This design comes from an exercise in tuning for small area, a short achievable clock period and few clock cycles on the open sky130 flow, not from production work. Where RTL was checked, it was by simulation tests only, not by an equivalence proof against the original. Some runs may be left out. An edit can pass the tests and still lose a function that they never use. Function not checked in runs 2, 3, 5, 6, 8 and 9: the RTL went through the layout flow alone.

==> design/flow/design.v <==
module ALU (op_1, op_2, opcode, result);
  input [3:0] opcode;
  input [255:0] op_1, op_2;
  output reg [255:0] result;
  localparam VADD = 4'b0000;
  localparam VDOT = 4'b0001;
  localparam SMUL = 4'b0010;
  localparam SST = 4'b0011;
  localparam VLD = 4'b0100;
  localparam VST = 4'b0101;
  localparam SLL = 4'b0110;
  localparam SLH = 4'b0111;
  localparam J   = 4'b1000;
  localparam NOP = 4'b1111;
  always @(*)
    case(opcode)
      VADD:
        begin
          result = float_add(op_1, op_2);
        end
      VDOT:
        begin
          result = float_mult(op_1, op_2);
        end
      SMUL:
        begin
          result = float_mult(op_1, op_2);
        end
      SST:
        begin
          result = op_1 + op_2;
        end
      VLD:
        begin
          result = op_1 + op_2;
        end
      VST:
        begin
          result = op_1 + op_2;
        end
      SLL:
        begin
          result = {240'd0, ScalarLoadLow(op_1[15:0], op_2[7:0])};
        end
      SLH:
        begin
          result = {240'd0, ScalarLoadHigh(op_1[15:0], op_2[7:0])};
        end     
      J:
        begin
          result = op_1 + op_2;
        end                                     
      default:  
        begin 
          result = 255'd0;
        end
    endcase
function [15:0] float_add;
  input [15:0] float_1, float_2;
  parameter inf_exponent =  5'b11111,
            inf_mantissa = 10'b0;
  parameter hidden_bit_high = 1'b1,
            hidden_bit_low  = 1'b0;
  parameter sign_bit     = 15,
            exponent_msb = 14,
            exponent_lsb = 10, 
            mantissa_msb = 9,
            mantissa_lsb = 0;
  parameter GRS_zero_fill = 15'b0,
            overflow_bit  = 26,
            hidden_bit    = 25,
            sum_msb       = 24,
            sum_lsb       = 15,
            guard_bit     = 14,
            round_bit     = 13,
            sticky_msb    = 12,
	          sticky_lsb    = 0;
  reg [4:0] exp_1, exp_2, exp_shifted, exp_diff;
  reg [25:0] mantissa_1, mantissa_2;  
  reg [26:0] mantissa_sum;            
  reg sign, overflow;
  reg [3:0] leadingZeros;
  begin
    overflow = 0;
    exp_shifted = 0;
    mantissa_sum = 0;
    exp_1 = float_1[exponent_msb : exponent_lsb];
    exp_2 = float_2[exponent_msb : exponent_lsb];
    if (exp_1 == inf_exponent) begin
      overflow = 1;
      sign = float_1[sign_bit];
    end else if (exp_2 == inf_exponent) begin
      overflow = 1;
      sign = float_2[sign_bit];
    end else begin
      exp_diff = exp_1 - exp_2;
      mantissa_1 = {(|exp_1 ? hidden_bit_high : hidden_bit_low), float_1[mantissa_msb : mantissa_lsb], GRS_zero_fill};
      mantissa_2 = {(|exp_2 ? hidden_bit_high : hidden_bit_low), float_2[mantissa_msb : mantissa_lsb], GRS_zero_fill};   
      if (exp_2 > exp_1) begin      
        exp_shifted = exp_2;
        mantissa_1 = mantissa_1 >> exp_diff;
        sign = float_2[sign_bit];
        mantissa_sum = (float_1[sign_bit] ~^ float_2[sign_bit]) ? mantissa_1 + mantissa_2 : mantissa_2 - mantissa_1;
      end else begin
        exp_shifted = exp_1;
        mantissa_2 = mantissa_2 >> exp_diff;
        sign = float_1[sign_bit];
        mantissa_sum = (float_1[sign_bit] ~^ float_2[sign_bit]) ? mantissa_1 + mantissa_2 : mantissa_1 - mantissa_2;  
      end
      if (~|mantissa_sum[overflow_bit : sum_lsb]) begin  
        exp_shifted = 0;
        mantissa_sum = mantissa_sum;
      end else if (mantissa_sum[overflow_bit]) begin  
        mantissa_sum = mantissa_sum >> 1;
        exp_shifted  = exp_shifted + 1;
        if (&exp_shifted) begin  
          overflow = 1;
        end else begin
          overflow = overflow;
        end
      end else if (~mantissa_sum[hidden_bit]) begin  
        leadingZeros = numLeadingZeros(mantissa_sum[sum_msb : sum_lsb]);
        mantissa_sum[hidden_bit : round_bit] = mantissa_sum[hidden_bit : round_bit] << leadingZeros;
        exp_shifted  = exp_shifted - leadingZeros;
      end else begin
        mantissa_sum = mantissa_sum;
        exp_shifted  = exp_shifted;
        overflow = overflow;
      end
      if (~overflow) begin
        if (mantissa_sum[guard_bit] & (|mantissa_sum[round_bit : sticky_lsb] | mantissa_sum[sum_lsb])) begin
          mantissa_sum = mantissa_sum + 1;
          exp_shifted  = |mantissa_sum[sum_msb : sum_lsb] ? exp_shifted : exp_shifted + 1;  
          if (&exp_shifted) begin  
            overflow = 1;
          end else begin
            overflow = overflow;
          end
        end
      end
      if (~|mantissa_sum[overflow_bit : sum_lsb]) begin  
        exp_shifted = 0;
        mantissa_sum = mantissa_sum;
      end else if (mantissa_sum[overflow_bit]) begin  
        mantissa_sum = mantissa_sum >> 1;
        exp_shifted  = exp_shifted + 1;
        if (&exp_shifted) begin  
          overflow = 1;
        end else begin
          overflow = overflow;
        end
      end else if (~mantissa_sum[hidden_bit]) begin  
        leadingZeros = numLeadingZeros(mantissa_sum[sum_msb : sum_lsb]);
        mantissa_sum[hidden_bit : round_bit] = mantissa_sum[hidden_bit : round_bit] << leadingZeros;
        exp_shifted  = exp_shifted - leadingZeros;
      end else begin
        mantissa_sum = mantissa_sum;
        exp_shifted  = exp_shifted;
        overflow = overflow;
      end
    end
    float_add = overflow ? {sign, inf_exponent, inf_mantissa} : {sign, exp_shifted, mantissa_sum[sum_msb : sum_lsb]};
  end
endfunction
function [3:0] numLeadingZeros;
  input [10:0] mantissa;
  casex(mantissa)
    11'b1xxxxxxxxxx: numLeadingZeros = 4'd0;
    11'b01xxxxxxxxx: numLeadingZeros = 4'd1;
    11'b001xxxxxxxx: numLeadingZeros = 4'd2;
    11'b0001xxxxxxx: numLeadingZeros = 4'd3;
    11'b00001xxxxxx: numLeadingZeros = 4'd4;
    11'b000001xxxxx: numLeadingZeros = 4'd5;
    11'b0000001xxxx: numLeadingZeros = 4'd6;
    11'b00000001xxx: numLeadingZeros = 4'd7;
    11'b000000001xx: numLeadingZeros = 4'd8;
    11'b0000000001x: numLeadingZeros = 4'd9;
    11'b00000000001: numLeadingZeros = 4'd10;
    default:         numLeadingZeros = 4'd0;
  endcase
endfunction
function [15:0] float_mult;
  input [15:0] float_1, float_2;
  parameter sign_bit     = 15,
            exponent_msb = 14,
            exponent_lsb = 10, 
            mantissa_msb = 9,
            mantissa_lsb = 0,
            overflow     = 21,
            hidden       = 20,
            exponent_bias   = 5'b01111,
            hidden_bit      = 1'b1;
  reg [4:0] exp_1, exp_2;
  reg [5:0] exp_sum;
  reg [10:0] mantissa_1, mantissa_2;  
  reg [21:0] mantissa_prod;
  reg sign;
  reg [3:0] leadingZeros;
  reg [1:0] signs;
  begin
    exp_1 = float_1[exponent_msb : exponent_lsb];
    exp_2 = float_2[exponent_msb : exponent_lsb];
    mantissa_1 = {hidden_bit, float_1[mantissa_msb : mantissa_lsb]};
    mantissa_2 = {hidden_bit, float_2[mantissa_msb : mantissa_lsb]};
    if((~|exp_1 && ~|mantissa_1[9:0]) || (~|exp_2 && ~|mantissa_2[9:0])) begin
      sign = 0;
      exp_sum = 6'b110001;
      mantissa_prod = 0;
    end else begin
      signs[1] = float_1[sign_bit];
      signs[0] = float_2[sign_bit];
      sign = ^(signs);
      mantissa_prod = mantissa_1 * mantissa_2;
      if (mantissa_prod[overflow]) begin
        mantissa_prod = mantissa_prod >> 1;
        if(exp_1>exponent_bias)begin
          exp_1 = exp_1 - exponent_bias;
          if(exp_2>exponent_bias)begin
            exp_2 = exp_2 - exponent_bias;
            exp_sum = exp_1 + exp_2+1;
          end else begin
            exp_sum = exp_1 - exp_2;
          end
        end else begin
          if(exp_2>exponent_bias)begin
            exp_2 = exp_2 - exponent_bias;
            exp_sum = exp_2 - exp_1;
          end else begin
            exp_sum = 6'b110001;
          end
        end
      end else begin
        if(exp_1>exponent_bias)begin
          exp_1 = exp_1 - exponent_bias;
          if(exp_2>exponent_bias)begin
            exp_2 = exp_2 - exponent_bias;
            exp_sum = exp_1 + exp_2;
          end else begin
            exp_sum = exp_1 - exp_2;
          end
        end else begin
          if(exp_2>exponent_bias)begin
            exp_2 = exp_2 - exponent_bias;
            exp_sum = exp_2 - exp_1;
          end else begin
            exp_sum = 6'b110001;
          end
        end
      end
    end
    exp_sum = exp_sum + exponent_bias;
    if (exp_sum[5])  
        exp_sum[4:0] = 5'b11111;
    float_mult = {sign, exp_sum[4:0], mantissa_prod[19 : 10]};
  end
endfunction
function [15:0] ScalarLoadLow;
  input [15:0] op_1;  
  input [7:0] op_2;   
  reg [15:0] masked;
  begin
    masked = op_1 & 16'hFF00;  
    ScalarLoadLow = masked | {8'h00, op_2};
  end
endfunction
function [15:0] ScalarLoadHigh;
  input [15:0] op_1;  
  input [7:0] op_2;   
  reg [15:0] masked;
  begin
    masked = op_1 & 16'h00FF;  
    ScalarLoadHigh = masked | {op_2, 8'h00};
  end
endfunction
endmodule
module decode(instr, cycleCount, functype, v_en,  s_en,
               offset, dstAddr, addr1, addr2, immediate, jumpOffset);
input [15:0] instr;
output reg v_en, s_en;
output reg [2:0] addr1, addr2, dstAddr;
output [3:0] functype;
output reg [4:0] cycleCount;
output reg [5:0] offset;
output reg [7:0] immediate;
output reg [11:0] jumpOffset;
localparam VADD = 4'b0000;
localparam VDOT = 4'b0001;
localparam SMUL = 4'b0010;
localparam SST = 4'b0011;
localparam VLD = 4'b0100;
localparam VST = 4'b0101;
localparam SLL = 4'b0110;
localparam SLH = 4'b0111;
localparam J = 4'b1000;
localparam NOP = 4'b1111;
assign functype = instr[15:12];
always @(*) begin  
  v_en = 1'b0;
  s_en = 1'b0;
  addr1 = 3'b000;
  addr2 = 3'b000;
  dstAddr = 3'b000;
  cycleCount = 4'h0;  
  offset = 6'd0;
  immediate = 8'h00;
  jumpOffset = 12'h000;
  case(functype)  
    VADD:
      begin
        cycleCount = 5'd15;      
        v_en = 1'b1;
        addr1 = instr[8:6];
        addr2 = instr[5:3];
        dstAddr = instr[11:9];
      end
    VDOT:
      begin
        s_en = 1'b1;             
        dstAddr = instr[11:9];    
        addr1 = instr[8:6];       
        addr2 = instr[5:3];       
        cycleCount = 4'd15;      
      end
    VLD:
      begin
        v_en = 1'b1;
        addr1 =  instr[8:6];
        dstAddr = instr[11:9];
        cycleCount = 5'd16;  
        offset = instr[5:0];
      end
    VST:
      begin
        addr1 = instr[8:6];    
        addr2 = instr[11:9];   
        cycleCount = 4'd15; 
        offset = instr[5:0];
      end
    SST:
      begin
        addr1 = instr[8:6];    
        addr2 = instr[11:9];   
        offset = instr[5:0];
      end
    SMUL:
      begin
        v_en = 1'b1;             
        dstAddr = instr[11:9];   
        addr1 = instr[8:6];      
        addr2 = instr[5:3];      
        cycleCount = 5'd15;      
      end
    SLL:
      begin
        s_en = 1'b1;
        addr1 = instr[11:9];
        dstAddr = instr[11:9];
        immediate = instr[7:0];
      end
    SLH:
      begin
        s_en = 1'b1;
        addr1 = instr[11:9];
        dstAddr = instr[11:9];
        immediate = instr[7:0];
      end
    J:
      begin
        jumpOffset = instr[11:0];
      end
    default: begin end  
  endcase
end
endmodule
module picker(functype, vectorData1, vectorData2, scalarData1,
               scalarData2, immediate, offset, jumpOffset, PC, op1, op2);
  input [3:0] functype;
  input [5:0] offset;
  input [7:0] immediate;
  input [11:0] jumpOffset;
  input [15:0] scalarData1, scalarData2;
  input [255:0] vectorData1, vectorData2;
  input [15:0] PC;
  output reg [255:0] op1, op2;
  localparam VADD = 4'b0000;
  localparam VDOT = 4'b0001;
  localparam SMUL = 4'b0010;
  localparam SST  = 4'b0011;
  localparam VLD  = 4'b0100;
  localparam VST  = 4'b0101;
  localparam SLL  = 4'b0110;
  localparam SLH  = 4'b0111;
  localparam J    = 4'b1000;
  localparam NOP  = 4'b1111;
  always @(*) begin
  case(functype)  
    VADD:
      begin
        op1 = vectorData1;
        op2 = vectorData2;
      end
    VLD:
      begin
        op1 = {240'd0, scalarData1};
        op2 = {240'd0, {{10{offset[5]}}, offset}};  
      end
    VDOT:
      begin
        op1 = vectorData1;
        op2 = vectorData2;
      end
    VST:
      begin
        op1 = {240'd0, scalarData1};
        op2 = {240'd0, {{10{offset[5]}}, offset}};  
      end
    SST:
      begin
        op1 = {240'd0, scalarData1};
        op2 = {240'd0, {{10{offset[5]}}, offset}};  
      end
    SMUL:
      begin
        op1 = vectorData1;                         
        op2 = {240'd0, scalarData2};               
      end
    SLL:
      begin
        op1 = {240'd0, scalarData1};
        op2 = {248'd0, immediate};
      end
    SLH:
      begin
        op1 = {240'd0, scalarData1};
        op2 = {248'd0, immediate};
      end
    J:
      begin
        op1 = {240'd0, PC};
        op2 = {240'd0, {{4{jumpOffset[11]}}, jumpOffset}};
      end
    default:
      begin
        op1 = 255'd0;
        op2 = 255'd0;
      end
  endcase
end
endmodule
module ScalarRegFile (clk, rst, rd_addr_1, rd_addr_2, wr_dst, wr_data, wr_en, data_1, data_2);
input clk, wr_en, rst;
input [2:0] rd_addr_1, rd_addr_2, wr_dst;
input [15:0] wr_data;
output [15:0] data_1, data_2;
wire [15:0] regTable [0:7];
assign data_1 = regTable[rd_addr_1];
assign data_2 = regTable[rd_addr_2];
genvar g;
generate
  for (g = 0; g < 8; g = g + 1) begin : entry
    reg [15:0] q;
    assign regTable[g] = q;
    always @(posedge clk)
      if (rst)  
        q <= 16'h0000;
      else if (wr_en && wr_dst == g)
        q <= wr_data;
  end
endgenerate
endmodule
module VectorRegFile (clk, rst, rd_addr_1, rd_addr_2, wr_dst, wr_data, wr_en, data_1, data_2);
input clk, wr_en, rst;
input [2:0] rd_addr_1, rd_addr_2, wr_dst;
input [255:0] wr_data;
output [255:0] data_1, data_2;
wire [255:0] regTable [0:7];
assign data_1 = regTable[rd_addr_1];
assign data_2 = regTable[rd_addr_2];
genvar g;
generate
  for (g = 0; g < 8; g = g + 1) begin : entry
    reg [255:0] q;
    assign regTable[g] = q;
    always @(posedge clk)
      if (rst)  
        q <= 256'd0;
      else if (wr_en && wr_dst == g)
        q <= wr_data;
  end
endgenerate
endmodule
module CVP14(output [15:0] Addr, output RD, output WR, output V, output [15:0] dataOut, 
            input Reset, input Clk1, input [15:0] DataIn);
localparam Fetch = 4'd0;
localparam Decode = 4'd1;
localparam Execute = 4'd2;
localparam WriteBack = 4'd3;
localparam Load = 4'd4;
localparam Store = 4'd5;
localparam Jump = 4'd6;
localparam ScalarMultiply = 4'd7;
localparam VectorDot = 4'd8;
localparam VectorAdd = 4'd9;
localparam VADD = 4'b0000;
localparam VDOT = 4'b0001;
localparam SMUL = 4'b0010;
localparam SST = 4'b0011;
localparam VLD = 4'b0100;
localparam VST = 4'b0101;
localparam SLL = 4'b0110;
localparam SLH = 4'b0111;
localparam J = 4'b1000;
localparam NOP = 4'b1111;
localparam INFINITY = 16'h7C00;
reg flow, overflow, read, write;
reg [3:0] state;
reg [3:0] func;
reg [4:0] cycles;
reg [15:0] scalarToLoad, nextInstrAddr, memAddr, data, instrIn;
reg [15:0] op1, op2;
reg [255:0] vectorToLoad;
reg n_flow, n_overflow, n_read, n_write;
reg [3:0] nextState;
reg [3:0] n_func;
reg [4:0] n_cycles;
reg [15:0] n_scalarToLoad, n_nextInstrAddr, n_memAddr, n_data, n_instrIn;
reg [15:0] n_op1, n_op2;
reg [255:0] n_vectorToLoad;
reg vector_en, scalar_en;
reg [2:0] wrAddr;
reg [15:0] scalarWrData;
reg [255:0] vectorWrData;
wire wr_vector, wr_scalar;
wire [2:0] addr1, addr2, addrDst;
wire [3:0] code;
wire [4:0] count;
wire [5:0] offset;
wire [7:0] immediate;
wire [11:0] jumpOffset;
wire [15:0] scalarData1, scalarData2;
wire [255:0] data1, data2, vectorData1, vectorData2, result;
wire [15:0] lane1, lane2, storeLane;
VectorRegFile vrf(.clk(Clk1),
                  .rst(Reset),
                  .rd_addr_1(addr1), 
                  .rd_addr_2(addr2), 
                  .wr_dst(wrAddr),
                  .wr_data(vectorWrData), 
                  .wr_en(vector_en), 
                  .data_1(vectorData1), 
                  .data_2(vectorData2));
ScalarRegFile srf(.clk(Clk1),
                  .rst(Reset),
                  .rd_addr_1(addr1), 
                  .rd_addr_2(addr2), 
                  .wr_dst(wrAddr),
                  .wr_data(scalarWrData), 
                  .wr_en(scalar_en), 
                  .data_1(scalarData1), 
                  .data_2(scalarData2));
ALU alu(.op_1({240'd0, op1}), 
        .op_2({240'd0, op2}), 
        .opcode(func), 
        .result(result));
decode instr(.instr(instrIn),  
              .v_en(wr_vector),  
              .s_en(wr_scalar),
              .dstAddr(addrDst),
              .addr1(addr1), 
              .addr2(addr2),
              .immediate(immediate), 
              .offset(offset),
              .cycleCount(count),
              .jumpOffset(jumpOffset),
              .functype(code));
picker ofOps(.functype(code),   
             .vectorData1(vectorData1),
             .vectorData2(vectorData2),
             .scalarData1(scalarData1),
             .scalarData2(scalarData2),
             .immediate(immediate),
             .offset(offset),
             .jumpOffset(jumpOffset),
             .PC(memAddr),
             .op1(data1),  
             .op2(data2));  
assign lane1 = data1[{cycles[3:0] + 4'd1, 4'd0} +: 16];
assign lane2 = data2[{cycles[3:0] + 4'd1, 4'd0} +: 16];
assign storeLane = vectorData2[{cycles[3:0], 4'd0} +: 16];
assign RD = read;
assign WR = write;
assign V = flow;
assign Addr = memAddr;
assign dataOut = data;          
always @(posedge Clk1)
  if(Reset) begin
    state <= Fetch;
    nextInstrAddr <= 16'h0000;
    flow <= 1'b0;
    overflow <= 1'b0;
    read <= 1'b0;
    write <= 1'b0;
    memAddr <= 16'h0000;
    data <= 16'h0000;
  end else begin
    state <= nextState;
    nextInstrAddr <= n_nextInstrAddr;
    flow <= n_flow;
    overflow <= n_overflow;
    read <= n_read;
    write <= n_write;
    memAddr <= n_memAddr;
    data <= n_data;
  end
always @(posedge Clk1) begin
  instrIn <= n_instrIn;
  cycles <= n_cycles;
  op1 <= n_op1;
  op2 <= n_op2;
  func <= n_func;
  vectorToLoad <= n_vectorToLoad;
  scalarToLoad <= n_scalarToLoad;
end
always @(*) begin
  nextState = Fetch;
  n_nextInstrAddr = nextInstrAddr;
  n_memAddr = memAddr;
  n_flow = flow;
  n_overflow = overflow;
  n_instrIn = instrIn;
  n_cycles = cycles;
  n_op1 = op1;
  n_op2 = op2;
  n_func = func;
  n_vectorToLoad = vectorToLoad;
  n_scalarToLoad = scalarToLoad;
  n_read = 1'b0;
  n_write = 1'b0;
  n_data = 16'h0000;
  vector_en = 1'b0;
  scalar_en = 1'b0;
  wrAddr = 3'd0;
  vectorWrData = 256'd0;
  scalarWrData = 16'd0;
  case(state)
    Fetch: begin
      n_memAddr = nextInstrAddr;
      n_nextInstrAddr = nextInstrAddr + 16'd1;
      n_flow = overflow;
      n_read = 1'b1;
      nextState = Decode;
    end
    Decode: begin
      n_instrIn = DataIn; 
      n_cycles = 5'd0;  
      nextState = Execute;
    end
    Execute: begin
      n_op1 = data1[15:0];
      n_op2 = data2[15:0];  
      n_overflow = 1'b0;  
      n_func = code;
      if(code == VADD)
        nextState = VectorAdd;      
      else if(code == VDOT)
        nextState = VectorDot;
      else if(code == SMUL)
        nextState = ScalarMultiply;  
      else if(code == J)
        nextState = Jump;
      else if(code == VLD)
        nextState = Load;
      else if(code == VST || code == SST)
        nextState = Store;
      else  
        nextState = WriteBack;
    end
    VectorAdd: begin
      n_op1 = lane1;
      n_op2 = lane2;
      if(result[15:0] == INFINITY) begin  
        n_overflow = 1'b1;
        scalar_en = 1'b1;
        wrAddr = 3'd7;
        scalarWrData = memAddr;
        n_nextInstrAddr = 16'hfff0;  
      end
      if(cycles > 0)
        n_vectorToLoad = vectorToLoad | ({240'd0, result[15:0]} << {cycles[3:0], 4'd0});
      else
        n_vectorToLoad = {240'd0, result[15:0]};
      if(cycles == count)
        nextState = WriteBack;
      else begin
        n_cycles = cycles + 5'd1;
        nextState = VectorAdd;  
      end
    end
    VectorDot: begin
      n_op1 = lane1;
      n_op2 = lane2;
      if(result[15:0] == INFINITY) begin  
        n_overflow = 1'b1;
        scalar_en = 1'b1;
        wrAddr = 3'd7;
        scalarWrData = memAddr;
        n_nextInstrAddr = 16'hfff0;  
      end
      if(cycles > 0)
        n_scalarToLoad = float_add(scalarToLoad, result[15:0]);
      else
        n_scalarToLoad = result[15:0];
      if(cycles == count)
        nextState = WriteBack;
      else begin
        n_cycles = cycles + 5'd1;
        nextState = VectorDot;  
      end
    end
    ScalarMultiply: begin
      n_op1 = lane1;  
      if(cycles > 0)
        n_vectorToLoad = vectorToLoad | ({240'd0, result[15:0]} << {cycles[3:0], 4'd0});
      else
        n_vectorToLoad = {240'd0, result[15:0]};  
      if(result[15:0] == INFINITY) begin  
        n_overflow = 1'b1;
        scalar_en = 1'b1;
        wrAddr = 3'd7;
        scalarWrData = memAddr;
        n_nextInstrAddr = 16'hfff0;  
      end
      if(cycles == count)
        nextState = WriteBack;
      else begin
        n_cycles = cycles + 5'd1;
        nextState = ScalarMultiply;  
      end
    end
    Jump: begin
      n_nextInstrAddr = result[15:0];
      nextState = Fetch;
    end
    Load: begin  
      n_memAddr = result[15:0] + {11'd0, cycles};
      n_read = 1'b1;
      if(cycles > 0)  
        n_vectorToLoad = vectorToLoad | ({240'd0, DataIn} << {cycles[3:0] - 4'd1, 4'd0});
      else
        n_vectorToLoad = 256'd0;  
      if(cycles == count)
        nextState = WriteBack;
      else begin
        nextState = Load;
        n_cycles = cycles + 5'd1;
      end
    end
    Store: begin  
      n_memAddr = result[15:0] + {11'd0, cycles};
      n_write = 1'b1;
      if(cycles == 0 && code == SST)
        n_data = scalarData2;
      else
        n_data = storeLane;
      if(cycles == count)
        nextState = Fetch;
      else begin
        nextState = Store;
        n_cycles = cycles + 5'd1;
      end
    end
    WriteBack: begin
      if(wr_vector) begin
        vector_en = 1'b1;
        wrAddr = addrDst;
        vectorWrData = vectorToLoad;
      end else if(wr_scalar) begin
        scalar_en = 1'b1;
        wrAddr = addrDst;
        if(code == VDOT)
          scalarWrData = scalarToLoad;
        else
          scalarWrData = result[15:0];
      end
      nextState = Fetch;
    end
    default:
      nextState = Fetch;
  endcase
end
function [15:0] float_add;
  input [15:0] float_1, float_2;
  parameter inf_exponent =  5'b11111,
            inf_mantissa = 10'b0;
  parameter hidden_bit_high = 1'b1,
            hidden_bit_low  = 1'b0;
  parameter sign_bit     = 15,
            exponent_msb = 14,
            exponent_lsb = 10, 
            mantissa_msb = 9,
            mantissa_lsb = 0;
  parameter GRS_zero_fill = 15'b0,
            overflow_bit  = 26,
            hidden_bit    = 25,
            sum_msb       = 24,
            sum_lsb       = 15,
            guard_bit     = 14,
            round_bit     = 13,
            sticky_msb    = 12,
	          sticky_lsb    = 0;
  reg [4:0] exp_1, exp_2, exp_shifted, exp_diff;
  reg [25:0] mantissa_1, mantissa_2;  
  reg [26:0] mantissa_sum;            
  reg sign, overflow;
  reg [3:0] leadingZeros;
  begin
    overflow = 0;
    mantissa_sum = 0;
    exp_shifted  = 0;
    exp_1 = float_1[exponent_msb : exponent_lsb];
    exp_2 = float_2[exponent_msb : exponent_lsb];
    if (exp_1 == inf_exponent) begin
      overflow = 1;
      sign = float_1[sign_bit];
    end else if (exp_2 == inf_exponent) begin
      overflow = 1;
      sign = float_2[sign_bit];
    end else begin
      exp_diff = exp_1 - exp_2;
      mantissa_1 = {(|exp_1 ? hidden_bit_high : hidden_bit_low), float_1[mantissa_msb : mantissa_lsb], GRS_zero_fill};
      mantissa_2 = {(|exp_2 ? hidden_bit_high : hidden_bit_low), float_2[mantissa_msb : mantissa_lsb], GRS_zero_fill};   
      if (exp_2 > exp_1) begin      
        exp_shifted = exp_2;
        mantissa_1 = mantissa_1 >> exp_diff;
        sign = float_2[sign_bit];
        mantissa_sum = (float_1[sign_bit] ~^ float_2[sign_bit]) ? mantissa_1 + mantissa_2 : mantissa_2 - mantissa_1;
      end else begin
        exp_shifted = exp_1;
        mantissa_2 = mantissa_2 >> exp_diff;
        sign = float_1[sign_bit];
        mantissa_sum = (float_1[sign_bit] ~^ float_2[sign_bit]) ? mantissa_1 + mantissa_2 : mantissa_1 - mantissa_2;  
      end
      if (~|mantissa_sum[overflow_bit : sum_lsb]) begin  
        exp_shifted = 0;
        mantissa_sum = mantissa_sum;
      end else if (mantissa_sum[overflow_bit]) begin  
        mantissa_sum = mantissa_sum >> 1;
        exp_shifted  = exp_shifted + 1;
        if (&exp_shifted) begin  
          overflow = 1;
        end else begin
          overflow = overflow;
        end
      end else if (~mantissa_sum[hidden_bit]) begin  
        leadingZeros = numLeadingZeros(mantissa_sum[sum_msb : sum_lsb]);
        mantissa_sum[hidden_bit : round_bit] = mantissa_sum[hidden_bit : round_bit] << leadingZeros;
        exp_shifted  = exp_shifted - leadingZeros;
      end else begin
        mantissa_sum = mantissa_sum;
        exp_shifted  = exp_shifted;
        overflow = overflow;
      end
      if (~overflow) begin
        if (mantissa_sum[guard_bit] & (|mantissa_sum[round_bit : sticky_lsb] | mantissa_sum[sum_lsb])) begin
          mantissa_sum = mantissa_sum + 1;
          exp_shifted  = |mantissa_sum[sum_msb : sum_lsb] ? exp_shifted : exp_shifted + 1;  
          if (&exp_shifted) begin  
            overflow = 1;
          end else begin
            overflow = overflow;
          end
        end
      end
      if (~|mantissa_sum[overflow_bit : sum_lsb]) begin  
        exp_shifted = 0;
        mantissa_sum = mantissa_sum;
      end else if (mantissa_sum[overflow_bit]) begin  
        mantissa_sum = mantissa_sum >> 1;
        exp_shifted  = exp_shifted + 1;
        if (&exp_shifted) begin  
          overflow = 1;
        end else begin
          overflow = overflow;
        end
      end else if (~mantissa_sum[hidden_bit]) begin  
        leadingZeros = numLeadingZeros(mantissa_sum[sum_msb : sum_lsb]);
        mantissa_sum[hidden_bit : round_bit] = mantissa_sum[hidden_bit : round_bit] << leadingZeros;
        exp_shifted  = exp_shifted - leadingZeros;
      end else begin
        mantissa_sum = mantissa_sum;
        exp_shifted  = exp_shifted;
        overflow = overflow;
      end
    end
    float_add = overflow ? {sign, inf_exponent, inf_mantissa} : {sign, exp_shifted, mantissa_sum[sum_msb : sum_lsb]};
  end
endfunction
function [3:0] numLeadingZeros;
  input [10:0] mantissa;
  casex(mantissa)
    11'b1xxxxxxxxxx: numLeadingZeros = 4'd0;
    11'b01xxxxxxxxx: numLeadingZeros = 4'd1;
    11'b001xxxxxxxx: numLeadingZeros = 4'd2;
    11'b0001xxxxxxx: numLeadingZeros = 4'd3;
    11'b00001xxxxxx: numLeadingZeros = 4'd4;
    11'b000001xxxxx: numLeadingZeros = 4'd5;
    11'b0000001xxxx: numLeadingZeros = 4'd6;
    11'b00000001xxx: numLeadingZeros = 4'd7;
    11'b000000001xx: numLeadingZeros = 4'd8;
    11'b0000000001x: numLeadingZeros = 4'd9;
    11'b00000000001: numLeadingZeros = 4'd10;
    default:  numLeadingZeros = 4'd0;
  endcase
endfunction
endmodule
==> design/flow/run.sh <==
#!/bin/bash
# synth_recipe.tcl (not shown) runs the flow's synth.tcl, then flattens the netlist and writes it again
# the make line also repeats each setting of config.mk as NAME=value (left out here)
make -C /OpenROAD-flow-scripts/flow DESIGN_CONFIG=/design/flow/config.mk WORK_HOME=/design/flow/orfs CLKGATE_MAP_FILE= SYNTH_SCRIPT=/design/flow/synth_recipe.tcl finish
==> design/flow/config.mk <==
export PLATFORM = sky130hd
export DESIGN_NAME = CVP14
export DESIGN_NICKNAME = CVP14
export VERILOG_FILES = /design/flow/design.v
export SDC_FILE = /design/flow/constraint.sdc
export NUM_CORES = 8
export LEC_CHECK = 0
export CAP_MARGIN = 30
export CORE_MARGIN = 2
export CORE_UTILIZATION = 40
export SLEW_MARGIN = 30
==> design/flow/constraint.sdc <==
create_clock -name core_clock -period 20.0 [get_ports {Clk1}]
set_input_delay 4.0000 -clock core_clock [delete_from_list [all_inputs] [get_ports {Clk1}]]
set_output_delay 4.0000 -clock core_clock [all_outputs]
set_load 0.01 [all_outputs]
Figure 1. Sequential cells grouped by signal name (run 1).
Other sequential cells in the stronger gray, the rest of the logic in the fainter gray.
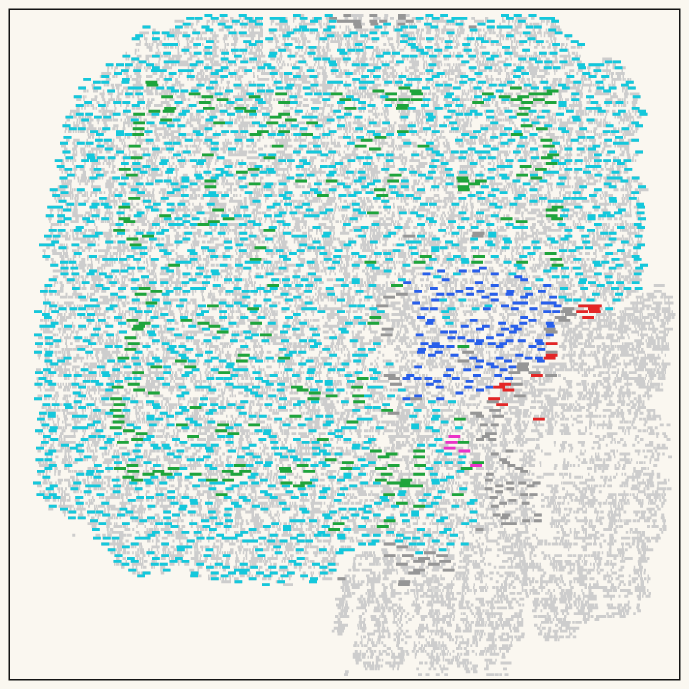
color	signal	sequential cells
blue	srf.entry.q	128
green	vectorToLoad	256
cyan	vrf.entry.q	2048
magenta	cycles	5
red	op1	16
Final Util: 0.444
Register Area: 54600 µm²
sequential share of cell area: 0.319

Figure 2. Pin placement (run 1).
Pins as bars across the die edge, other pins in gray.
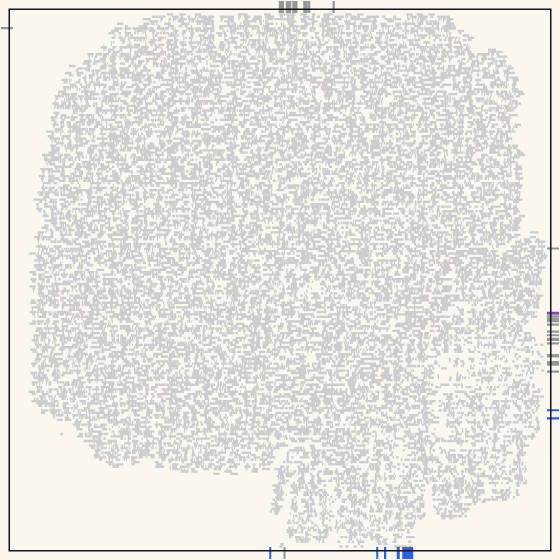
color	port	pins	direction	edge
blue	DataIn	16	input	14 bottom, 2 right
purple	V	1	output	right
all pins by edge	21 right, 16 top, 15 bottom, 1 left
die height: 627 µm
Die Wd: 627 µm

==> results.cfg, run 1 <==
[setup_path]
worstPathBufferInverterCount = 10
crit_arrival_ps = 19880
cp.depth = 90
cp-startpoint = op1[10]
r2r_slack_ps = 820
crit_fanout = 17
r2r_cells = 90
cp_top_family = compound AO/OA/AOI/OAI gates
r2r_start = op1[10]
end_kind = register
slowest_stage = fa_2

[synth]
yosys.area.top_type_share = 0.288
synth_simple_gate_area_frac = 0.245
synthArstFlopShare = 0
yosysTopAreaCell = dfxtp_1
postSynthCellCount = 22000
ys_ff_latch = 2561
synth_xor_area_frac = 0.00879
synth_area_leaders = dfxtp_1, nand2_1, a21oi_1
synth_ff_type = dfxtp_1
synth_fa_ha_area_frac = 0.0309
muxShareOfSynthArea = 0.0399
synth_fp_nets = 22300
synth_warnings = 6
synth_edf_count = 329
yosysSeqAreaShare = 0.352
synth_most_common_cell = nand2_1
synth_compound_area_frac = 0.264
syn-cell-area_um2 = 155000

[sta]
setup_viol = 0
fmax_ghz = 0.0521
worstMarginPinSlew_ps = 1320
finalSetupTns_ps = 0
relSlewSlack = 0.122
fin_worst_skew_ps = 81.2
drv_slew = 0
fin_ws_ps = 822
hold_viol_final = 0
fin_crit_ps = 19180
timing.hold.ws_ps = 463

[clocking]
ctsRootBufferMaster = clkbuf_16
cts.clk_slew.worst_paths_ps = 60
cts.sinks = 2561
cts_buffers = 296
cts_tree = done
clockBufferDepth = 4
cts_setup_buffers = 0
hold_buffers = 0

[layout]
registers.top_by_ff_count = vrf.entry.q
largestClassByArea = multi-input combinational cells
buf_share = 0.0370
clk_share = 0.0571
layout.cells.non_filler = 26400
area_growth_pct = 10.4
multi_input_cells = 17000
clkbuf_count = 443
nets = 21200
drive_gt1_frac = 0.0815
nFlopsAndLatches = 2561
fillers = 39300
buffers = 724
top_regs = vrf.entry.q: 2048 flops, vectorToLoad: 256 flops, srf.entry.q: 128 flops
num_antenna_cells = 102

[worst_hold_path]
min_from = vrf.entry[2].q[97]
hold_class = reg2reg
hold_end = vrf.entry[2].q[97]

[routing]
avgViaCountPerCell = 6.73
wl_met2_mm = 336
drtAntennaViolNets = 0
routedWlPerCell_um = 32.1
wirelength_met1_mm = 299
drc = 0
drtIter0Drc = 32900
vias = 178000
wirelength_mm = 847
wl_met3_mm = 134

[placement]
dpl.hpwl_mm = 499
dpl.cell_count = 25700
dp_slack_ps = 256
gp_congestion = 0.999

[outcome]
status = timing/DRC/antenna clean

[global_routing]
grt_use_total = 0.411
globalRouteOverflowTotal = 0
grtUsageMet3 = 0.161
grt_pass1_vias = 157000
grt_use_met1 = 0.504
grt_max_degree = 188
met2_usage = 0.573

[floorplanning]
core-area_um2 = 386000
taps = 5175
initial_utilization = 0.402

[run]
max-cap-violations = 0
Testbench counts for the RTL of run 1, summed over its fixed seeds: cycles 141,848.
Figure 3. Final layout (run 1).
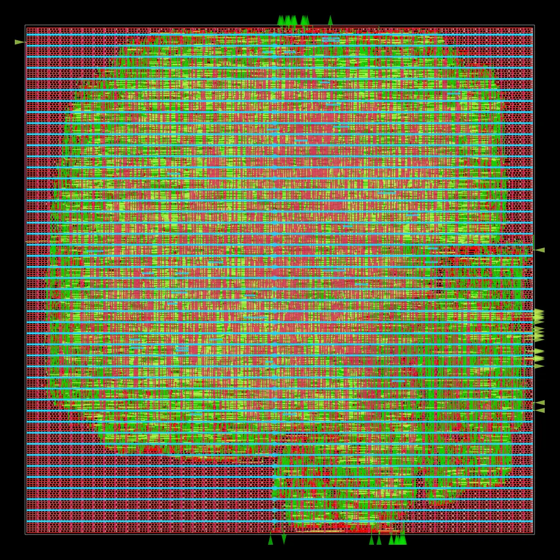
I/O Pins: 53
die area: 393000 µm²
Rows: 228
fin area: 171000 µm²

Figure 4. Floorplan with the power grid (run 1).
Pins as bars on the die edge. Tap cells in gray.
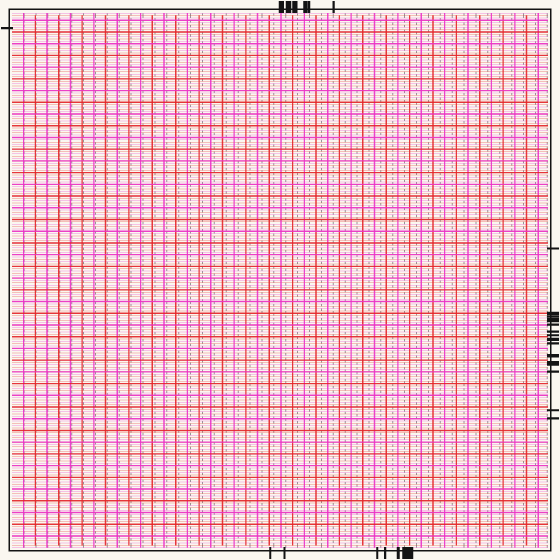

## Run 2: files that changed since run 1, shown whole
==> design/flow/design.v <==
module fadd_s1(input [15:0] a, input [15:0] b, output [23:0] p);
  wire [4:0] ea = a[14:10], eb = b[14:10];
  wire sa = a[15], sb = b[15];
  wire [4:0] d = ea - eb;
  wire swap = (eb > ea);
  wire sub = sa ^ sb;
  wire sign = swap ? sb : sa;
  wire [4:0] E0 = swap ? eb : ea;
  wire [10:0] ma = {|ea, a[9:0]}, mb = {|eb, b[9:0]};
  wire [10:0] mbig = swap ? mb : ma;
  wire [10:0] msml = swap ? ma : mb;
  wire [25:0] al = {msml, 15'b0} >> d;
  wire [26:0] S = sub ? ({1'b0, mbig, 15'b0} - {1'b0, al}) : ({1'b0, mbig, 15'b0} + {1'b0, al});
  wire spec = (&ea) | (&eb);
  wire ssign = spec ? ((&ea) ? sa : sb) : sign;
  assign p = {spec, ssign, E0, S[26:13], |S[12:1], &S[12:1], S[0]};
endmodule
module fadd_s2(input [23:0] p, output reg [15:0] y);
  wire spec = p[23], sign = p[22];
  wire [4:0] E0 = p[21:17];
  wire [13:0] H = p[16:3];      
  wire or121 = p[2], and121 = p[1], s0 = p[0];
  wire [11:0] U = H[13:2];      
  wire s14 = H[1], s13 = H[0];
  wire or13_1 = s13 | or121;
  wire or13_0 = s13 | or121 | s0;
  wire or12_0 = or121 | s0;
  wire all14_0 = s14 & s13 & and121 & s0;
  wire all14_1 = s14 & s13 & and121;
  reg [3:0] lz;
  reg [11:0] X;
  reg [9:0] frac;
  reg cond, c, fz, ovf;
  reg [4:0] E1, E2, E3;
  always @(*) begin
    ovf = 1'b0; cond = 1'b0; c = 1'b0; fz = 1'b0;
    E1 = E0; E2 = E0; E3 = E0; frac = 10'd0; X = 12'd0;
    casez (U[9:0])
      10'b1?????????: lz = 4'd1;
      10'b01????????: lz = 4'd2;
      10'b001???????: lz = 4'd3;
      10'b0001??????: lz = 4'd4;
      10'b00001?????: lz = 4'd5;
      10'b000001????: lz = 4'd6;
      10'b0000001???: lz = 4'd7;
      10'b00000001??: lz = 4'd8;
      10'b000000001?: lz = 4'd9;
      default:        lz = 4'd10;
    endcase
    if (U == 12'd0) begin
      E3 = all14_0 ? 5'd22 : 5'd0;
      frac = 10'd0;
    end else if (U[11]) begin
      E1 = E0 + 5'd1;
      ovf = &E1;
      frac = U[10:1];
      cond = U[0] & (s14 | or13_1 | U[1]);
      c = U[0] & all14_1;
      fz = (frac == 10'd0 & !c) | (frac == 10'd1023 & c);
      E2 = E1 + {4'd0, cond & fz};
      if (cond & (&E2)) ovf = 1'b1;
      if (c & (&frac)) begin
        E3 = E2 + 5'd1;
        if (&E3) ovf = 1'b1;
        frac = 10'd0;
      end else begin
        E3 = E2;
        frac = frac + {9'd0, c};
      end
    end else if (U[10]) begin
      frac = U[9:0];
      cond = s14 & (or13_0 | U[0]);
      c = all14_0;
      fz = (frac == 10'd0 & !c) | (frac == 10'd1023 & c);
      E2 = E0 + {4'd0, cond & fz};
      if (cond & (&E2)) ovf = 1'b1;
      if (c & (&frac)) begin
        E3 = E2 + 5'd1;
        if (&E3) ovf = 1'b1;
        frac = 10'd0;
      end else begin
        E3 = E2;
        frac = frac + {9'd0, c};
      end
    end else begin
      X = {U[9:0], s14, s13} << (lz - 4'd1);
      frac = X[10:1];
      E1 = E0 - {1'b0, lz};
      cond = (lz == 4'd1) & s13 & (or12_0 | s14);
      E2 = E1 + {4'd0, cond & (frac == 10'd0)};
      if (cond & (&E2)) ovf = 1'b1;
      E3 = E2;
    end
    if (spec | ovf) y = {sign, 5'b11111, 10'd0};
    else y = {sign, E3, frac};
  end
endmodule
module fmul_s1(input [15:0] a, input [15:0] b, output [23:0] p);
  wire [4:0] ea = a[14:10], eb = b[14:10];
  wire zero = (ea == 5'd0 && a[9:0] == 10'd0) || (eb == 5'd0 && b[9:0] == 10'd0);
  wire [21:0] prod = {1'b1, a[9:0]} * {1'b1, b[9:0]};
  wire ga = ea > 5'd15, gb = eb > 5'd15;
  wire [4:0] ea1 = ea - 5'd15, eb1 = eb - 5'd15;
  reg [5:0] s0, s1;
  always @(*) begin
    if (ga & gb) begin
      s0 = {1'b0, ea1} + {1'b0, eb1};
      s1 = {1'b0, ea1} + {1'b0, eb1} + 6'd1;
    end else if (ga) begin
      s0 = {1'b0, ea1} - {1'b0, eb};
      s1 = s0;
    end else if (gb) begin
      s0 = {1'b0, eb1} - {1'b0, ea};
      s1 = s0;
    end else begin
      s0 = 6'b110001;
      s1 = 6'b110001;
    end
  end
  wire [5:0] t0 = s0 + 6'd15, t1 = s1 + 6'd15;
  wire [4:0] x0 = t0[5] ? 5'b11111 : t0[4:0];
  wire [4:0] x1 = t1[5] ? 5'b11111 : t1[4:0];
  assign p = {zero, a[15] ^ b[15], x1, x0, prod[21:10]};
endmodule
module fmul_s2(input [23:0] p, output [15:0] y);
  wire zero = p[23], sign = p[22];
  wire [4:0] x1 = p[21:17], x0 = p[16:12];
  wire [11:0] ph = p[11:0];    
  assign y = zero ? 16'd0 : (ph[11] ? {sign, x1, ph[10:1]} : {sign, x0, ph[9:0]});
endmodule
module ScalarRegFile (clk, rst, ra1, ra2, rd1, rd2,
                      bw_en, bw_hi, bw_dst, bw_data,
                      ww_lo, ww_hi, ww_dst, ww_data, r7_en, r7_data);
  input clk, rst;
  input [2:0] ra1, ra2;
  output [15:0] rd1, rd2;
  input bw_en, bw_hi;
  input [2:0] bw_dst;
  input [7:0] bw_data;
  input ww_lo, ww_hi;
  input [2:0] ww_dst;
  input [15:0] ww_data;
  input r7_en;
  input [15:0] r7_data;
  wire [15:0] regs [0:7];
  assign rd1 = regs[ra1];
  assign rd2 = regs[ra2];
  genvar g;
  generate
    for (g = 0; g < 8; g = g + 1) begin : entry
      reg [15:0] q;
      assign regs[g] = q;
      always @(posedge clk)
        if (rst)
          q <= 16'h0000;
        else begin
          if (ww_lo && ww_dst == g)              q[7:0] <= ww_data[7:0];
          else if (g == 7 && r7_en)              q[7:0] <= r7_data[7:0];
          else if (bw_en && !bw_hi && bw_dst == g) q[7:0] <= bw_data;
          if (ww_hi && ww_dst == g)              q[15:8] <= ww_data[15:8];
          else if (g == 7 && r7_en)              q[15:8] <= r7_data[15:8];
          else if (bw_en && bw_hi && bw_dst == g)  q[15:8] <= bw_data;
        end
    end
  endgenerate
endmodule
module VectorRegFile (clk, we_l, wd_l, we_a, wd_a, heads);
  input clk;
  input [7:0] we_l, we_a;
  input [15:0] wd_l, wd_a;
  output [127:0] heads;
  genvar g;
  generate
    for (g = 0; g < 8; g = g + 1) begin : entry
      reg [255:0] q;
      wire [255:0] rot = {q[15:0], q[255:16]};
      wire [15:0] w = we_l[g] ? wd_l : (we_a[g] ? wd_a : rot[223:208]);
      always @(posedge clk)
        q <= {rot[255:224], w, rot[207:0]};
      assign heads[16*g +: 16] = q[15:0];
    end
  endgenerate
endmodule
module CVP14(output [15:0] Addr, output RD, output WR, output V, output [15:0] dataOut,
             input Reset, input Clk1, input [15:0] DataIn);
localparam QD = 4;                   
localparam MU_IDLE = 2'd0, MU_VLD = 2'd1, MU_VSTW = 2'd2, MU_VSTR = 2'd3;
localparam AU_VADD = 2'd0, AU_VDOT = 2'd1, AU_SMUL = 2'd2;
function ok_add;
  input [15:0] x;
  ok_add = (x[14:0] == 15'd0) | (x[14:10] >= 5'd10 && x[14:10] <= 5'd27);
endfunction
function ok_mul;
  input [15:0] x;
  ok_mul = (x[14:10] <= 5'd22);
endfunction
reg [3:0] ph;                        
reg [7:0] zf;                        
reg [7:0] sa, sm;                    
reg [15:0] addr_q, dout_q;
reg rd_q, wr_q, v_q, vflag;
reg [15:0] q [0:QD-1];
reg [2:0] qn;                        
reg [15:0] ir_pc, fpc;
reg f_act;                           
wire [15:0] ir = q[0];
wire ir_v = (qn != 3'd0);
reg [1:0] mu_st;
reg [3:0] mu_cnt;
reg [15:0] base;
reg [2:0] mu_reg;
reg ld_now, ld_last;                 
reg l_oka, l_okm;
reg [15:0] ld1, ld2;
reg ld1_v, ld2_v;
reg [2:0] ld1_r, ld2_r;
reg rd_busy, rd_act, vdot_wait, rd_us;
reg [1:0] rd_op;
reg [2:0] rd_ra, rd_rb, rd_rd;
reg [3:0] rd_cnt;
reg s1_v, s1_first, s1_last, s1_us;
reg [1:0] s1_op;
reg [2:0] s1_rd;
reg s2_v, s2_first, s2_last, s2_us;
reg [1:0] s2_op;
reg [2:0] s2_rd;
reg [15:0] x1, y1;
reg [23:0] fa_p, fm_p;
reg a_oka, a_okm;
reg us_busy, us_fin, us_vdot, ovf;
reg [15:0] us_pc;
reg [15:0] fq [0:7];
reg [2:0] fq_wp, fq_rp;
reg [3:0] fq_cnt;
reg [15:0] acc;
reg [4:0] acc_k;
reg acc_busy, vd_pend, vd_wlo, vd_whi;
reg [2:0] vd_rd;
reg [23:0] fc_p;
wire [3:0] op = ir[15:12];
wire is_vadd = (op == 4'd0);
wire is_vdot = (op == 4'd1);
wire is_smul = (op == 4'd2);
wire is_sst  = (op == 4'd3);
wire is_vld  = (op == 4'd4);
wire is_vst  = (op == 4'd5);
wire is_sll  = (op == 4'd6);
wire is_slh  = (op == 4'd7);
wire is_j    = (op == 4'd8);
wire is_au = is_vadd | is_vdot | is_smul;
wire is_mu = is_sst | is_vld | is_vst;
wire [2:0] f_d = ir[11:9], f_a = ir[8:6], f_b = ir[5:3];
wire [15:0] rx, ry;
wire [127:0] heads;
wire [15:0] fa_y, fm_y, fc_y;        
wire [15:0] res = (s2_op == AU_VADD) ? fa_y : fm_y;
wire s2_vdot = (s2_op == AU_VDOT);
wire redirect = us_fin & ovf;
wire blocking = us_busy & ~(us_fin & ~ovf);           
function pend_w;
  input [2:0] r;
  pend_w = (rd_busy & (rd_op != AU_VDOT) & (rd_rd == r)) |
           (s1_v & (s1_op != AU_VDOT) & (s1_rd == r)) |
           (s2_v & (s2_op != AU_VDOT) & (s2_rd == r));
endfunction
function pend_s;
  input [2:0] r;
  pend_s = vd_pend & (vd_rd == r);
endfunction
wire mu_free = (mu_st == MU_IDLE);
wire vld_act = (mu_st == MU_VLD) | ld_now;            
wire au_haz = (vld_act & (mu_reg == f_a | (mu_reg == f_b & ~is_smul) | (mu_reg == f_d & ~is_vdot))) |
              ((mu_st == MU_VSTW) & (mu_reg == f_d) & ~is_vdot);
wire wait_rd_d = vdot_wait & (rd_ra == f_d | rd_rb == f_d);
reg issue_ok;
always @(*) begin
  if (is_au)       issue_ok = ~rd_busy & ~au_haz & (~is_vdot | ~vd_pend) & (~is_smul | ~pend_s(f_b));
  else if (is_vld) issue_ok = mu_free & ~pend_s(f_a) & ~pend_w(f_d) & ~wait_rd_d;
  else if (is_vst) issue_ok = mu_free & ~ld_now & ~pend_s(f_a) & ~pend_w(f_d);
  else if (is_sst) issue_ok = mu_free & ~pend_s(f_a) & ~pend_s(f_d);
  else issue_ok = 1'b1;
end
wire issue = ir_v & ~blocking & ~redirect & issue_ok;
wire au_issue = issue & is_au;
wire mu_issue = issue & is_mu;
wire issue_safe = is_vadd ? (sa[f_a] & sa[f_b]) :
                  is_vdot ? (sm[f_a] & sm[f_b]) :
                            (sm[f_a] & (ry[14:10] <= 5'd22));
wire vdot_last = acc_busy & (acc_k == 5'd16);
wire sll_vd = issue & is_sll & vd_pend & (vd_rd == f_d);
wire slh_vd = issue & is_slh & vd_pend & (vd_rd == f_d);
wire r7_en = redirect & ~(us_vdot & vd_rd == 3'd7);
wire r7_vd = r7_en & vd_pend & (vd_rd == 3'd7);
ScalarRegFile srf(.clk(Clk1), .rst(Reset),
                  .ra1(f_a), .ra2(is_smul ? f_b : f_d), .rd1(rx), .rd2(ry),
                  .bw_en(issue & (is_sll | is_slh)), .bw_hi(is_slh), .bw_dst(f_d), .bw_data(ir[7:0]),
                  .ww_lo(vdot_last & vd_wlo & ~sll_vd), .ww_hi(vdot_last & vd_whi & ~slh_vd),
                  .ww_dst(vd_rd), .ww_data(fc_y),
                  .r7_en(r7_en), .r7_data(us_pc));
wire au_wr = s2_v & ~s2_vdot;
wire [7:0] we_l = ld2_v ? (8'd1 << ld2_r) : 8'd0;
wire [7:0] we_a = au_wr ? (8'd1 << s2_rd) : 8'd0;
VectorRegFile vrf(.clk(Clk1), .we_l(we_l), .wd_l(ld2), .we_a(we_a), .wd_a(res), .heads(heads));
wire [2:0] sel_a = au_issue ? f_a : rd_ra;
wire [2:0] sel_b = au_issue ? f_b : rd_rb;
wire [2:0] sel_c = mu_free ? f_d : mu_reg;
wire [15:0] va = zf[sel_a] ? 16'd0 : heads[16*sel_a +: 16];
wire [15:0] vb = zf[sel_b] ? 16'd0 : heads[16*sel_b +: 16];
wire [15:0] vc = zf[sel_c] ? 16'd0 : heads[16*sel_c +: 16];
wire [1:0] i_op = is_vadd ? AU_VADD : (is_vdot ? AU_VDOT : AU_SMUL);
wire first_read = (au_issue & (~is_vdot | ph == 4'd0)) | (vdot_wait & ph == 4'd0);
wire read_now = first_read | rd_act;
wire read_last = rd_act & (rd_cnt == 4'd15);
wire [1:0] cur_op = au_issue ? i_op : rd_op;
wire [2:0] cur_rd = au_issue ? f_d : rd_rd;
wire [23:0] fa_pn, fm_pn;
fadd_s1 ua1(.a(x1), .b(y1), .p(fa_pn));
fadd_s2 ua2(.p(fa_p), .y(fa_y));
fmul_s1 um1(.a(x1), .b(y1), .p(fm_pn));
fmul_s2 um2(.p(fm_p), .y(fm_y));
always @(posedge Clk1) begin
  if (Reset) begin
    rd_busy <= 1'b0; rd_act <= 1'b0; vdot_wait <= 1'b0;
    s1_v <= 1'b0; s2_v <= 1'b0;
    us_busy <= 1'b0; us_fin <= 1'b0; ovf <= 1'b0;
  end else begin
    if (us_fin) begin us_fin <= 1'b0; us_busy <= 1'b0; end
    else if (s2_v & s2_last & s2_us) us_fin <= 1'b1;
    if (au_issue) begin
      rd_busy <= 1'b1;
      rd_op <= i_op; rd_ra <= f_a; rd_rb <= f_b; rd_rd <= f_d; rd_us <= ~issue_safe;
      vdot_wait <= is_vdot & (ph != 4'd0);
      if (~issue_safe) begin
        us_busy <= 1'b1; us_vdot <= is_vdot; us_pc <= ir_pc; ovf <= 1'b0;
      end
    end
    if (vdot_wait & ph == 4'd0) vdot_wait <= 1'b0;
    if (first_read) begin rd_act <= 1'b1; rd_cnt <= 4'd1; end
    else if (rd_act) begin rd_cnt <= rd_cnt + 4'd1; if (rd_cnt == 4'd15) rd_act <= 1'b0; end
    if (read_last) rd_busy <= 1'b0;
    s1_v <= read_now;
    s2_v <= s1_v;
    if (s2_v & (res == 16'h7C00)) ovf <= 1'b1;
  end
end
always @(posedge Clk1) begin
  if (read_now) begin
    x1 <= va;
    if (cur_op != AU_SMUL) y1 <= vb;
    else if (au_issue) y1 <= ry;
  end
  s1_first <= first_read; s1_last <= read_last; s1_op <= cur_op; s1_rd <= cur_rd;
  s1_us <= au_issue ? ~issue_safe : rd_us;
  s2_first <= s1_first; s2_last <= s1_last; s2_op <= s1_op; s2_rd <= s1_rd; s2_us <= s1_us;
  fa_p <= fa_pn;
  fm_p <= fm_pn;
  if (au_wr) begin
    a_oka <= (a_oka | s2_first) & ok_add(res);
    a_okm <= (a_okm | s2_first) & ok_mul(res);
  end
end
wire fq_has = (fq_cnt != 4'd0);
wire step = vd_pend & fq_has & ~acc_busy & (acc_k != 5'd16);
wire [15:0] fq_head = fq[fq_rp];
wire [23:0] fc_pn;
fadd_s1 uc1(.a(acc), .b(fq_head), .p(fc_pn));
fadd_s2 uc2(.p(fc_p), .y(fc_y));
wire push = s2_v & s2_vdot;
always @(posedge Clk1) begin
  if (Reset) begin
    vd_pend <= 1'b0; acc_busy <= 1'b0;
  end else begin
    if (sll_vd | r7_vd) vd_wlo <= 1'b0;
    if (slh_vd | r7_vd) vd_whi <= 1'b0;
    if (au_issue & is_vdot) begin
      vd_pend <= 1'b1; vd_rd <= f_d; vd_wlo <= 1'b1; vd_whi <= 1'b1;
      acc_k <= 5'd0; fq_cnt <= 4'd0; fq_wp <= 3'd0; fq_rp <= 3'd0;
    end else begin
      if (push) fq_wp <= fq_wp + 3'd1;
      if (step) fq_rp <= fq_rp + 3'd1;
      fq_cnt <= fq_cnt + {3'd0, push} - {3'd0, step};
      if (step) acc_k <= acc_k + 5'd1;
    end
    acc_busy <= step & (acc_k != 5'd0);
    if (vdot_last) vd_pend <= 1'b0;
  end
end
always @(posedge Clk1) begin
  if (push) fq[fq_wp] <= fm_y;
  fc_p <= fc_pn;
  if (step & (acc_k == 5'd0)) acc <= fq_head;
  else if (acc_busy) acc <= fc_y;
end
wire [15:0] base_now = rx + {{10{ir[5]}}, ir[5:0]};
reg n_mu_port, n_mu_rd, n_mu_wr, n_ld, n_ld_last;
reg [15:0] n_mu_base, n_dout;
reg [3:0] n_eoff, n_mu_cnt;
reg [1:0] n_mu_st;
always @(*) begin
  n_mu_port = 1'b0; n_mu_rd = 1'b0; n_mu_wr = 1'b0; n_ld = 1'b0; n_ld_last = 1'b0;
  n_mu_base = base; n_eoff = 4'd0; n_dout = vc;
  n_mu_st = mu_st; n_mu_cnt = mu_cnt;
  case (mu_st)
    MU_IDLE:
      if (mu_issue) begin
        n_mu_base = base_now;
        if (is_vld) begin
          n_mu_port = 1'b1; n_mu_rd = 1'b1; n_ld = 1'b1; n_eoff = ph + 4'd1;
          n_mu_st = MU_VLD; n_mu_cnt = 4'd1;
        end else if (is_sst) begin
          n_mu_port = 1'b1; n_mu_wr = 1'b1; n_dout = ry;
        end else if (ph == 4'd0) begin
          n_mu_port = 1'b1; n_mu_wr = 1'b1; n_mu_st = MU_VSTR;
        end else
          n_mu_st = MU_VSTW;
      end
    MU_VLD: begin
      n_mu_port = 1'b1; n_mu_rd = 1'b1; n_ld = 1'b1; n_eoff = ph + 4'd1;
      n_mu_cnt = mu_cnt + 4'd1;
      if (mu_cnt == 4'd15) begin n_mu_st = MU_IDLE; n_ld_last = 1'b1; end
    end
    MU_VSTW:
      if (ph == 4'd0) begin
        n_mu_port = 1'b1; n_mu_wr = 1'b1; n_mu_st = MU_VSTR;
      end
    MU_VSTR: begin
      n_mu_port = 1'b1; n_mu_wr = 1'b1; n_eoff = ph;
      if (ph == 4'd15) n_mu_st = MU_IDLE;
    end
  endcase
end
wire [15:0] n_mu_addr = n_mu_base + {12'd0, n_eoff};
wire flush = redirect | (issue & is_j);
wire [15:0] target = redirect ? 16'hFFF0 : (ir_pc + {{4{ir[11]}}, ir[11:0]});
wire arrive = f_act & ~flush;
wire [2:0] qn_pop = qn - {2'd0, issue};
wire [2:0] n_qn = flush ? 3'd0 : qn_pop + {2'd0, arrive};
wire n_f_act = ~n_mu_port & (n_qn != QD);
wire [15:0] fetch_addr = flush ? target : fpc;
wire n_vflag = redirect | (vflag & ~issue);
always @(posedge Clk1) begin
  if (Reset) begin
    ph <= 4'd0;
    zf <= 8'hFF; sa <= 8'hFF; sm <= 8'hFF;
    qn <= 3'd0; ir_pc <= 16'd0; fpc <= 16'd1; f_act <= 1'b1;
    addr_q <= 16'd0; rd_q <= 1'b1; wr_q <= 1'b0; v_q <= 1'b0; vflag <= 1'b0;
    mu_st <= MU_IDLE; ld_now <= 1'b0; ld_last <= 1'b0; ld1_v <= 1'b0; ld2_v <= 1'b0;
  end else begin
    ph <= ph + 4'd1;
    qn <= n_qn;
    ir_pc <= flush ? target : (issue ? ir_pc + 16'd1 : ir_pc);
    fpc <= fetch_addr + {15'd0, n_f_act};
    f_act <= n_f_act;
    addr_q <= n_mu_port ? n_mu_addr : fetch_addr;
    rd_q <= n_mu_port ? n_mu_rd : n_f_act;
    wr_q <= n_mu_port & n_mu_wr;
    vflag <= n_vflag;
    v_q <= n_vflag & ~n_mu_port & n_f_act;    
    mu_st <= n_mu_st; mu_cnt <= n_mu_cnt;
    ld_now <= n_ld; ld_last <= n_ld_last;
    ld1_v <= ld_now; ld1_r <= mu_reg;
    ld2_v <= ld1_v; ld2_r <= ld1_r;
    if (ld_now) begin
      l_oka <= l_oka & ok_add(DataIn);
      l_okm <= l_okm & ok_mul(DataIn);
    end
    if (ld_last) begin
      zf[mu_reg] <= 1'b0;
      sa[mu_reg] <= l_oka & ok_add(DataIn);
      sm[mu_reg] <= l_okm & ok_mul(DataIn);
    end
    if (au_wr & s2_last) begin
      if (~((rd_busy & (rd_op != AU_VDOT) & (rd_rd == s2_rd)) |
            (s1_v & (s1_op != AU_VDOT) & (s1_rd == s2_rd)))) begin
        sa[s2_rd] <= (a_oka | s2_first) & ok_add(res);
        sm[s2_rd] <= (a_okm | s2_first) & ok_mul(res);
      end
    end
    if (read_last & (rd_op != AU_VDOT)) zf[rd_rd] <= 1'b0;
    if (mu_issue & is_vld) begin
      sa[f_d] <= 1'b0; sm[f_d] <= 1'b0;
      l_oka <= 1'b1; l_okm <= 1'b1;
    end
    if (au_issue & ~is_vdot) begin
      sa[f_d] <= 1'b0; sm[f_d] <= 1'b0;
    end
  end
end
integer k;
always @(posedge Clk1) begin
  for (k = 0; k < QD; k = k + 1)
    if (arrive && k == qn_pop) q[k] <= DataIn;
    else if (issue && k < QD - 1) q[k] <= q[k + 1];
end
always @(posedge Clk1) begin
  if (mu_issue) begin base <= base_now; mu_reg <= f_d; end
  dout_q <= n_dout;
  ld1 <= DataIn;
  ld2 <= ld1;
end
assign Addr = addr_q;
assign RD = rd_q;
assign WR = wr_q;
assign V = v_q;
assign dataOut = dout_q;
endmodule
Figure 5. Floorplan with the power grid (run 2).
Pins as bars on the die edge. Tap cells in gray.
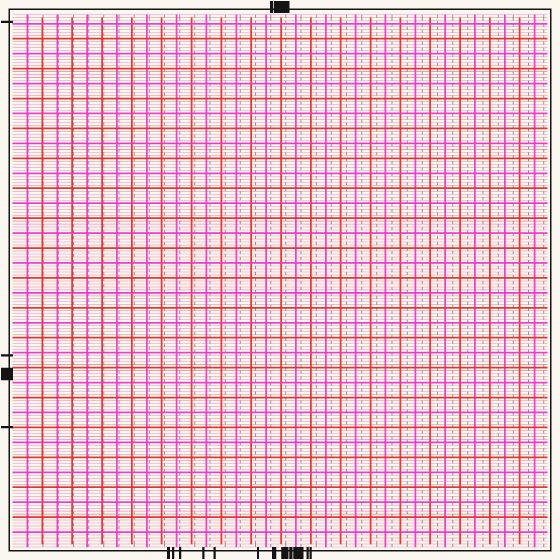
color	net
magenta	VSS
red	VDD
met5 straps	35
met4 straps	35
rows	178

==> results.cfg, run 2 <==
[setup_path]
r2r_start = fa_p[8]
slowest_stage = a32oi_1
r2r_cells = 30
end_kind = register
cp.depth = 30
cp-startpoint = fa_p[8]
crit_fanout = 14
crit_arrival_ps = 9970

[synth]
syn-cell-area_um2 = 95000
synth_fp_nets = 8924
synth_xor_area_frac = 0.0251
synth_ff_type = dfxtp_1
synth_edf_count = 310
synth_simple_gate_area_frac = 0.116
synthArstFlopShare = 0
muxShareOfSynthArea = 0.0500
postSynthCellCount = 8553
synth_most_common_cell = dfxtp_1
yosysTopAreaCell = dfxtp_1
synth_area_leaders = dfxtp_1, edfxtp_1, nand2_1
synth_warnings = 6

[floorplanning]
taps = 3150
num_rows = 178
io_pins = 53
die-width_um = 491
die-area_um2 = 241000
initial_utilization = 0.403

[layout]
clk_share = 0.0858
nets = 8935
largestClassByArea = registers
nFlopsAndLatches = 2741
multi_input_cells = 5048
top_regs = vrf.entry.q: 2048 flops, fq: 128 flops, srf.entry.q: 128 flops
buf_share = 0.0141
fin_util = 0.460

[routing]
drtIter0Drc = 5644
routedWlPerCell_um = 21.8
drtAntennaViolNets = 0
wirelength_met1_mm = 118
drc = 0
wirelength_mm = 260

[worst_hold_path]
hold_end = vrf.entry[2].q[73]
hold_class = reg2reg

[outcome]
status = timing/DRC/antenna clean

[clocking]
clockBufferDepth = 4
cts.clk_slew.worst_paths_ps = 60
hold_buffers = 0
ctsRootBufferMaster = clkbuf_16
cts_tree = done

[sta]
fin_crit_ps = 9140
timing.hold.ws_ps = 263
finalSetupTns_ps = 0
setup_viol = 0
fmax_ghz = 0.109
drv_slew = 0
fin_worst_skew_ps = 90.1

[run]
max-cap-violations = 0

[placement]
gp_congestion = 0.895

[global_routing]
grtUsageMet3 = 0.0344
grt_use_total = 0.210
Figure 6. Sequential cells grouped by signal name (run 2).
Other sequential cells in the stronger gray, the rest of the logic in the fainter gray.
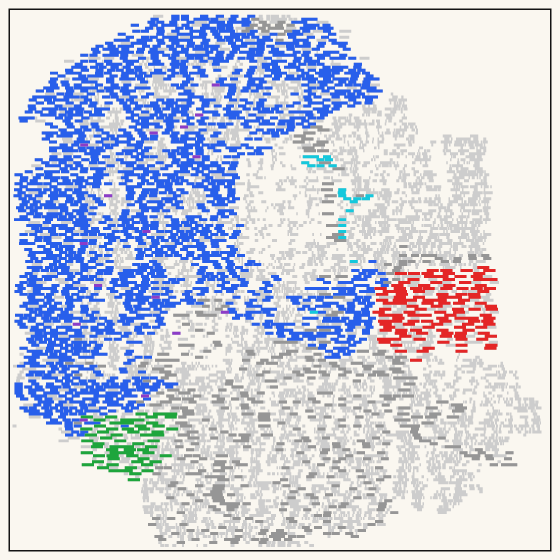
color	signal	sequential cells
purple	ld2	16
green	q	64
red	fq	128
cyan	fa_p	24
blue	vrf.entry.q	2048
not colored	461

Figure 7. Final layout (run 2).
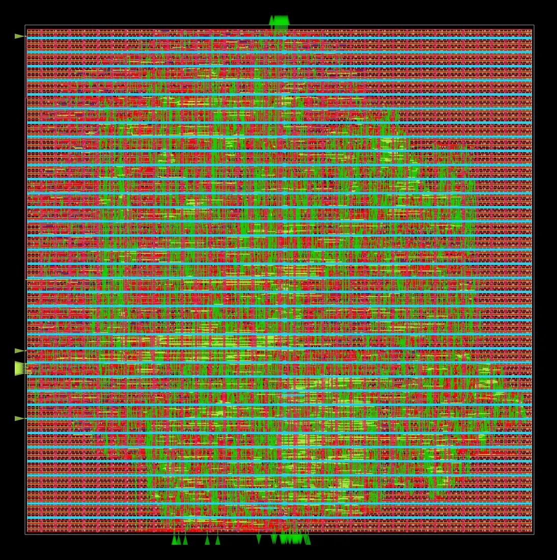

## Run 3: what changed since run 2
--- a/design/flow/config.mk
+++ b/design/flow/config.mk
@@ -5,7 +5,7 @@
 export SDC_FILE = /design/flow/constraint.sdc
 export NUM_CORES = 8
 export LEC_CHECK = 0
-export CAP_MARGIN = 30
+export CAP_MARGIN = 80
 export CORE_MARGIN = 2
 export CORE_UTILIZATION = 40
-export SLEW_MARGIN = 30
+export SLEW_MARGIN = 80
Figure 8. Final layout (run 3).
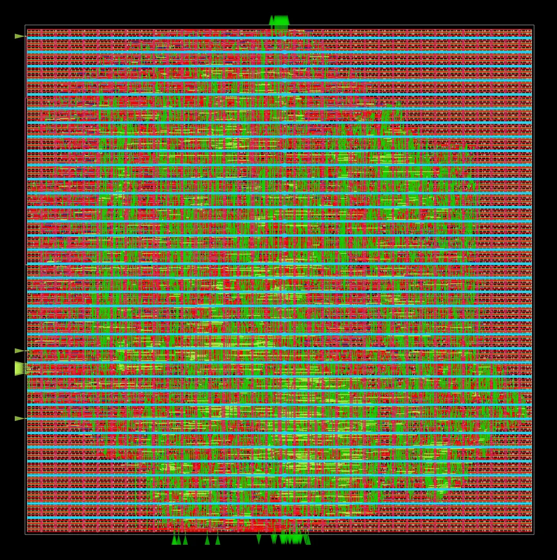
Final Util: 0.510
Non-Filler Instances: 12500
total wire length: 269 mm
Rows: 178
Die Wd: 491 µm

Figure 9. Signal wires on met2 (run 3).
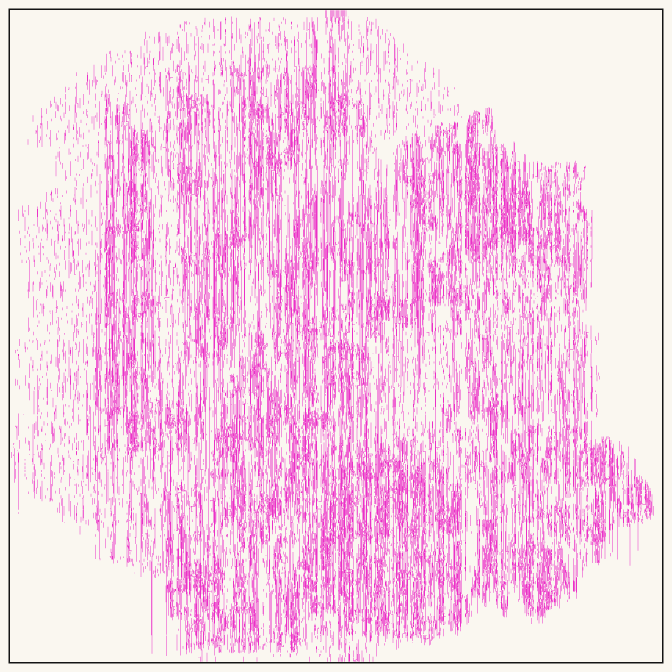
nets with wire on the layer	8026
main direction	vertical

==> results.cfg, run 3 <==
[layout]
buf_share = 0.0572
largestClassByArea = registers
nFlopsAndLatches = 2741
registers.top_by_ff_count = vrf.entry.q
drive_gt1_frac = 0.224
multi_input_cells = 5048
num_antenna_cells = 15
top_regs = vrf.entry.q: 2048 flops, fq: 128 flops, srf.entry.q: 128 flops
final_cell_area_um2 = 120000
clkbuf_count = 386

[synth]
synth_ff_type = dfxtp_1
yosys.area.top_type_share = 0.512
synth_simple_gate_area_frac = 0.116
syn-cell-area_um2 = 95000
synth_xor_area_frac = 0.0251
synth_most_common_cell = dfxtp_1
synth_compound_area_frac = 0.114

[sta]
fin_ws_ps = 12090
finalSetupTns_ps = 0
hold_viol_final = 0
drv_slew = 0
timing.hold.ws_ps = 273
worstMarginPinSlew_ps = 334
fin_crit_ps = 7910

[worst_hold_path]
hold_end = vrf.entry[3].q[5]
hold_class = reg2reg
min_from = vrf.entry[3].q[21]

[clocking]
cts.sinks = 2741
cts.clk_slew.worst_paths_ps = 70
cts_setup_buffers = 0
cts_tree = done

[routing]
wl_met2_mm = 124
drtIter0Drc = 5425
wirelength_met1_mm = 121
drtAntennaViolNets = 0
drc = 0
routedWlPerCell_um = 21.5

[setup_path]
slowest_stage = or4_1
crit_fanout = 13
cp.depth = 35

[outcome]
status = timing/DRC/antenna clean

[floorplanning]
core-area_um2 = 236000
die-area_um2 = 241000
taps = 3150
io_pins = 53

[global_routing]
grtUsageMet3 = 0.0344
grt_use_total = 0.216
met2_usage = 0.346
globalRouteOverflowTotal = 0

[placement]
dp_slack_ps = 12100
dpl.cell_count = 11900
dpl.hpwl_mm = 192
Figure 10. Pin placement (run 3).
Pins as bars across the die edge, other pins in gray.
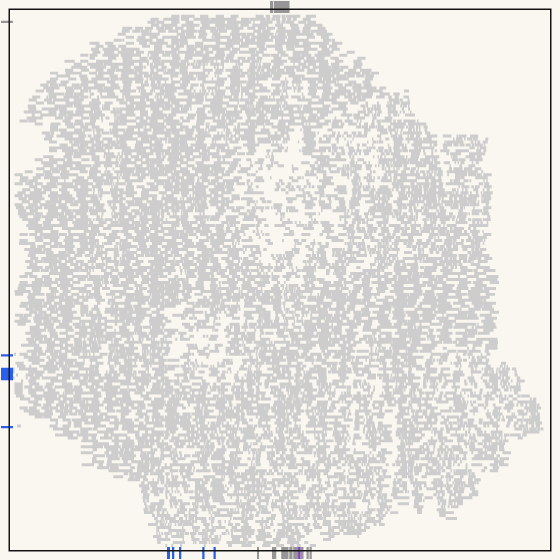

==> run 4: a larger rewrite; changed files in full <==
==> design/flow/design.v <==
module fadd_s1(input [15:0] a, input [15:0] b, output [23:0] p);
  wire [4:0] ea = a[14:10], eb = b[14:10];
  wire sa = a[15], sb = b[15];
  wire [4:0] d = ea - eb;
  wire swap = (eb > ea);
  wire sub = sa ^ sb;
  wire sign = swap ? sb : sa;
  wire [4:0] E0 = swap ? eb : ea;
  wire [10:0] ma = {|ea, a[9:0]}, mb = {|eb, b[9:0]};
  wire [10:0] mbig = swap ? mb : ma;
  wire [10:0] msml = swap ? ma : mb;
  wire [25:0] al = {msml, 15'b0} >> d;
  wire [26:0] S = sub ? ({1'b0, mbig, 15'b0} - {1'b0, al}) : ({1'b0, mbig, 15'b0} + {1'b0, al});
  wire spec = (&ea) | (&eb);
  wire ssign = spec ? ((&ea) ? sa : sb) : sign;
  assign p = {spec, ssign, E0, S[26:13], |S[12:1], &S[12:1], S[0]};
endmodule
module fadd_s2(input [23:0] p, output reg [15:0] y);
  wire spec = p[23], sign = p[22];
  wire [4:0] E0 = p[21:17];
  wire [13:0] H = p[16:3];      
  wire or121 = p[2], and121 = p[1], s0 = p[0];
  wire [11:0] U = H[13:2];      
  wire s14 = H[1], s13 = H[0];
  wire or13_1 = s13 | or121;
  wire or13_0 = s13 | or121 | s0;
  wire or12_0 = or121 | s0;
  wire all14_0 = s14 & s13 & and121 & s0;
  wire all14_1 = s14 & s13 & and121;
  reg [3:0] lz;
  reg [11:0] X;
  reg [9:0] frac;
  reg cond, c, fz, ovf;
  reg [4:0] E1, E2, E3;
  always @(*) begin
    ovf = 1'b0; cond = 1'b0; c = 1'b0; fz = 1'b0;
    E1 = E0; E2 = E0; E3 = E0; frac = 10'd0; X = 12'd0;
    casez (U[9:0])
      10'b1?????????: lz = 4'd1;
      10'b01????????: lz = 4'd2;
      10'b001???????: lz = 4'd3;
      10'b0001??????: lz = 4'd4;
      10'b00001?????: lz = 4'd5;
      10'b000001????: lz = 4'd6;
      10'b0000001???: lz = 4'd7;
      10'b00000001??: lz = 4'd8;
      10'b000000001?: lz = 4'd9;
      default:        lz = 4'd10;
    endcase
    if (U == 12'd0) begin
      E3 = all14_0 ? 5'd22 : 5'd0;
      frac = 10'd0;
    end else if (U[11]) begin
      E1 = E0 + 5'd1;
      ovf = &E1;
      frac = U[10:1];
      cond = U[0] & (s14 | or13_1 | U[1]);
      c = U[0] & all14_1;
      fz = (frac == 10'd0 & !c) | (frac == 10'd1023 & c);
      E2 = E1 + {4'd0, cond & fz};
      if (cond & (&E2)) ovf = 1'b1;
      if (c & (&frac)) begin
        E3 = E2 + 5'd1;
        if (&E3) ovf = 1'b1;
        frac = 10'd0;
      end else begin
        E3 = E2;
        frac = frac + {9'd0, c};
      end
    end else if (U[10]) begin
      frac = U[9:0];
      cond = s14 & (or13_0 | U[0]);
      c = all14_0;
      fz = (frac == 10'd0 & !c) | (frac == 10'd1023 & c);
      E2 = E0 + {4'd0, cond & fz};
      if (cond & (&E2)) ovf = 1'b1;
      if (c & (&frac)) begin
        E3 = E2 + 5'd1;
        if (&E3) ovf = 1'b1;
        frac = 10'd0;
      end else begin
        E3 = E2;
        frac = frac + {9'd0, c};
      end
    end else begin
      X = {U[9:0], s14, s13} << (lz - 4'd1);
      frac = X[10:1];
      E1 = E0 - {1'b0, lz};
      cond = (lz == 4'd1) & s13 & (or12_0 | s14);
      E2 = E1 + {4'd0, cond & (frac == 10'd0)};
      if (cond & (&E2)) ovf = 1'b1;
      E3 = E2;
    end
    if (spec | ovf) y = {sign, 5'b11111, 10'd0};
    else y = {sign, E3, frac};
  end
endmodule
module fmul_s1(input [15:0] a, input [15:0] b, output [23:0] p);
  wire [4:0] ea = a[14:10], eb = b[14:10];
  wire zero = (ea == 5'd0 && a[9:0] == 10'd0) || (eb == 5'd0 && b[9:0] == 10'd0);
  wire [21:0] prod = {1'b1, a[9:0]} * {1'b1, b[9:0]};
  wire ga = ea > 5'd15, gb = eb > 5'd15;
  wire [4:0] ea1 = ea - 5'd15, eb1 = eb - 5'd15;
  reg [5:0] s0, s1;
  always @(*) begin
    if (ga & gb) begin
      s0 = {1'b0, ea1} + {1'b0, eb1};
      s1 = {1'b0, ea1} + {1'b0, eb1} + 6'd1;
    end else if (ga) begin
      s0 = {1'b0, ea1} - {1'b0, eb};
      s1 = s0;
    end else if (gb) begin
      s0 = {1'b0, eb1} - {1'b0, ea};
      s1 = s0;
    end else begin
      s0 = 6'b110001;
      s1 = 6'b110001;
    end
  end
  wire [5:0] t0 = s0 + 6'd15, t1 = s1 + 6'd15;
  wire [4:0] x0 = t0[5] ? 5'b11111 : t0[4:0];
  wire [4:0] x1 = t1[5] ? 5'b11111 : t1[4:0];
  assign p = {zero, a[15] ^ b[15], x1, x0, prod[21:10]};
endmodule
module fmul_s2(input [23:0] p, output [15:0] y);
  wire zero = p[23], sign = p[22];
  wire [4:0] x1 = p[21:17], x0 = p[16:12];
  wire [11:0] ph = p[11:0];    
  assign y = zero ? 16'd0 : (ph[11] ? {sign, x1, ph[10:1]} : {sign, x0, ph[9:0]});
endmodule
module ScalarRegFile (clk, rst, ra1, ra2, rd1, rd2,
                      bw_en, bw_hi, bw_dst, bw_data,
                      ww_en, ww_dst, ww_data, r7_en, r7_data);
  input clk, rst;
  input [2:0] ra1, ra2;
  output [15:0] rd1, rd2;
  input bw_en, bw_hi;
  input [2:0] bw_dst;
  input [7:0] bw_data;
  input ww_en;
  input [2:0] ww_dst;
  input [15:0] ww_data;
  input r7_en;
  input [15:0] r7_data;
  wire [15:0] regs [0:7];
  assign rd1 = regs[ra1];
  assign rd2 = regs[ra2];
  genvar g;
  generate
    for (g = 0; g < 8; g = g + 1) begin : entry
      reg [15:0] q;
      assign regs[g] = q;
      always @(posedge clk)
        if (rst)
          q <= 16'h0000;
        else if (ww_en && ww_dst == g)
          q <= ww_data;
        else if (g == 7 && r7_en)
          q <= r7_data;
        else if (bw_en && bw_dst == g) begin
          if (bw_hi) q[15:8] <= bw_data;
          else       q[7:0]  <= bw_data;
        end
    end
  endgenerate
endmodule
module VectorRegFile (clk, we, wdata, heads);
  input clk;
  input [7:0] we;
  input [15:0] wdata;
  output [127:0] heads;
  genvar g;
  generate
    for (g = 0; g < 8; g = g + 1) begin : entry
      reg [255:0] q;
      wire [255:0] rot = {q[15:0], q[255:16]};
      always @(posedge clk)
        q <= we[g] ? {rot[255:224], wdata, rot[207:0]} : rot;
      assign heads[16*g +: 16] = q[15:0];
    end
  endgenerate
endmodule
module CVP14(output [15:0] Addr, output RD, output WR, output V, output [15:0] dataOut,
             input Reset, input Clk1, input [15:0] DataIn);
localparam MU_IDLE = 2'd0, MU_VLD = 2'd1, MU_VSTW = 2'd2, MU_VSTR = 2'd3;
localparam AU_VADD = 2'd0, AU_VDOT = 2'd1, AU_SMUL = 2'd2;
reg [3:0] ph;                        
reg [7:0] zf;                        
reg [15:0] addr_q, dout_q;
reg rd_q, wr_q, v_q;
reg [15:0] ir, ib, ir_pc, fpc;
reg ir_v, ib_v, f_act;               
reg [1:0] mu_st;
reg [3:0] mu_cnt;
reg [15:0] base;
reg [2:0] mu_reg;
reg ld_now;                          
reg [15:0] ld1, ld2;
reg ld1_v, ld2_v;
reg [2:0] ld1_r, ld2_r;
reg au_busy, au_fin, vdot_wait, rd_act, ovf;
reg [1:0] au_op;
reg [2:0] au_ra, au_rb, au_rd;
reg [15:0] au_pc;
reg [3:0] rd_cnt;
reg s1_v, s2_v, s1_last, s2_last;
reg [15:0] x1, y1;
reg [23:0] fa_p, fm_p;
reg [15:0] fq [0:7];
reg [2:0] fq_wp, fq_rp;
reg [3:0] fq_cnt;
reg [15:0] acc;
reg [4:0] acc_k;
reg acc_busy;
wire [3:0] op = ir[15:12];
wire is_vadd = (op == 4'd0);
wire is_vdot = (op == 4'd1);
wire is_smul = (op == 4'd2);
wire is_sst  = (op == 4'd3);
wire is_vld  = (op == 4'd4);
wire is_vst  = (op == 4'd5);
wire is_sll  = (op == 4'd6);
wire is_slh  = (op == 4'd7);
wire is_j    = (op == 4'd8);
wire is_au = is_vadd | is_vdot | is_smul;
wire is_mu = is_sst | is_vld | is_vst;
wire [2:0] f_d = ir[11:9], f_a = ir[8:6], f_b = ir[5:3];
wire [15:0] rx, ry;
wire [127:0] heads;
wire [7:0] v_we;
wire [15:0] v_wdata;
wire [15:0] fa_y, fm_y;              
wire s2_vdot = (au_op == AU_VDOT);
wire [15:0] res = (au_op == AU_VADD) ? fa_y : fm_y;
wire au_done = au_fin;
wire redirect = au_done & ovf;
wire au_block = au_busy & ~(au_done & ~ovf);
wire issue_ok = is_au ? (mu_st == MU_IDLE && !ld_now) :
                is_vst ? (mu_st == MU_IDLE && !ld_now) :
                is_mu ? (mu_st == MU_IDLE) : 1'b1;
wire issue = ir_v & ~au_block & ~redirect & issue_ok;
wire au_issue = issue & is_au;
wire mu_issue = issue & is_mu;
wire vdot_last = acc_busy & (acc_k == 5'd16);
ScalarRegFile srf(.clk(Clk1), .rst(Reset),
                  .ra1(f_a), .ra2(is_smul ? f_b : f_d), .rd1(rx), .rd2(ry),
                  .bw_en(issue & (is_sll | is_slh)), .bw_hi(is_slh), .bw_dst(f_d), .bw_data(ir[7:0]),
                  .ww_en(vdot_last), .ww_dst(au_rd), .ww_data(fa_y),
                  .r7_en(redirect & ~(s2_vdot & au_rd == 3'd7)), .r7_data(au_pc));
VectorRegFile vrf(.clk(Clk1), .we(v_we), .wdata(v_wdata), .heads(heads));
wire [2:0] sel_a = au_issue ? f_a : au_ra;
wire [2:0] sel_b = au_issue ? f_b : au_rb;
wire [2:0] sel_c = (mu_st == MU_IDLE) ? f_d : mu_reg;
wire [15:0] va = zf[sel_a] ? 16'd0 : heads[16*sel_a +: 16];
wire [15:0] vb = zf[sel_b] ? 16'd0 : heads[16*sel_b +: 16];
wire [15:0] vc = zf[sel_c] ? 16'd0 : heads[16*sel_c +: 16];
wire first_read = (au_issue & (~is_vdot | ph == 4'd0)) | (vdot_wait & ph == 4'd0);
wire read_now = first_read | rd_act;
wire read_last = rd_act & (rd_cnt == 4'd15);
wire fq_has = (fq_cnt != 4'd0);
wire step = au_busy & s2_vdot & fq_has & ~acc_busy & (acc_k != 5'd16) & ~au_fin;
wire [15:0] fq_head = fq[fq_rp];
wire [15:0] fa_xin = s2_vdot ? acc : x1;
wire [15:0] fa_yin = s2_vdot ? fq_head : y1;
wire [23:0] fa_pn, fm_pn;
fadd_s1 ua1(.a(fa_xin), .b(fa_yin), .p(fa_pn));
fadd_s2 ua2(.p(fa_p), .y(fa_y));
fmul_s1 um1(.a(x1), .b(y1), .p(fm_pn));
fmul_s2 um2(.p(fm_p), .y(fm_y));
wire au_wr = s2_v & ~s2_vdot;
assign v_we = ld2_v ? (8'd1 << ld2_r) : (au_wr ? (8'd1 << au_rd) : 8'd0);
assign v_wdata = ld2_v ? ld2 : res;
always @(posedge Clk1) begin
  if (Reset) begin
    au_busy <= 1'b0; au_fin <= 1'b0; vdot_wait <= 1'b0; rd_act <= 1'b0; ovf <= 1'b0;
    s1_v <= 1'b0; s2_v <= 1'b0; s1_last <= 1'b0; s2_last <= 1'b0;
    fq_cnt <= 4'd0; fq_wp <= 3'd0; fq_rp <= 3'd0; acc_k <= 5'd0; acc_busy <= 1'b0;
  end else begin
    if (au_fin) begin au_fin <= 1'b0; au_busy <= 1'b0; end
    else if ((s2_last & ~s2_vdot) | vdot_last) au_fin <= 1'b1;
    if (au_issue) begin
      au_busy <= 1'b1;
      au_op <= is_vadd ? AU_VADD : (is_vdot ? AU_VDOT : AU_SMUL);
      au_ra <= f_a; au_rb <= f_b; au_rd <= f_d; au_pc <= ir_pc;
      ovf <= 1'b0;
      vdot_wait <= is_vdot & (ph != 4'd0);
      acc_k <= 5'd0; acc_busy <= 1'b0;
      fq_cnt <= 4'd0; fq_wp <= 3'd0; fq_rp <= 3'd0;
    end
    if (vdot_wait & ph == 4'd0) vdot_wait <= 1'b0;
    if (first_read) begin rd_act <= 1'b1; rd_cnt <= 4'd1; end
    else if (rd_act) begin rd_cnt <= rd_cnt + 4'd1; if (rd_cnt == 4'd15) rd_act <= 1'b0; end
    s1_v <= read_now;
    s1_last <= read_last;
    s2_v <= s1_v;
    s2_last <= s1_last;
    if (s2_v & (res == 16'h7C00)) ovf <= 1'b1;
    if (s2_v & s2_vdot) begin
      fq_wp <= fq_wp + 3'd1;
    end
    if (step) fq_rp <= fq_rp + 3'd1;
    fq_cnt <= fq_cnt + {3'd0, s2_v & s2_vdot} - {3'd0, step};
    if (step) begin
      acc_k <= acc_k + 5'd1;
      if (acc_k != 5'd0) acc_busy <= 1'b1;
    end
    if (acc_busy) acc_busy <= 1'b0;
  end
end
always @(posedge Clk1) begin
  if (read_now) begin
    x1 <= va;
    if (~(au_issue ? is_smul : (au_op == AU_SMUL))) y1 <= vb;
    else if (au_issue) y1 <= ry;
  end
  if (s1_v & (au_op == AU_VADD)) fa_p <= fa_pn;
  else if (step & (acc_k != 5'd0)) fa_p <= fa_pn;
  if (s1_v) fm_p <= fm_pn;
  if (s2_v & s2_vdot) fq[fq_wp] <= fm_y;
  if (step & (acc_k == 5'd0)) acc <= fq_head;
  else if (acc_busy) acc <= fa_y;
end
wire [15:0] base_now = rx + {{10{ir[5]}}, ir[5:0]};
reg n_mu_port, n_mu_rd, n_mu_wr, n_ld;
reg [15:0] n_mu_base, n_dout;
reg [3:0] n_eoff, n_mu_cnt;
reg [1:0] n_mu_st;
always @(*) begin
  n_mu_port = 1'b0; n_mu_rd = 1'b0; n_mu_wr = 1'b0; n_ld = 1'b0;
  n_mu_base = base; n_eoff = 4'd0; n_dout = vc;
  n_mu_st = mu_st; n_mu_cnt = mu_cnt;
  case (mu_st)
    MU_IDLE:
      if (mu_issue) begin
        n_mu_base = base_now;
        if (is_vld) begin
          n_mu_port = 1'b1; n_mu_rd = 1'b1; n_ld = 1'b1; n_eoff = ph + 4'd1;
          n_mu_st = MU_VLD; n_mu_cnt = 4'd1;
        end else if (is_sst) begin
          n_mu_port = 1'b1; n_mu_wr = 1'b1; n_dout = ry;
        end else if (ph == 4'd0) begin
          n_mu_port = 1'b1; n_mu_wr = 1'b1; n_mu_st = MU_VSTR;
        end else
          n_mu_st = MU_VSTW;
      end
    MU_VLD: begin
      n_mu_port = 1'b1; n_mu_rd = 1'b1; n_ld = 1'b1; n_eoff = ph + 4'd1;
      n_mu_cnt = mu_cnt + 4'd1;
      if (mu_cnt == 4'd15) n_mu_st = MU_IDLE;
    end
    MU_VSTW:
      if (ph == 4'd0) begin
        n_mu_port = 1'b1; n_mu_wr = 1'b1; n_mu_st = MU_VSTR;
      end
    MU_VSTR: begin
      n_mu_port = 1'b1; n_mu_wr = 1'b1; n_eoff = ph;
      if (ph == 4'd15) n_mu_st = MU_IDLE;
    end
  endcase
end
wire [15:0] n_mu_addr = n_mu_base + {12'd0, n_eoff};
wire flush = redirect | (issue & is_j);
wire [15:0] target = redirect ? 16'hFFF0 : (ir_pc + {{4{ir[11]}}, ir[11:0]});
wire arrive = f_act & ~flush;
reg [15:0] n_ir, n_ib;
reg n_ir_v, n_ib_v;
always @(*) begin
  n_ir = ir; n_ir_v = ir_v; n_ib = ib; n_ib_v = ib_v;
  if (flush) begin
    n_ir_v = 1'b0; n_ib_v = 1'b0;
  end else if (issue) begin
    if (ib_v) begin
      n_ir = ib; n_ir_v = 1'b1; n_ib = DataIn; n_ib_v = arrive;
    end else begin
      n_ir = DataIn; n_ir_v = arrive;
    end
  end else if (!ir_v) begin
    n_ir = DataIn; n_ir_v = arrive;
  end else if (arrive) begin
    n_ib = DataIn; n_ib_v = 1'b1;
  end
end
wire n_f_act = ~n_mu_port & ~(n_ir_v & n_ib_v);
wire [15:0] fetch_addr = flush ? target : fpc;
always @(posedge Clk1) begin
  if (Reset) begin
    ph <= 4'd0;
    zf <= 8'hFF;
    ir_v <= 1'b0; ib_v <= 1'b0; ir_pc <= 16'd0; fpc <= 16'd1; f_act <= 1'b1;
    addr_q <= 16'd0; rd_q <= 1'b1; wr_q <= 1'b0; v_q <= 1'b0;
    mu_st <= MU_IDLE; ld_now <= 1'b0; ld1_v <= 1'b0; ld2_v <= 1'b0;
  end else begin
    ph <= ph + 4'd1;
    ir <= n_ir; ir_v <= n_ir_v; ib <= n_ib; ib_v <= n_ib_v;
    ir_pc <= flush ? target : (issue ? ir_pc + 16'd1 : ir_pc);
    fpc <= fetch_addr + {15'd0, n_f_act};
    f_act <= n_f_act;
    addr_q <= n_mu_port ? n_mu_addr : fetch_addr;
    rd_q <= n_mu_port ? n_mu_rd : n_f_act;
    wr_q <= n_mu_port & n_mu_wr;
    v_q <= redirect ? 1'b1 : (issue ? 1'b0 : v_q);
    mu_st <= n_mu_st; mu_cnt <= n_mu_cnt;
    ld_now <= n_ld;
    ld1_v <= ld_now; ld1_r <= mu_reg;
    ld2_v <= ld1_v; ld2_r <= ld1_r;
    if (mu_issue & is_vld) zf[f_d] <= 1'b0;
    if (s2_last & ~s2_vdot) zf[au_rd] <= 1'b0;
  end
end
always @(posedge Clk1) begin
  if (mu_issue) begin base <= base_now; mu_reg <= f_d; end
  dout_q <= n_dout;
  ld1 <= DataIn;
  ld2 <= ld1;
end
assign Addr = addr_q;
assign RD = rd_q;
assign WR = wr_q;
assign V = v_q;
assign dataOut = dout_q;
endmodule
==> design/flow/config.mk <==
export PLATFORM = sky130hd
export DESIGN_NAME = CVP14
export DESIGN_NICKNAME = CVP14
export VERILOG_FILES = /design/flow/design.v
export SDC_FILE = /design/flow/constraint.sdc
export NUM_CORES = 8
export LEC_CHECK = 0
export CAP_MARGIN = 30
export CORE_MARGIN = 2
export CORE_UTILIZATION = 40
export SLEW_MARGIN = 30
Figure 11. Pin placement (run 4).
Pins as bars across the die edge, other pins in gray.
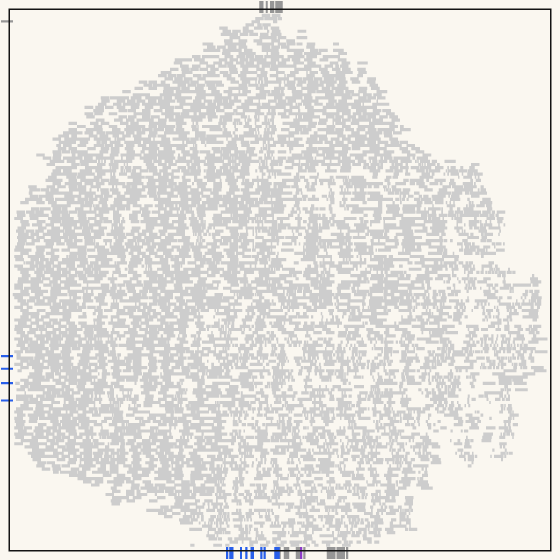
color	port	pins	direction	edge
blue	DataIn	16	input	12 bottom, 4 left
purple	V	1	output	bottom
all pins by edge	35 bottom, 13 top, 5 left

Figure 12. Final layout (run 4).
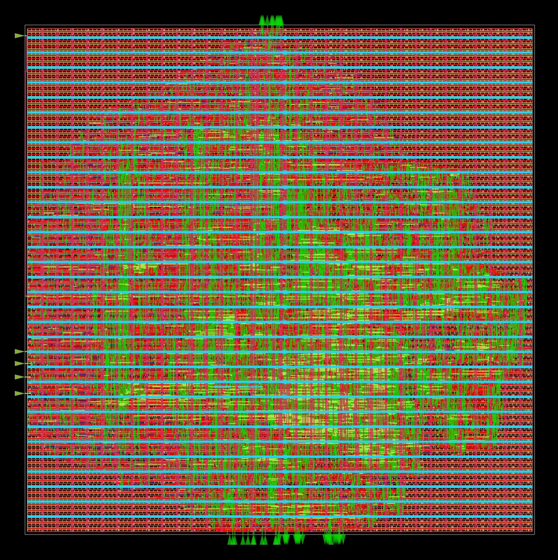
total wire length: 220 mm
Rows: 168
die area: 214000 µm²
die height: 463 µm
fin area: 97300 µm²

==> results.cfg, run 4 <==
[setup_path]
slowest_stage = edfxtp_1
r2r_slack_ps = 11440
cp.depth = 27
cp-startpoint = fa_p[8]
worstPathBufferInverterCount = 5

[synth]
synth_compound_area_frac = 0.0930
synth_area_leaders = dfxtp_1, edfxtp_1, nand2_1
synthArstFlopShare = 0
synth_fa_ha_area_frac = 0.0501
synth_most_common_cell = dfxtp_1
synth_xor_area_frac = 0.0153

[floorplanning]
io_pins = 53
taps = 2805
core-area_um2 = 210000
die-width_um = 463
initial_utilization = 0.402

[sta]
drv_slew = 0
fmax_ghz = 0.117
worstMarginPinSlew_ps = 1090
fin_crit_ps = 8560
fin_worst_skew_ps = 112

[routing]
wl_met2_mm = 95.7
drtAntennaViolNets = 0
routedWlPerCell_um = 21.5
wirelength_met1_mm = 97.2

[clocking]
cts.sinks = 2639
cts_tree = done
cts_buffers = 274

[placement]
gp_congestion = 0.907
dpl.hpwl_mm = 145

[global_routing]
grt_max_degree = 84
grt_use_total = 0.201
grt_pass1_vias = 52100
globalRouteOverflowTotal = 0

[layout]
top_regs = vrf.entry.q: 2048 flops, fq: 128 flops, srf.entry.q: 128 flops
ff_latch_area_um2 = 55800
nets = 7534

[worst_hold_path]
hold_class = reg2reg

[outcome]
status = timing/DRC/antenna clean

[run]
max-cap-violations = 0
Testbench counts for the RTL of run 4, summed over its fixed seeds: cycles 124,561.
Figure 13. Floorplan with the power grid (run 4).
Pins as bars on the die edge. Tap cells in gray.
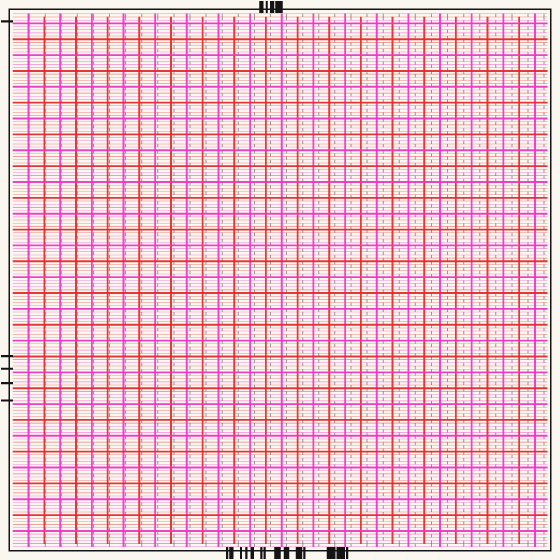

--- run 5: outline of the changes from run 4 ---
design/flow/design.v: 421 -> 548 lines; modules unchanged: 0
  fadd_a: new, 15 lines
  fadd_b: new, 20 lines
  fadd_c: new, 77 lines
  fmul_a: new, 31 lines
  fmul_b: new, 4 lines
  fmul_c: new, 6 lines
  ScalarRegFile: edited, 36 -> 36 lines
  VectorRegFile: edited, 16 -> 17 lines
  CVP14: edited, 239 -> 342 lines
  removed: fadd_s1, fadd_s2, fmul_s1, fmul_s2
==> module ScalarRegFile as of run 5 <==
module ScalarRegFile (clk, rst, ra1, ra2, rd1, rd2,
                      bw_en, bw_hi, bw_dst, bw_data,
                      ww_lo, ww_hi, ww_dst, ww_data, r7_en, r7_data);
  input clk, rst;
  input [2:0] ra1, ra2;
  output [15:0] rd1, rd2;
  input bw_en, bw_hi;
  input [2:0] bw_dst;
  input [7:0] bw_data;
  input ww_lo, ww_hi;
  input [2:0] ww_dst;
  input [15:0] ww_data;
  input r7_en;
  input [15:0] r7_data;
  wire [15:0] regs [0:7];
  assign rd1 = regs[ra1];
  assign rd2 = regs[ra2];
  genvar g;
  generate
    for (g = 0; g < 8; g = g + 1) begin : entry
      reg [15:0] q;
      assign regs[g] = q;
      always @(posedge clk)
        if (rst)
          q <= 16'h0000;
        else begin
          if (ww_lo && ww_dst == g)              q[7:0] <= ww_data[7:0];
          else if (g == 7 && r7_en)              q[7:0] <= r7_data[7:0];
          else if (bw_en && !bw_hi && bw_dst == g) q[7:0] <= bw_data;
          if (ww_hi && ww_dst == g)              q[15:8] <= ww_data[15:8];
          else if (g == 7 && r7_en)              q[15:8] <= r7_data[15:8];
          else if (bw_en && bw_hi && bw_dst == g)  q[15:8] <= bw_data;
        end
    end
  endgenerate
endmodule
==> module fmul_a as of run 5 <==
module fmul_a(input [15:0] a, input [15:0] b, output [66:0] p);
  wire [4:0] ea = a[14:10], eb = b[14:10];
  wire zero = (ea == 5'd0 && a[9:0] == 10'd0) || (eb == 5'd0 && b[9:0] == 10'd0);
  wire [10:0] ma = {1'b1, a[9:0]}, mb = {1'b1, b[9:0]};
  wire [13:0] pp0 = ma * mb[2:0];
  wire [13:0] pp1 = ma * mb[5:3];
  wire [13:0] pp2 = ma * mb[8:6];
  wire [12:0] pp3 = ma * mb[10:9];
  wire ga = ea > 5'd15, gb = eb > 5'd15;
  wire [4:0] ea1 = ea - 5'd15, eb1 = eb - 5'd15;
  reg [5:0] s0, s1;
  always @(*) begin
    if (ga & gb) begin
      s0 = {1'b0, ea1} + {1'b0, eb1};
      s1 = {1'b0, ea1} + {1'b0, eb1} + 6'd1;
    end else if (ga) begin
      s0 = {1'b0, ea1} - {1'b0, eb};
      s1 = s0;
    end else if (gb) begin
      s0 = {1'b0, eb1} - {1'b0, ea};
      s1 = s0;
    end else begin
      s0 = 6'b110001;
      s1 = 6'b110001;
    end
  end
  wire [5:0] t0 = s0 + 6'd15, t1 = s1 + 6'd15;
  wire [4:0] x0 = t0[5] ? 5'b11111 : t0[4:0];
  wire [4:0] x1 = t1[5] ? 5'b11111 : t1[4:0];
  assign p = {zero, a[15] ^ b[15], x1, x0, pp3, pp2, pp1, pp0};
endmodule
==> module fadd_a as of run 5 <==
module fadd_a(input [15:0] a, input [15:0] b, output [45:0] p);
  wire [4:0] ea = a[14:10], eb = b[14:10];
  wire sa = a[15], sb = b[15];
  wire [4:0] d = ea - eb;
  wire swap = (eb > ea);
  wire sub = sa ^ sb;
  wire [4:0] E0 = swap ? eb : ea;
  wire [10:0] ma = {|ea, a[9:0]}, mb = {|eb, b[9:0]};
  wire [10:0] mbig = swap ? mb : ma;
  wire [10:0] msml = swap ? ma : mb;
  wire [25:0] al = {msml, 15'b0} >> d;
  wire spec = (&ea) | (&eb);
  wire sign = spec ? ((&ea) ? sa : sb) : (swap ? sb : sa);
  assign p = {spec, sign, E0, sub, mbig, al, sub & (|al[14:0])};
endmodule
==> module fadd_c as of run 5 <==
module fadd_c(input [23:0] p, output [15:0] y);
  wire spec = p[23], sign = p[22];
  wire [4:0] E0 = p[21:17];
  wire [13:0] H = p[16:3];      
  wire or121 = p[2], and121 = p[1], s0 = p[0];
  wire [11:0] U = H[13:2];      
  wire s14 = H[1], s13 = H[0];
  wire or13_1 = s13 | or121;
  wire or13_0 = s13 | or121 | s0;
  wire or12_0 = or121 | s0;
  wire all14_0 = s14 & s13 & and121 & s0;
  wire all14_1 = s14 & s13 & and121;
  wire [4:0] Ep1 = E0 + 5'd1, Ep2 = E0 + 5'd2, Ep3 = E0 + 5'd3;
  wire e28 = (E0 >= 5'd28), e29 = (E0 >= 5'd29), e30 = (E0 == 5'd30);
  wire cZ = (U == 12'd0);
  wire cO = U[11];
  wire cN = ~U[11] & U[10];
  wire [9:0] frO = U[10:1];
  wire condO = U[0] & (s14 | or13_1 | U[1]);
  wire cyO = U[0] & all14_1;
  wire all1O = &frO, zeroO = (frO == 10'd0);
  wire [9:0] frOi = frO + 10'd1;
  wire [9:0] frN = U[9:0];
  wire condN = s14 & (or13_0 | U[0]);
  wire cyN = all14_0;
  wire all1N = &frN, zeroN = (frN == 10'd0);
  wire [9:0] frNi = frN + 10'd1;
  reg [3:0] lz;
  always @(*)
    casez (U[9:0])
      10'b1?????????: lz = 4'd1;
      10'b01????????: lz = 4'd2;
      10'b001???????: lz = 4'd3;
      10'b0001??????: lz = 4'd4;
      10'b00001?????: lz = 4'd5;
      10'b000001????: lz = 4'd6;
      10'b0000001???: lz = 4'd7;
      10'b00000001??: lz = 4'd8;
      10'b000000001?: lz = 4'd9;
      default:        lz = 4'd10;
    endcase
  wire [11:0] X = {U[9:0], s14, s13} << (lz - 4'd1);
  wire [9:0] frL = X[10:1];
  wire condL = U[9] & s13 & (or12_0 | s14);
  wire bumpL = condL & (U[8:0] == 9'd0) & ~s14;
  reg [4:0] EL;
  always @(*)
    casez (U[9:0])
      10'b1?????????: EL = bumpL ? E0 : E0 - 5'd1;
      10'b01????????: EL = E0 - 5'd2;
      10'b001???????: EL = E0 - 5'd3;
      10'b0001??????: EL = E0 - 5'd4;
      10'b00001?????: EL = E0 - 5'd5;
      10'b000001????: EL = E0 - 5'd6;
      10'b0000001???: EL = E0 - 5'd7;
      10'b00000001??: EL = E0 - 5'd8;
      10'b000000001?: EL = E0 - 5'd9;
      default:        EL = E0 - 5'd10;
    endcase
  reg [4:0] E; reg [9:0] F; reg ovf;
  always @(*) begin
    if (cZ) begin
      E = all14_0 ? 5'd22 : 5'd0; F = 10'd0; ovf = 1'b0;
    end else if (cO) begin
      if (cyO & all1O) begin E = Ep3; F = 10'd0; ovf = e28; end
      else if (condO & zeroO & ~cyO) begin E = Ep2; F = frO; ovf = e29; end
      else begin E = Ep1; F = cyO ? frOi : frO; ovf = e30; end
    end else if (cN) begin
      if (cyN & all1N) begin E = Ep2; F = 10'd0; ovf = e29; end
      else if (condN & zeroN & ~cyN) begin E = Ep1; F = frN; ovf = e30; end
      else begin E = E0; F = cyN ? frNi : frN; ovf = 1'b0; end
    end else begin
      E = EL; F = frL; ovf = 1'b0;
    end
  end
  assign y = (spec | ovf) ? {sign, 5'b11111, 10'd0} : {sign, E, F};
endmodule
==> module fmul_b as of run 5 <==
module fmul_b(input [66:0] p, output [23:0] q);
  wire [21:0] prod = {p[54:42], 9'd0} + {2'd0, p[41:28], 6'd0} + {5'd0, p[27:14], 3'd0} + {8'd0, p[13:0]};
  assign q = {p[66:55], prod[21:10]};
endmodule
==> module fmul_c as of run 5 <==
module fmul_c(input [23:0] p, output [15:0] y);
  wire zero = p[23], sign = p[22];
  wire [4:0] x1 = p[21:17], x0 = p[16:12];
  wire [11:0] ph = p[11:0];    
  assign y = zero ? 16'd0 : (ph[11] ? {sign, x1, ph[10:1]} : {sign, x0, ph[9:0]});
endmodule
==> module VectorRegFile as of run 5 <==
module VectorRegFile (clk, we_l, wd_l, we_a, wd_a, heads);
  input clk;
  input [7:0] we_l, we_a;
  input [15:0] wd_l, wd_a;
  output [127:0] heads;
  genvar g;
  generate
    for (g = 0; g < 8; g = g + 1) begin : entry
      reg [255:0] q;
      wire [255:0] rot = {q[15:0], q[255:16]};
      always @(posedge clk)
        q <= {rot[255:240], we_l[g] ? wd_l : rot[239:224], rot[223:192],
              we_a[g] ? wd_a : rot[191:176], rot[175:0]};
      assign heads[16*g +: 16] = q[15:0];
    end
  endgenerate
endmodule
==> module fadd_b as of run 5 <==
module fadd_b(input [45:0] p, output [23:0] q);
  wire spec = p[45], sign = p[44];
  wire [4:0] E0 = p[43:39];
  wire sub = p[38];
  wire [10:0] mbig = p[37:27];
  wire [25:0] al = p[26:1];
  wire borrow = p[0];
  wire [14:0] x = al[14:0];
  wire [11:0] yv = {sub, al[25:15] ^ {11{sub}}};
  wire [12:0] sum = {1'b0, mbig, 1'b1} + {yv, sub & ~borrow};
  wire [11:0] hi = sum[12:1];
  wire z13 = (x[12:0] == 13'd0);
  wire o13 = (x[12:0] == 13'h1FFF);
  wire c14 = ~x[13] & z13;
  wire s13 = sub ? (~x[13] ^ z13) : x[13];
  wire s14 = sub ? (~x[14] ^ c14) : x[14];
  wire or121 = sub ? ~(z13 | o13) : (|x[12:1]);
  wire and121 = sub ? ((x[12:0] == 13'd1) | (x[12:0] == 13'd2)) : (&x[12:1]);
  assign q = {spec, sign, E0, hi, s14, s13, or121, and121, x[0]};
endmodule
Figure 14. Floorplan with the power grid (run 5).
Pins as bars on the die edge. Tap cells in gray.
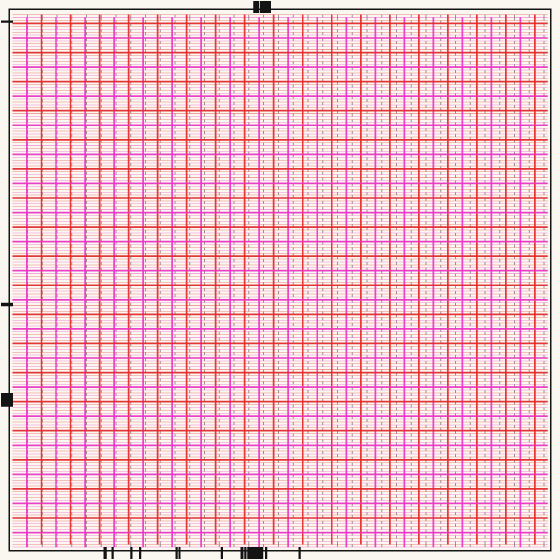
color	net
red	VDD
magenta	VSS
met5 straps	36
signal pins	53
tap cells	3330
met4 straps	36
die height: 505 µm
Die Wd: 505 µm
Core ar.: 249000 µm²

==> results.cfg, run 5 <==
[synth]
synth_xor_area_frac = 0.0264
synth_edf_count = 389
synth_compound_area_frac = 0.0889
yosys.area.top_type_share = 0.517
synth_most_common_cell = dfxtp_1
synthArstFlopShare = 0
synth_fa_ha_area_frac = 0.0471
syn-cell-area_um2 = 100000
synth_area_leaders = dfxtp_1, edfxtp_1, mux2_2
postSynthCellCount = 8164
muxShareOfSynthArea = 0.0971
yosysSeqAreaShare = 0.633
yosysTopAreaCell = dfxtp_1
synth_warnings = 8

[floorplanning]
io_pins = 53
taps = 3330
initial_utilization = 0.403
num_rows = 183

[layout]
final_cell_area_um2 = 115000
clkbuf_count = 391
multi_input_cells = 4567
clk_share = 0.0864
fillers = 22400
top_regs = vrf.entry.q: 2048 flops, fq: 192 flops, srf.entry.q: 128 flops
largestClassByArea = registers
seq_share = 0.554
nFlopsAndLatches = 2979
num_antenna_cells = 11
buffers = 154
buf_share = 0.0116
area_growth_pct = 14.2
ff_latch_area_um2 = 63500

[setup_path]
r2r_slack_ps = 13460
slowest_stage = o31ai_1
worstPathBufferInverterCount = 3
end_kind = register
cp_top_family = compound AO/OA/AOI/OAI gates

[placement]
dp_slack_ps = 13440
dpl.cell_count = 11300
dpl.hpwl_mm = 178
gp_congestion = 0.913

[sta]
timing.hold.ws_ps = 276
fin_worst_skew_ps = 73.7
relSlewSlack = 0.228
worstMarginPinSlew_ps = 1150
finalSetupTns_ps = 0
hold_viol_final = 0
fin_ws_ps = 13460
fmax_ghz = 0.153
fin_crit_ps = 6540

[routing]
wirelength_met1_mm = 122
wl_met2_mm = 120
drtIter0Drc = 5698
drc = 0
wl_met3_mm = 16.5
avgViaCountPerCell = 5.28

[clocking]
ctsRootBufferMaster = clkbuf_16
cts_setup_buffers = 0
hold_buffers = 0
cts_tree = done
cts_buffers = 306
cts.sinks = 2979
clockBufferDepth = 4

[global_routing]
met2_usage = 0.319
globalRouteOverflowTotal = 0
grt_use_total = 0.205
grt_max_degree = 152
grt_pass1_vias = 61100

[worst_hold_path]
min_from = vrf.entry[6].q[64]
hold_class = reg2reg

[outcome]
status = timing/DRC/antenna clean

[run]
max-cap-violations = 0
Figure 15. Final layout (run 5).
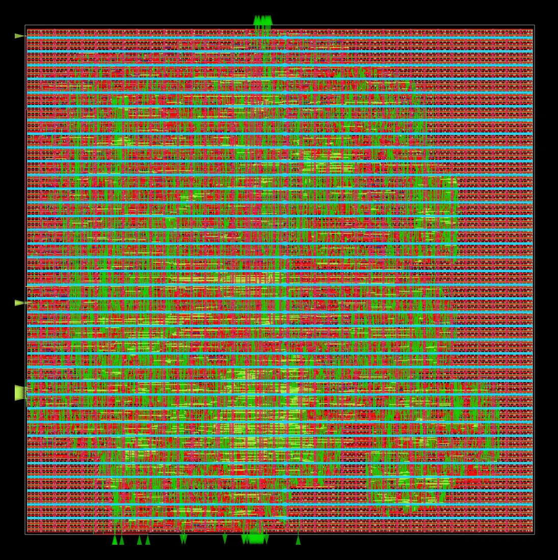
die area: 255000 µm²
Final Util: 0.460
Non-Filler Instances: 11800

Figure 16. Pin placement (run 5).
Pins as bars across the die edge, other pins in gray.
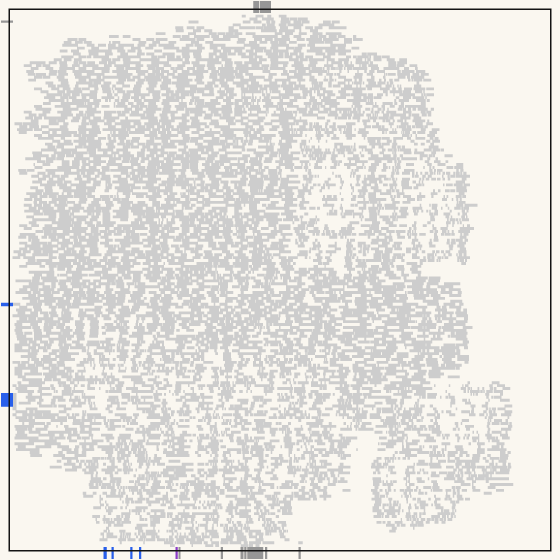

## Run 6: what changed since run 5
--- a/design/flow/config.mk
+++ b/design/flow/config.mk
@@ -5,7 +5,7 @@
 export SDC_FILE = /design/flow/constraint.sdc
 export NUM_CORES = 8
 export LEC_CHECK = 0
-export CAP_MARGIN = 30
+export CAP_MARGIN = 80
 export CORE_MARGIN = 2
 export CORE_UTILIZATION = 40
-export SLEW_MARGIN = 30
+export SLEW_MARGIN = 80
Figure 17. Pin placement (run 6).
Pins as bars across the die edge, other pins in gray.
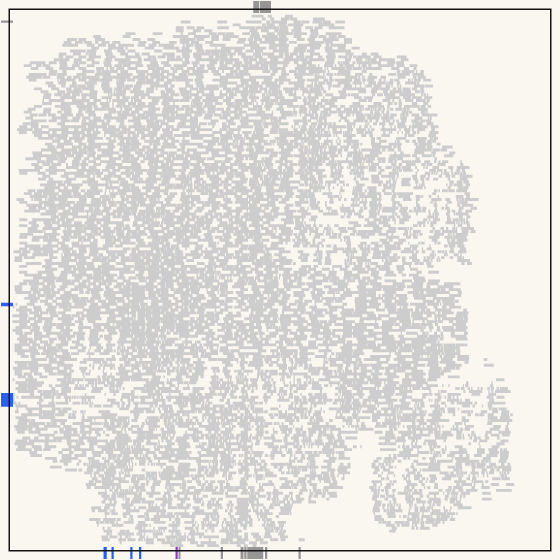
PortBufs: 52

Figure 18. Final layout (run 6).
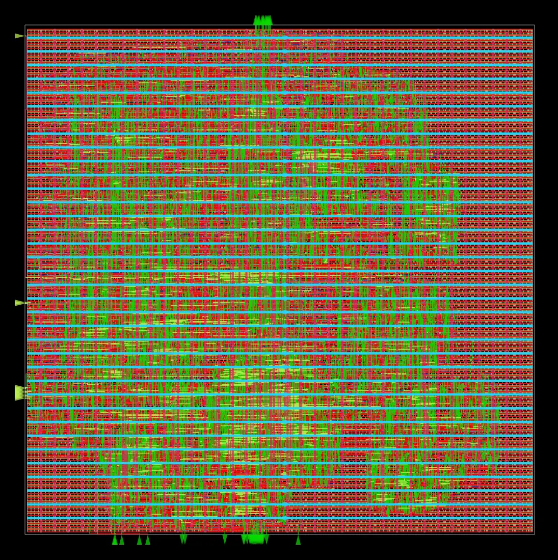
fin area: 125000 µm²
Final Util: 0.500

==> results.cfg, run 6 <==
[synth]
synth_most_common_cell = dfxtp_1
synth_simple_gate_area_frac = 0.0837
muxShareOfSynthArea = 0.0971
synthArstFlopShare = 0
postSynthCellCount = 8164
synth_ff_type = dfxtp_1
yosysSeqAreaShare = 0.633
synth_xor_area_frac = 0.0264
synth_warnings = 8
yosysTopAreaCell = dfxtp_1
synth_fp_nets = 8521
synth_fa_ha_area_frac = 0.0471

[clocking]
cts_buffers = 306
cts.sinks = 2979
cts.clk_slew.worst_paths_ps = 60
ctsRootBufferMaster = clkbuf_16
cts_setup_buffers = 0
cts_tree = done
hold_buffers = 0

[global_routing]
met2_usage = 0.329
grt_use_met1 = 0.288
grt_pass1_vias = 64000
grt_use_total = 0.209
grtUsageMet3 = 0.0354

[sta]
fin_worst_skew_ps = 69.8
fin_crit_ps = 6010
drv_slew = 0
relSlewSlack = 0.787
setup_viol = 0
fmax_ghz = 0.166
finalSetupTns_ps = 0
worstMarginPinSlew_ps = 314
hold_viol_final = 0

[layout]
clkbuf_count = 434
layout.cells.non_filler = 12300
registers.top_by_ff_count = vrf.entry.q
top_regs = vrf.entry.q: 2048 flops, fq: 192 flops, srf.entry.q: 128 flops
buffers = 663
nFlopsAndLatches = 2979
multi_input_cells = 4567
largestClassByArea = registers
seq_share = 0.511
fillers = 21400
nets = 9117
drive_gt1_frac = 0.247
num_antenna_cells = 8
ff_latch_area_um2 = 63800
clk_share = 0.0814
area_growth_pct = 24.2

[placement]
dp_slack_ps = 13360
gp_congestion = 0.913
dpl.cell_count = 11700

[floorplanning]
die-area_um2 = 255000
die_y_um = 505
num_rows = 183
core-area_um2 = 249000
taps = 3330
initial_utilization = 0.403
io_pins = 53
die-width_um = 505

[routing]
routedWlPerCell_um = 22.2
vias = 64600
drtIter0Drc = 5372
wl_met3_mm = 16.8
avgViaCountPerCell = 5.24
drtAntennaViolNets = 0
wirelength_met1_mm = 122

[worst_hold_path]
min_from = vrf.entry[0].q[160]
hold_end = vrf.entry[0].q[144]
hold_class = reg2reg

[run]
max-cap-violations = 0

[setup_path]
cp-startpoint = q[0][15]
slowest_stage = or4_1
end_kind = register
worstPathBufferInverterCount = 8
r2r_slack_ps = 13990
r2r_start = q[0][15]
r2r_cells = 28
crit_fanout = 20
cp.depth = 28

[outcome]
status = timing/DRC/antenna clean
Figure 19. Signal wires on met2 (run 6).
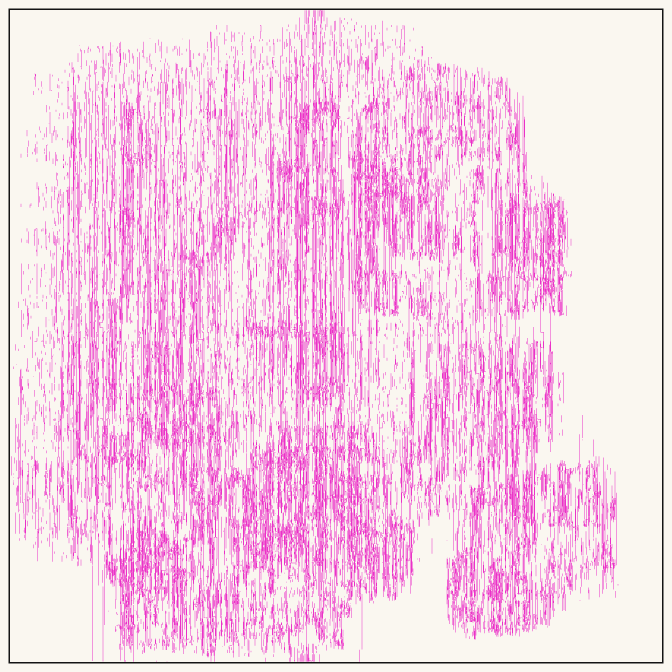

## Run 7: what changed since run 6
--- a/design/flow/design.v
+++ b/design/flow/design.v
@@ -319,7 +319,7 @@
 ScalarRegFile srf(.clk(Clk1), .rst(Reset),
                   .ra1(f_a), .ra2(is_smul ? f_b : f_d), .rd1(rx), .rd2(ry),
                   .bw_en(issue & (is_sll | is_slh)), .bw_hi(is_slh), .bw_dst(f_d), .bw_data(ir[7:0]),
-                  .ww_lo(vd_wr & vd_wlo & ~sll_vd), .ww_hi(vd_wr & vd_whi & ~slh_vd),
+                  .ww_lo(vd_wr & vd_wlo & ~sll_vd & ~r7_vd), .ww_hi(vd_wr & vd_whi & ~slh_vd & ~r7_vd),
                   .ww_dst(vd_rd), .ww_data(acc),
                   .r7_en(r7_en), .r7_data(us_pc));
 wire [7:0] we_l = ld1_v ? (8'd1 << ld1_r) : 8'd0;
--- a/design/flow/config.mk
+++ b/design/flow/config.mk
@@ -5,7 +5,7 @@
 export SDC_FILE = /design/flow/constraint.sdc
 export NUM_CORES = 8
 export LEC_CHECK = 0
-export CAP_MARGIN = 80
+export CAP_MARGIN = 30
 export CORE_MARGIN = 2
 export CORE_UTILIZATION = 40
-export SLEW_MARGIN = 80
+export SLEW_MARGIN = 30
Figure 20. Signal wires on met2 (run 7).
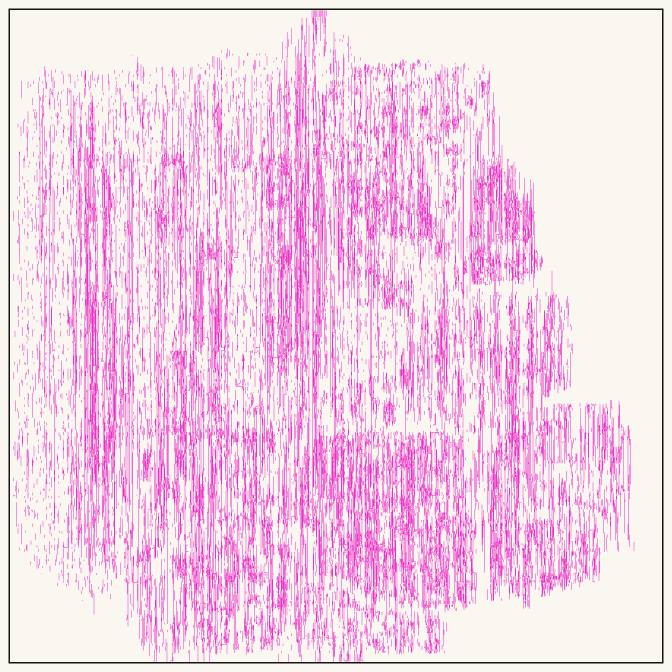
GR Layer Usage met2: 0.322
total number of vias: 62800
total wire length: 269 mm

==> results.cfg, run 7 <==
[worst_hold_path]
hold_class = reg2reg
min_from = vrf.entry[4].q[147]

[placement]
dpl.hpwl_mm = 178
gp_congestion = 0.920
dpl.cell_count = 11400

[synth]
synthArstFlopShare = 0
synth_xor_area_frac = 0.0260
synth_fp_nets = 8608
ys_ff_latch = 2979
syn-cell-area_um2 = 100000
synth_simple_gate_area_frac = 0.0915
synth_warnings = 8
synth_compound_area_frac = 0.0869
synth_fa_ha_area_frac = 0.0470
synth_ff_type = dfxtp_1
postSynthCellCount = 8251

[layout]
clkbuf_count = 417
top_regs = vrf.entry.q: 2048 flops, fq: 192 flops, srf.entry.q: 128 flops
final_cell_area_um2 = 115000
largestClassByArea = registers
buf_share = 0.0131
registers.top_by_ff_count = vrf.entry.q
buffers = 178
drive_gt1_frac = 0.142
ff_latch_area_um2 = 63500
nFlopsAndLatches = 2979
seq_share = 0.552
num_antenna_cells = 8
fillers = 22500
fin_util = 0.462
clk_share = 0.0878
multi_input_cells = 4643

[setup_path]
r2r_start = mu_st[1]
cp-startpoint = mu_st[1]
crit_arrival_ps = 7370
cp_top_family = simple AND/OR/NAND/NOR gates
worstPathBufferInverterCount = 2
cp.depth = 21
r2r_slack_ps = 13460

[sta]
worstMarginPinSlew_ps = 1030
relSlewSlack = 0.313
drv_slew = 0
setup_viol = 0
hold_viol_final = 0
finalSetupTns_ps = 0
timing.hold.ws_ps = 275
fmax_ghz = 0.153
fin_worst_skew_ps = 97.1

[floorplanning]
core-area_um2 = 249000
num_rows = 183
io_pins = 53
taps = 3330

[clocking]
cts_setup_buffers = 0
ctsRootBufferMaster = clkbuf_16
cts_tree = done
cts.clk_slew.worst_paths_ps = 60
cts_buffers = 310

[global_routing]
grt_use_met1 = 0.282
globalRouteOverflowTotal = 0
grtUsageMet3 = 0.0382
grt_pass1_vias = 61900
grt_use_total = 0.206
grt_max_degree = 61

[routing]
drc = 0
drtAntennaViolNets = 0
avgViaCountPerCell = 5.27
wl_met2_mm = 121
drtIter0Drc = 4848
wl_met3_mm = 16.9
wirelength_met1_mm = 121

[outcome]
status = timing/DRC/antenna clean

[run]
max-cap-violations = 0
Testbench counts for the RTL of run 7, summed over its fixed seeds: cycles 98,196.
Figure 21. Floorplan with the power grid (run 7).
Pins as bars on the die edge. Tap cells in gray.
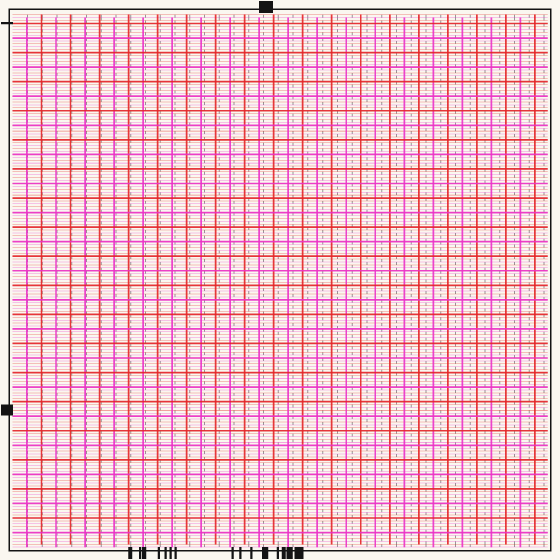
die height: 505 µm
Die Wd: 505 µm

Figure 22. Final layout (run 7).
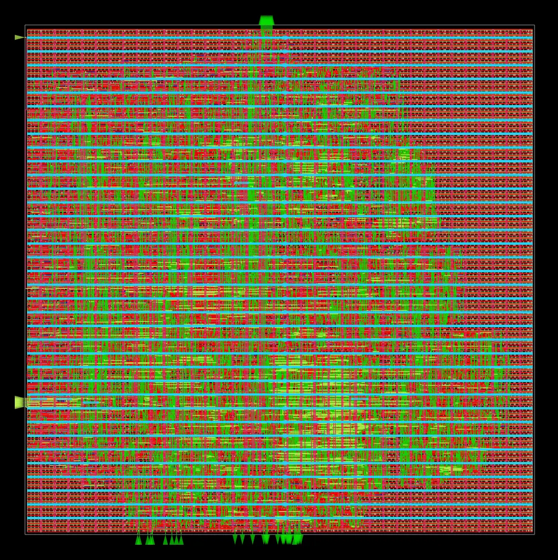

## Run 8: large edit since run 7, in outline
design/flow/design.v: 548 -> 588 lines; modules unchanged: 8
  CVP14: edited, 342 -> 382 lines
Figure 23. Final layout (run 8).
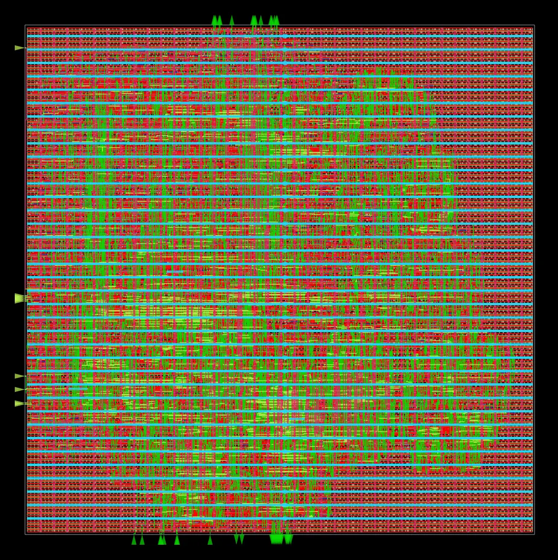
fin area: 120000 µm²
Non-Filler Instances: 12600
Rows: 188
total wire length: 293 mm

Figure 24. Pin placement (run 8).
Pins as bars across the die edge, other pins in gray.
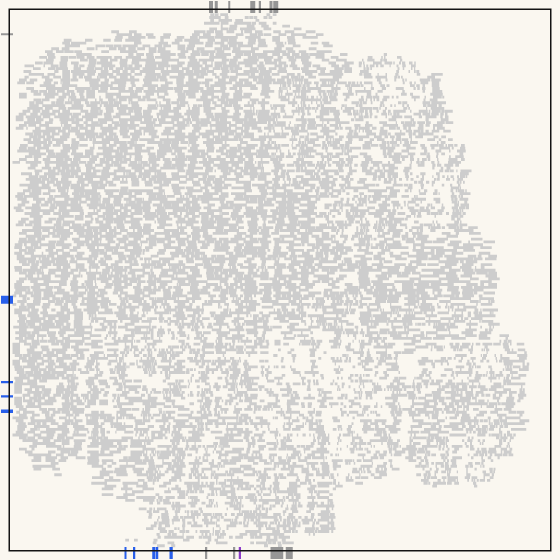
color	port	pins	direction	edge
blue	DataIn	16	input	9 left, 7 bottom
purple	V	1	output	bottom
all pins by edge	27 bottom, 16 top, 10 left
die height: 517 µm
Die Wd: 517 µm

==> results.cfg, run 8 <==
[synth]
synth_area_leaders = dfxtp_1, edfxtp_1, mux4_2
synth_fa_ha_area_frac = 0.0475
ys_ff_latch = 3036
synth_ff_type = dfxtp_1
synthArstFlopShare = 0
synth_xor_area_frac = 0.0309
synth_most_common_cell = dfxtp_1
synth_simple_gate_area_frac = 0.0932
synth_fp_nets = 9160
yosys.area.top_type_share = 0.500
synth_compound_area_frac = 0.0913
synth_warnings = 8
syn-cell-area_um2 = 105000
yosysSeqAreaShare = 0.615
synth_edf_count = 406

[sta]
fin_crit_ps = 8070
drv_slew = 0
fin_ws_ps = 11930
fmax_ghz = 0.124
finalSetupTns_ps = 0
fin_worst_skew_ps = 97.5

[placement]
port_buffers = 52
dp_slack_ps = 12000
gp_congestion = 0.944
dpl.cell_count = 12100

[routing]
avgViaCountPerCell = 5.33
drc = 0
wirelength_met1_mm = 131
vias = 67200
drtIter0Drc = 6336
wl_met3_mm = 18.5
drtAntennaViolNets = 0

[layout]
nets = 9230
seq_share = 0.539
fin_util = 0.459
buf_share = 0.0130
clkbuf_count = 427
top_regs = vrf.entry.q: 2048 flops, fq: 176 flops, srf.entry.q: 128 flops
multi_input_cells = 5022
registers.top_by_ff_count = vrf.entry.q
area_growth_pct = 14.2
largestClassByArea = registers
clk_share = 0.0867
num_antenna_cells = 2
drive_gt1_frac = 0.137

[setup_path]
r2r_cells = 27
end_kind = register
slowest_stage = edfxtp_1
cp.depth = 27

[floorplanning]
initial_utilization = 0.402
taps = 3515
die-area_um2 = 268000

[clocking]
clockBufferDepth = 4
hold_buffers = 0
cts.clk_slew.worst_paths_ps = 60
ctsRootBufferMaster = clkbuf_16
cts_setup_buffers = 0
cts_buffers = 315

[run]
max-cap-violations = 0

[worst_hold_path]
min_from = vrf.entry[6].q[170]
hold_class = reg2reg

[global_routing]
grt_max_degree = 82
globalRouteOverflowTotal = 0
grt_use_total = 0.215
grtUsageMet3 = 0.0381
grt_pass1_vias = 66300
grt_use_met1 = 0.294

[outcome]
status = timing/DRC/antenna clean
Figure 25. Sequential cells grouped by signal name (run 8).
Other sequential cells in the stronger gray, the rest of the logic in the fainter gray.
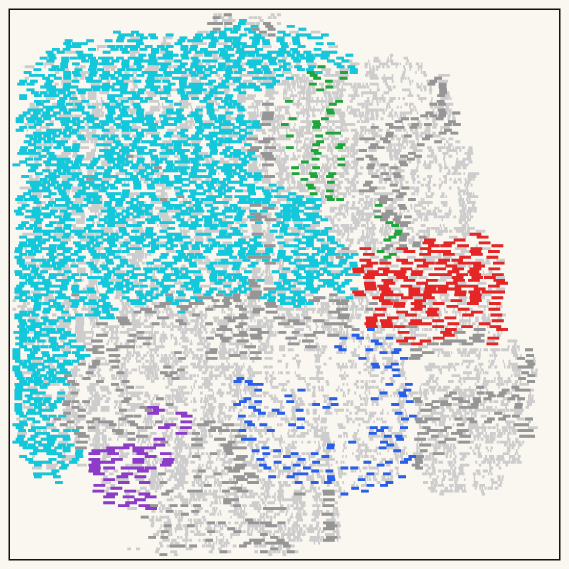

## Run 9: what changed since run 8
--- a/design/flow/config.mk
+++ b/design/flow/config.mk
@@ -5,7 +5,7 @@
 export SDC_FILE = /design/flow/constraint.sdc
 export NUM_CORES = 8
 export LEC_CHECK = 0
-export CAP_MARGIN = 30
+export CAP_MARGIN = 80
 export CORE_MARGIN = 2
 export CORE_UTILIZATION = 40
-export SLEW_MARGIN = 30
+export SLEW_MARGIN = 80
Figure 26. Sequential cells grouped by signal name (run 9).
Other sequential cells in the stronger gray, the rest of the logic in the fainter gray.
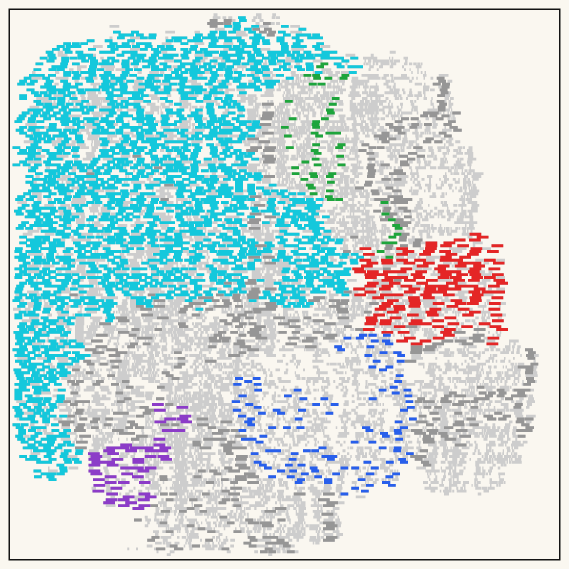
sequential share of cell area: 0.503
Register Area: 65100 µm²

Figure 27. Signal wires on met2 (run 9).
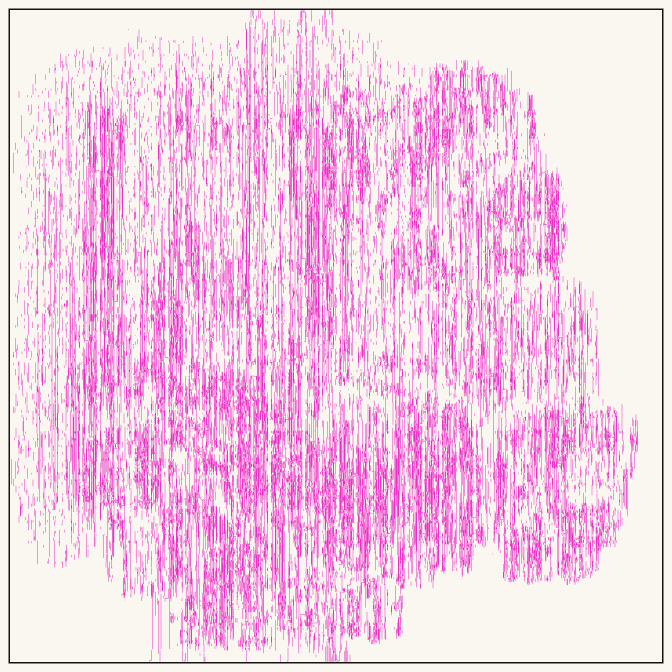
GR Layer Usage met2: 0.346
total number of vias: 69500
total wire length: 299 mm

==> results.cfg, run 9 <==
[layout]
layout.cells.non_filler = 13100
buffers = 687
clkbuf_count = 428
final_cell_area_um2 = 129000
registers.top_by_ff_count = vrf.entry.q
clk_share = 0.0800
drive_gt1_frac = 0.235
nFlopsAndLatches = 3036
top_regs = vrf.entry.q: 2048 flops, fq: 176 flops, srf.entry.q: 128 flops
largestClassByArea = registers
area_growth_pct = 22.7
fillers = 22700

[clocking]
cts_buffers = 314
clockBufferDepth = 4
cts_setup_buffers = 0
cts_tree = done
cts.clk_slew.worst_paths_ps = 70
ctsRootBufferMaster = clkbuf_16

[routing]
wirelength_met1_mm = 132
drc = 0

[placement]
dpl.hpwl_mm = 215
gp_congestion = 0.944

[sta]
fin_worst_skew_ps = 108
finalSetupTns_ps = 0
hold_viol_final = 0
worstMarginPinSlew_ps = 343
fmax_ghz = 0.127
fin_ws_ps = 12130
fin_crit_ps = 7870
setup_viol = 0

[synth]
synth_edf_count = 406
yosysSeqAreaShare = 0.615
muxShareOfSynthArea = 0.0952
yosys.area.top_type_share = 0.500
synth_ff_type = dfxtp_1

[setup_path]
worstPathBufferInverterCount = 10
crit_fanout = 19
r2r_start = q[0][14]
cp-startpoint = q[0][14]
crit_arrival_ps = 8690
slowest_stage = or4b_1
end_kind = register

[worst_hold_path]
hold_class = reg2reg

[floorplanning]
io_pins = 53
core-area_um2 = 262000
taps = 3515
die-area_um2 = 268000

[outcome]
status = timing/DRC/antenna clean

[global_routing]
grt_pass1_vias = 69000
globalRouteOverflowTotal = 0
grt_use_total = 0.221

afterwards: timing with drivers on the ports:
No port has a modelled driver above. Below, the same layouts with a new extraction and two added sets of constraints.
Step 1: set_driving_cell puts a clkbuf_16 on Clk1 and a buf_2 on each other input, an assumption about the parent block.
Step 2 times the ports against the registers' clock, not the clock port: input delays grow and output delays shrink by t, the midpoint of the rising clock arrivals with the driver on.
a / b / c = no drivers / after step 1 / after step 2; a / b = the first two.
run | t, ns | setup WS [ns] | worst register clock-pin slew, ns
run 1 | 1.056 | 0.822 / 0.822 / 0.822 | 0.08 / 0.08
run 2 | 0.975 | 10.858 / 10.858 / 10.858 | 0.07 / 0.07
run 3 | 0.990 | 12.092 / 12.092 / 12.092 | 0.07 / 0.07
run 4 | 0.962 | 11.444 / 11.444 / 11.444 | 0.07 / 0.07
run 5 | 0.992 | 13.462 / 13.462 / 13.462 | 0.07 / 0.07
run 6 | 0.989 | 13.989 / 13.989 / 13.260 | 0.07 / 0.07
run 7 | 0.991 | 13.464 / 13.464 / 13.433 | 0.07 / 0.07
run 8 | 1.018 | 11.932 / 11.932 / 11.932 | 0.07 / 0.07
run 9 | 1.006 | 12.128 / 12.128 / 12.128 | 0.07 / 0.07
After both steps every run listed still meets setup and hold. The setup slack of run 6, which loses most, moves by 0.000 ns with the drivers and by -0.729 ns with both steps.
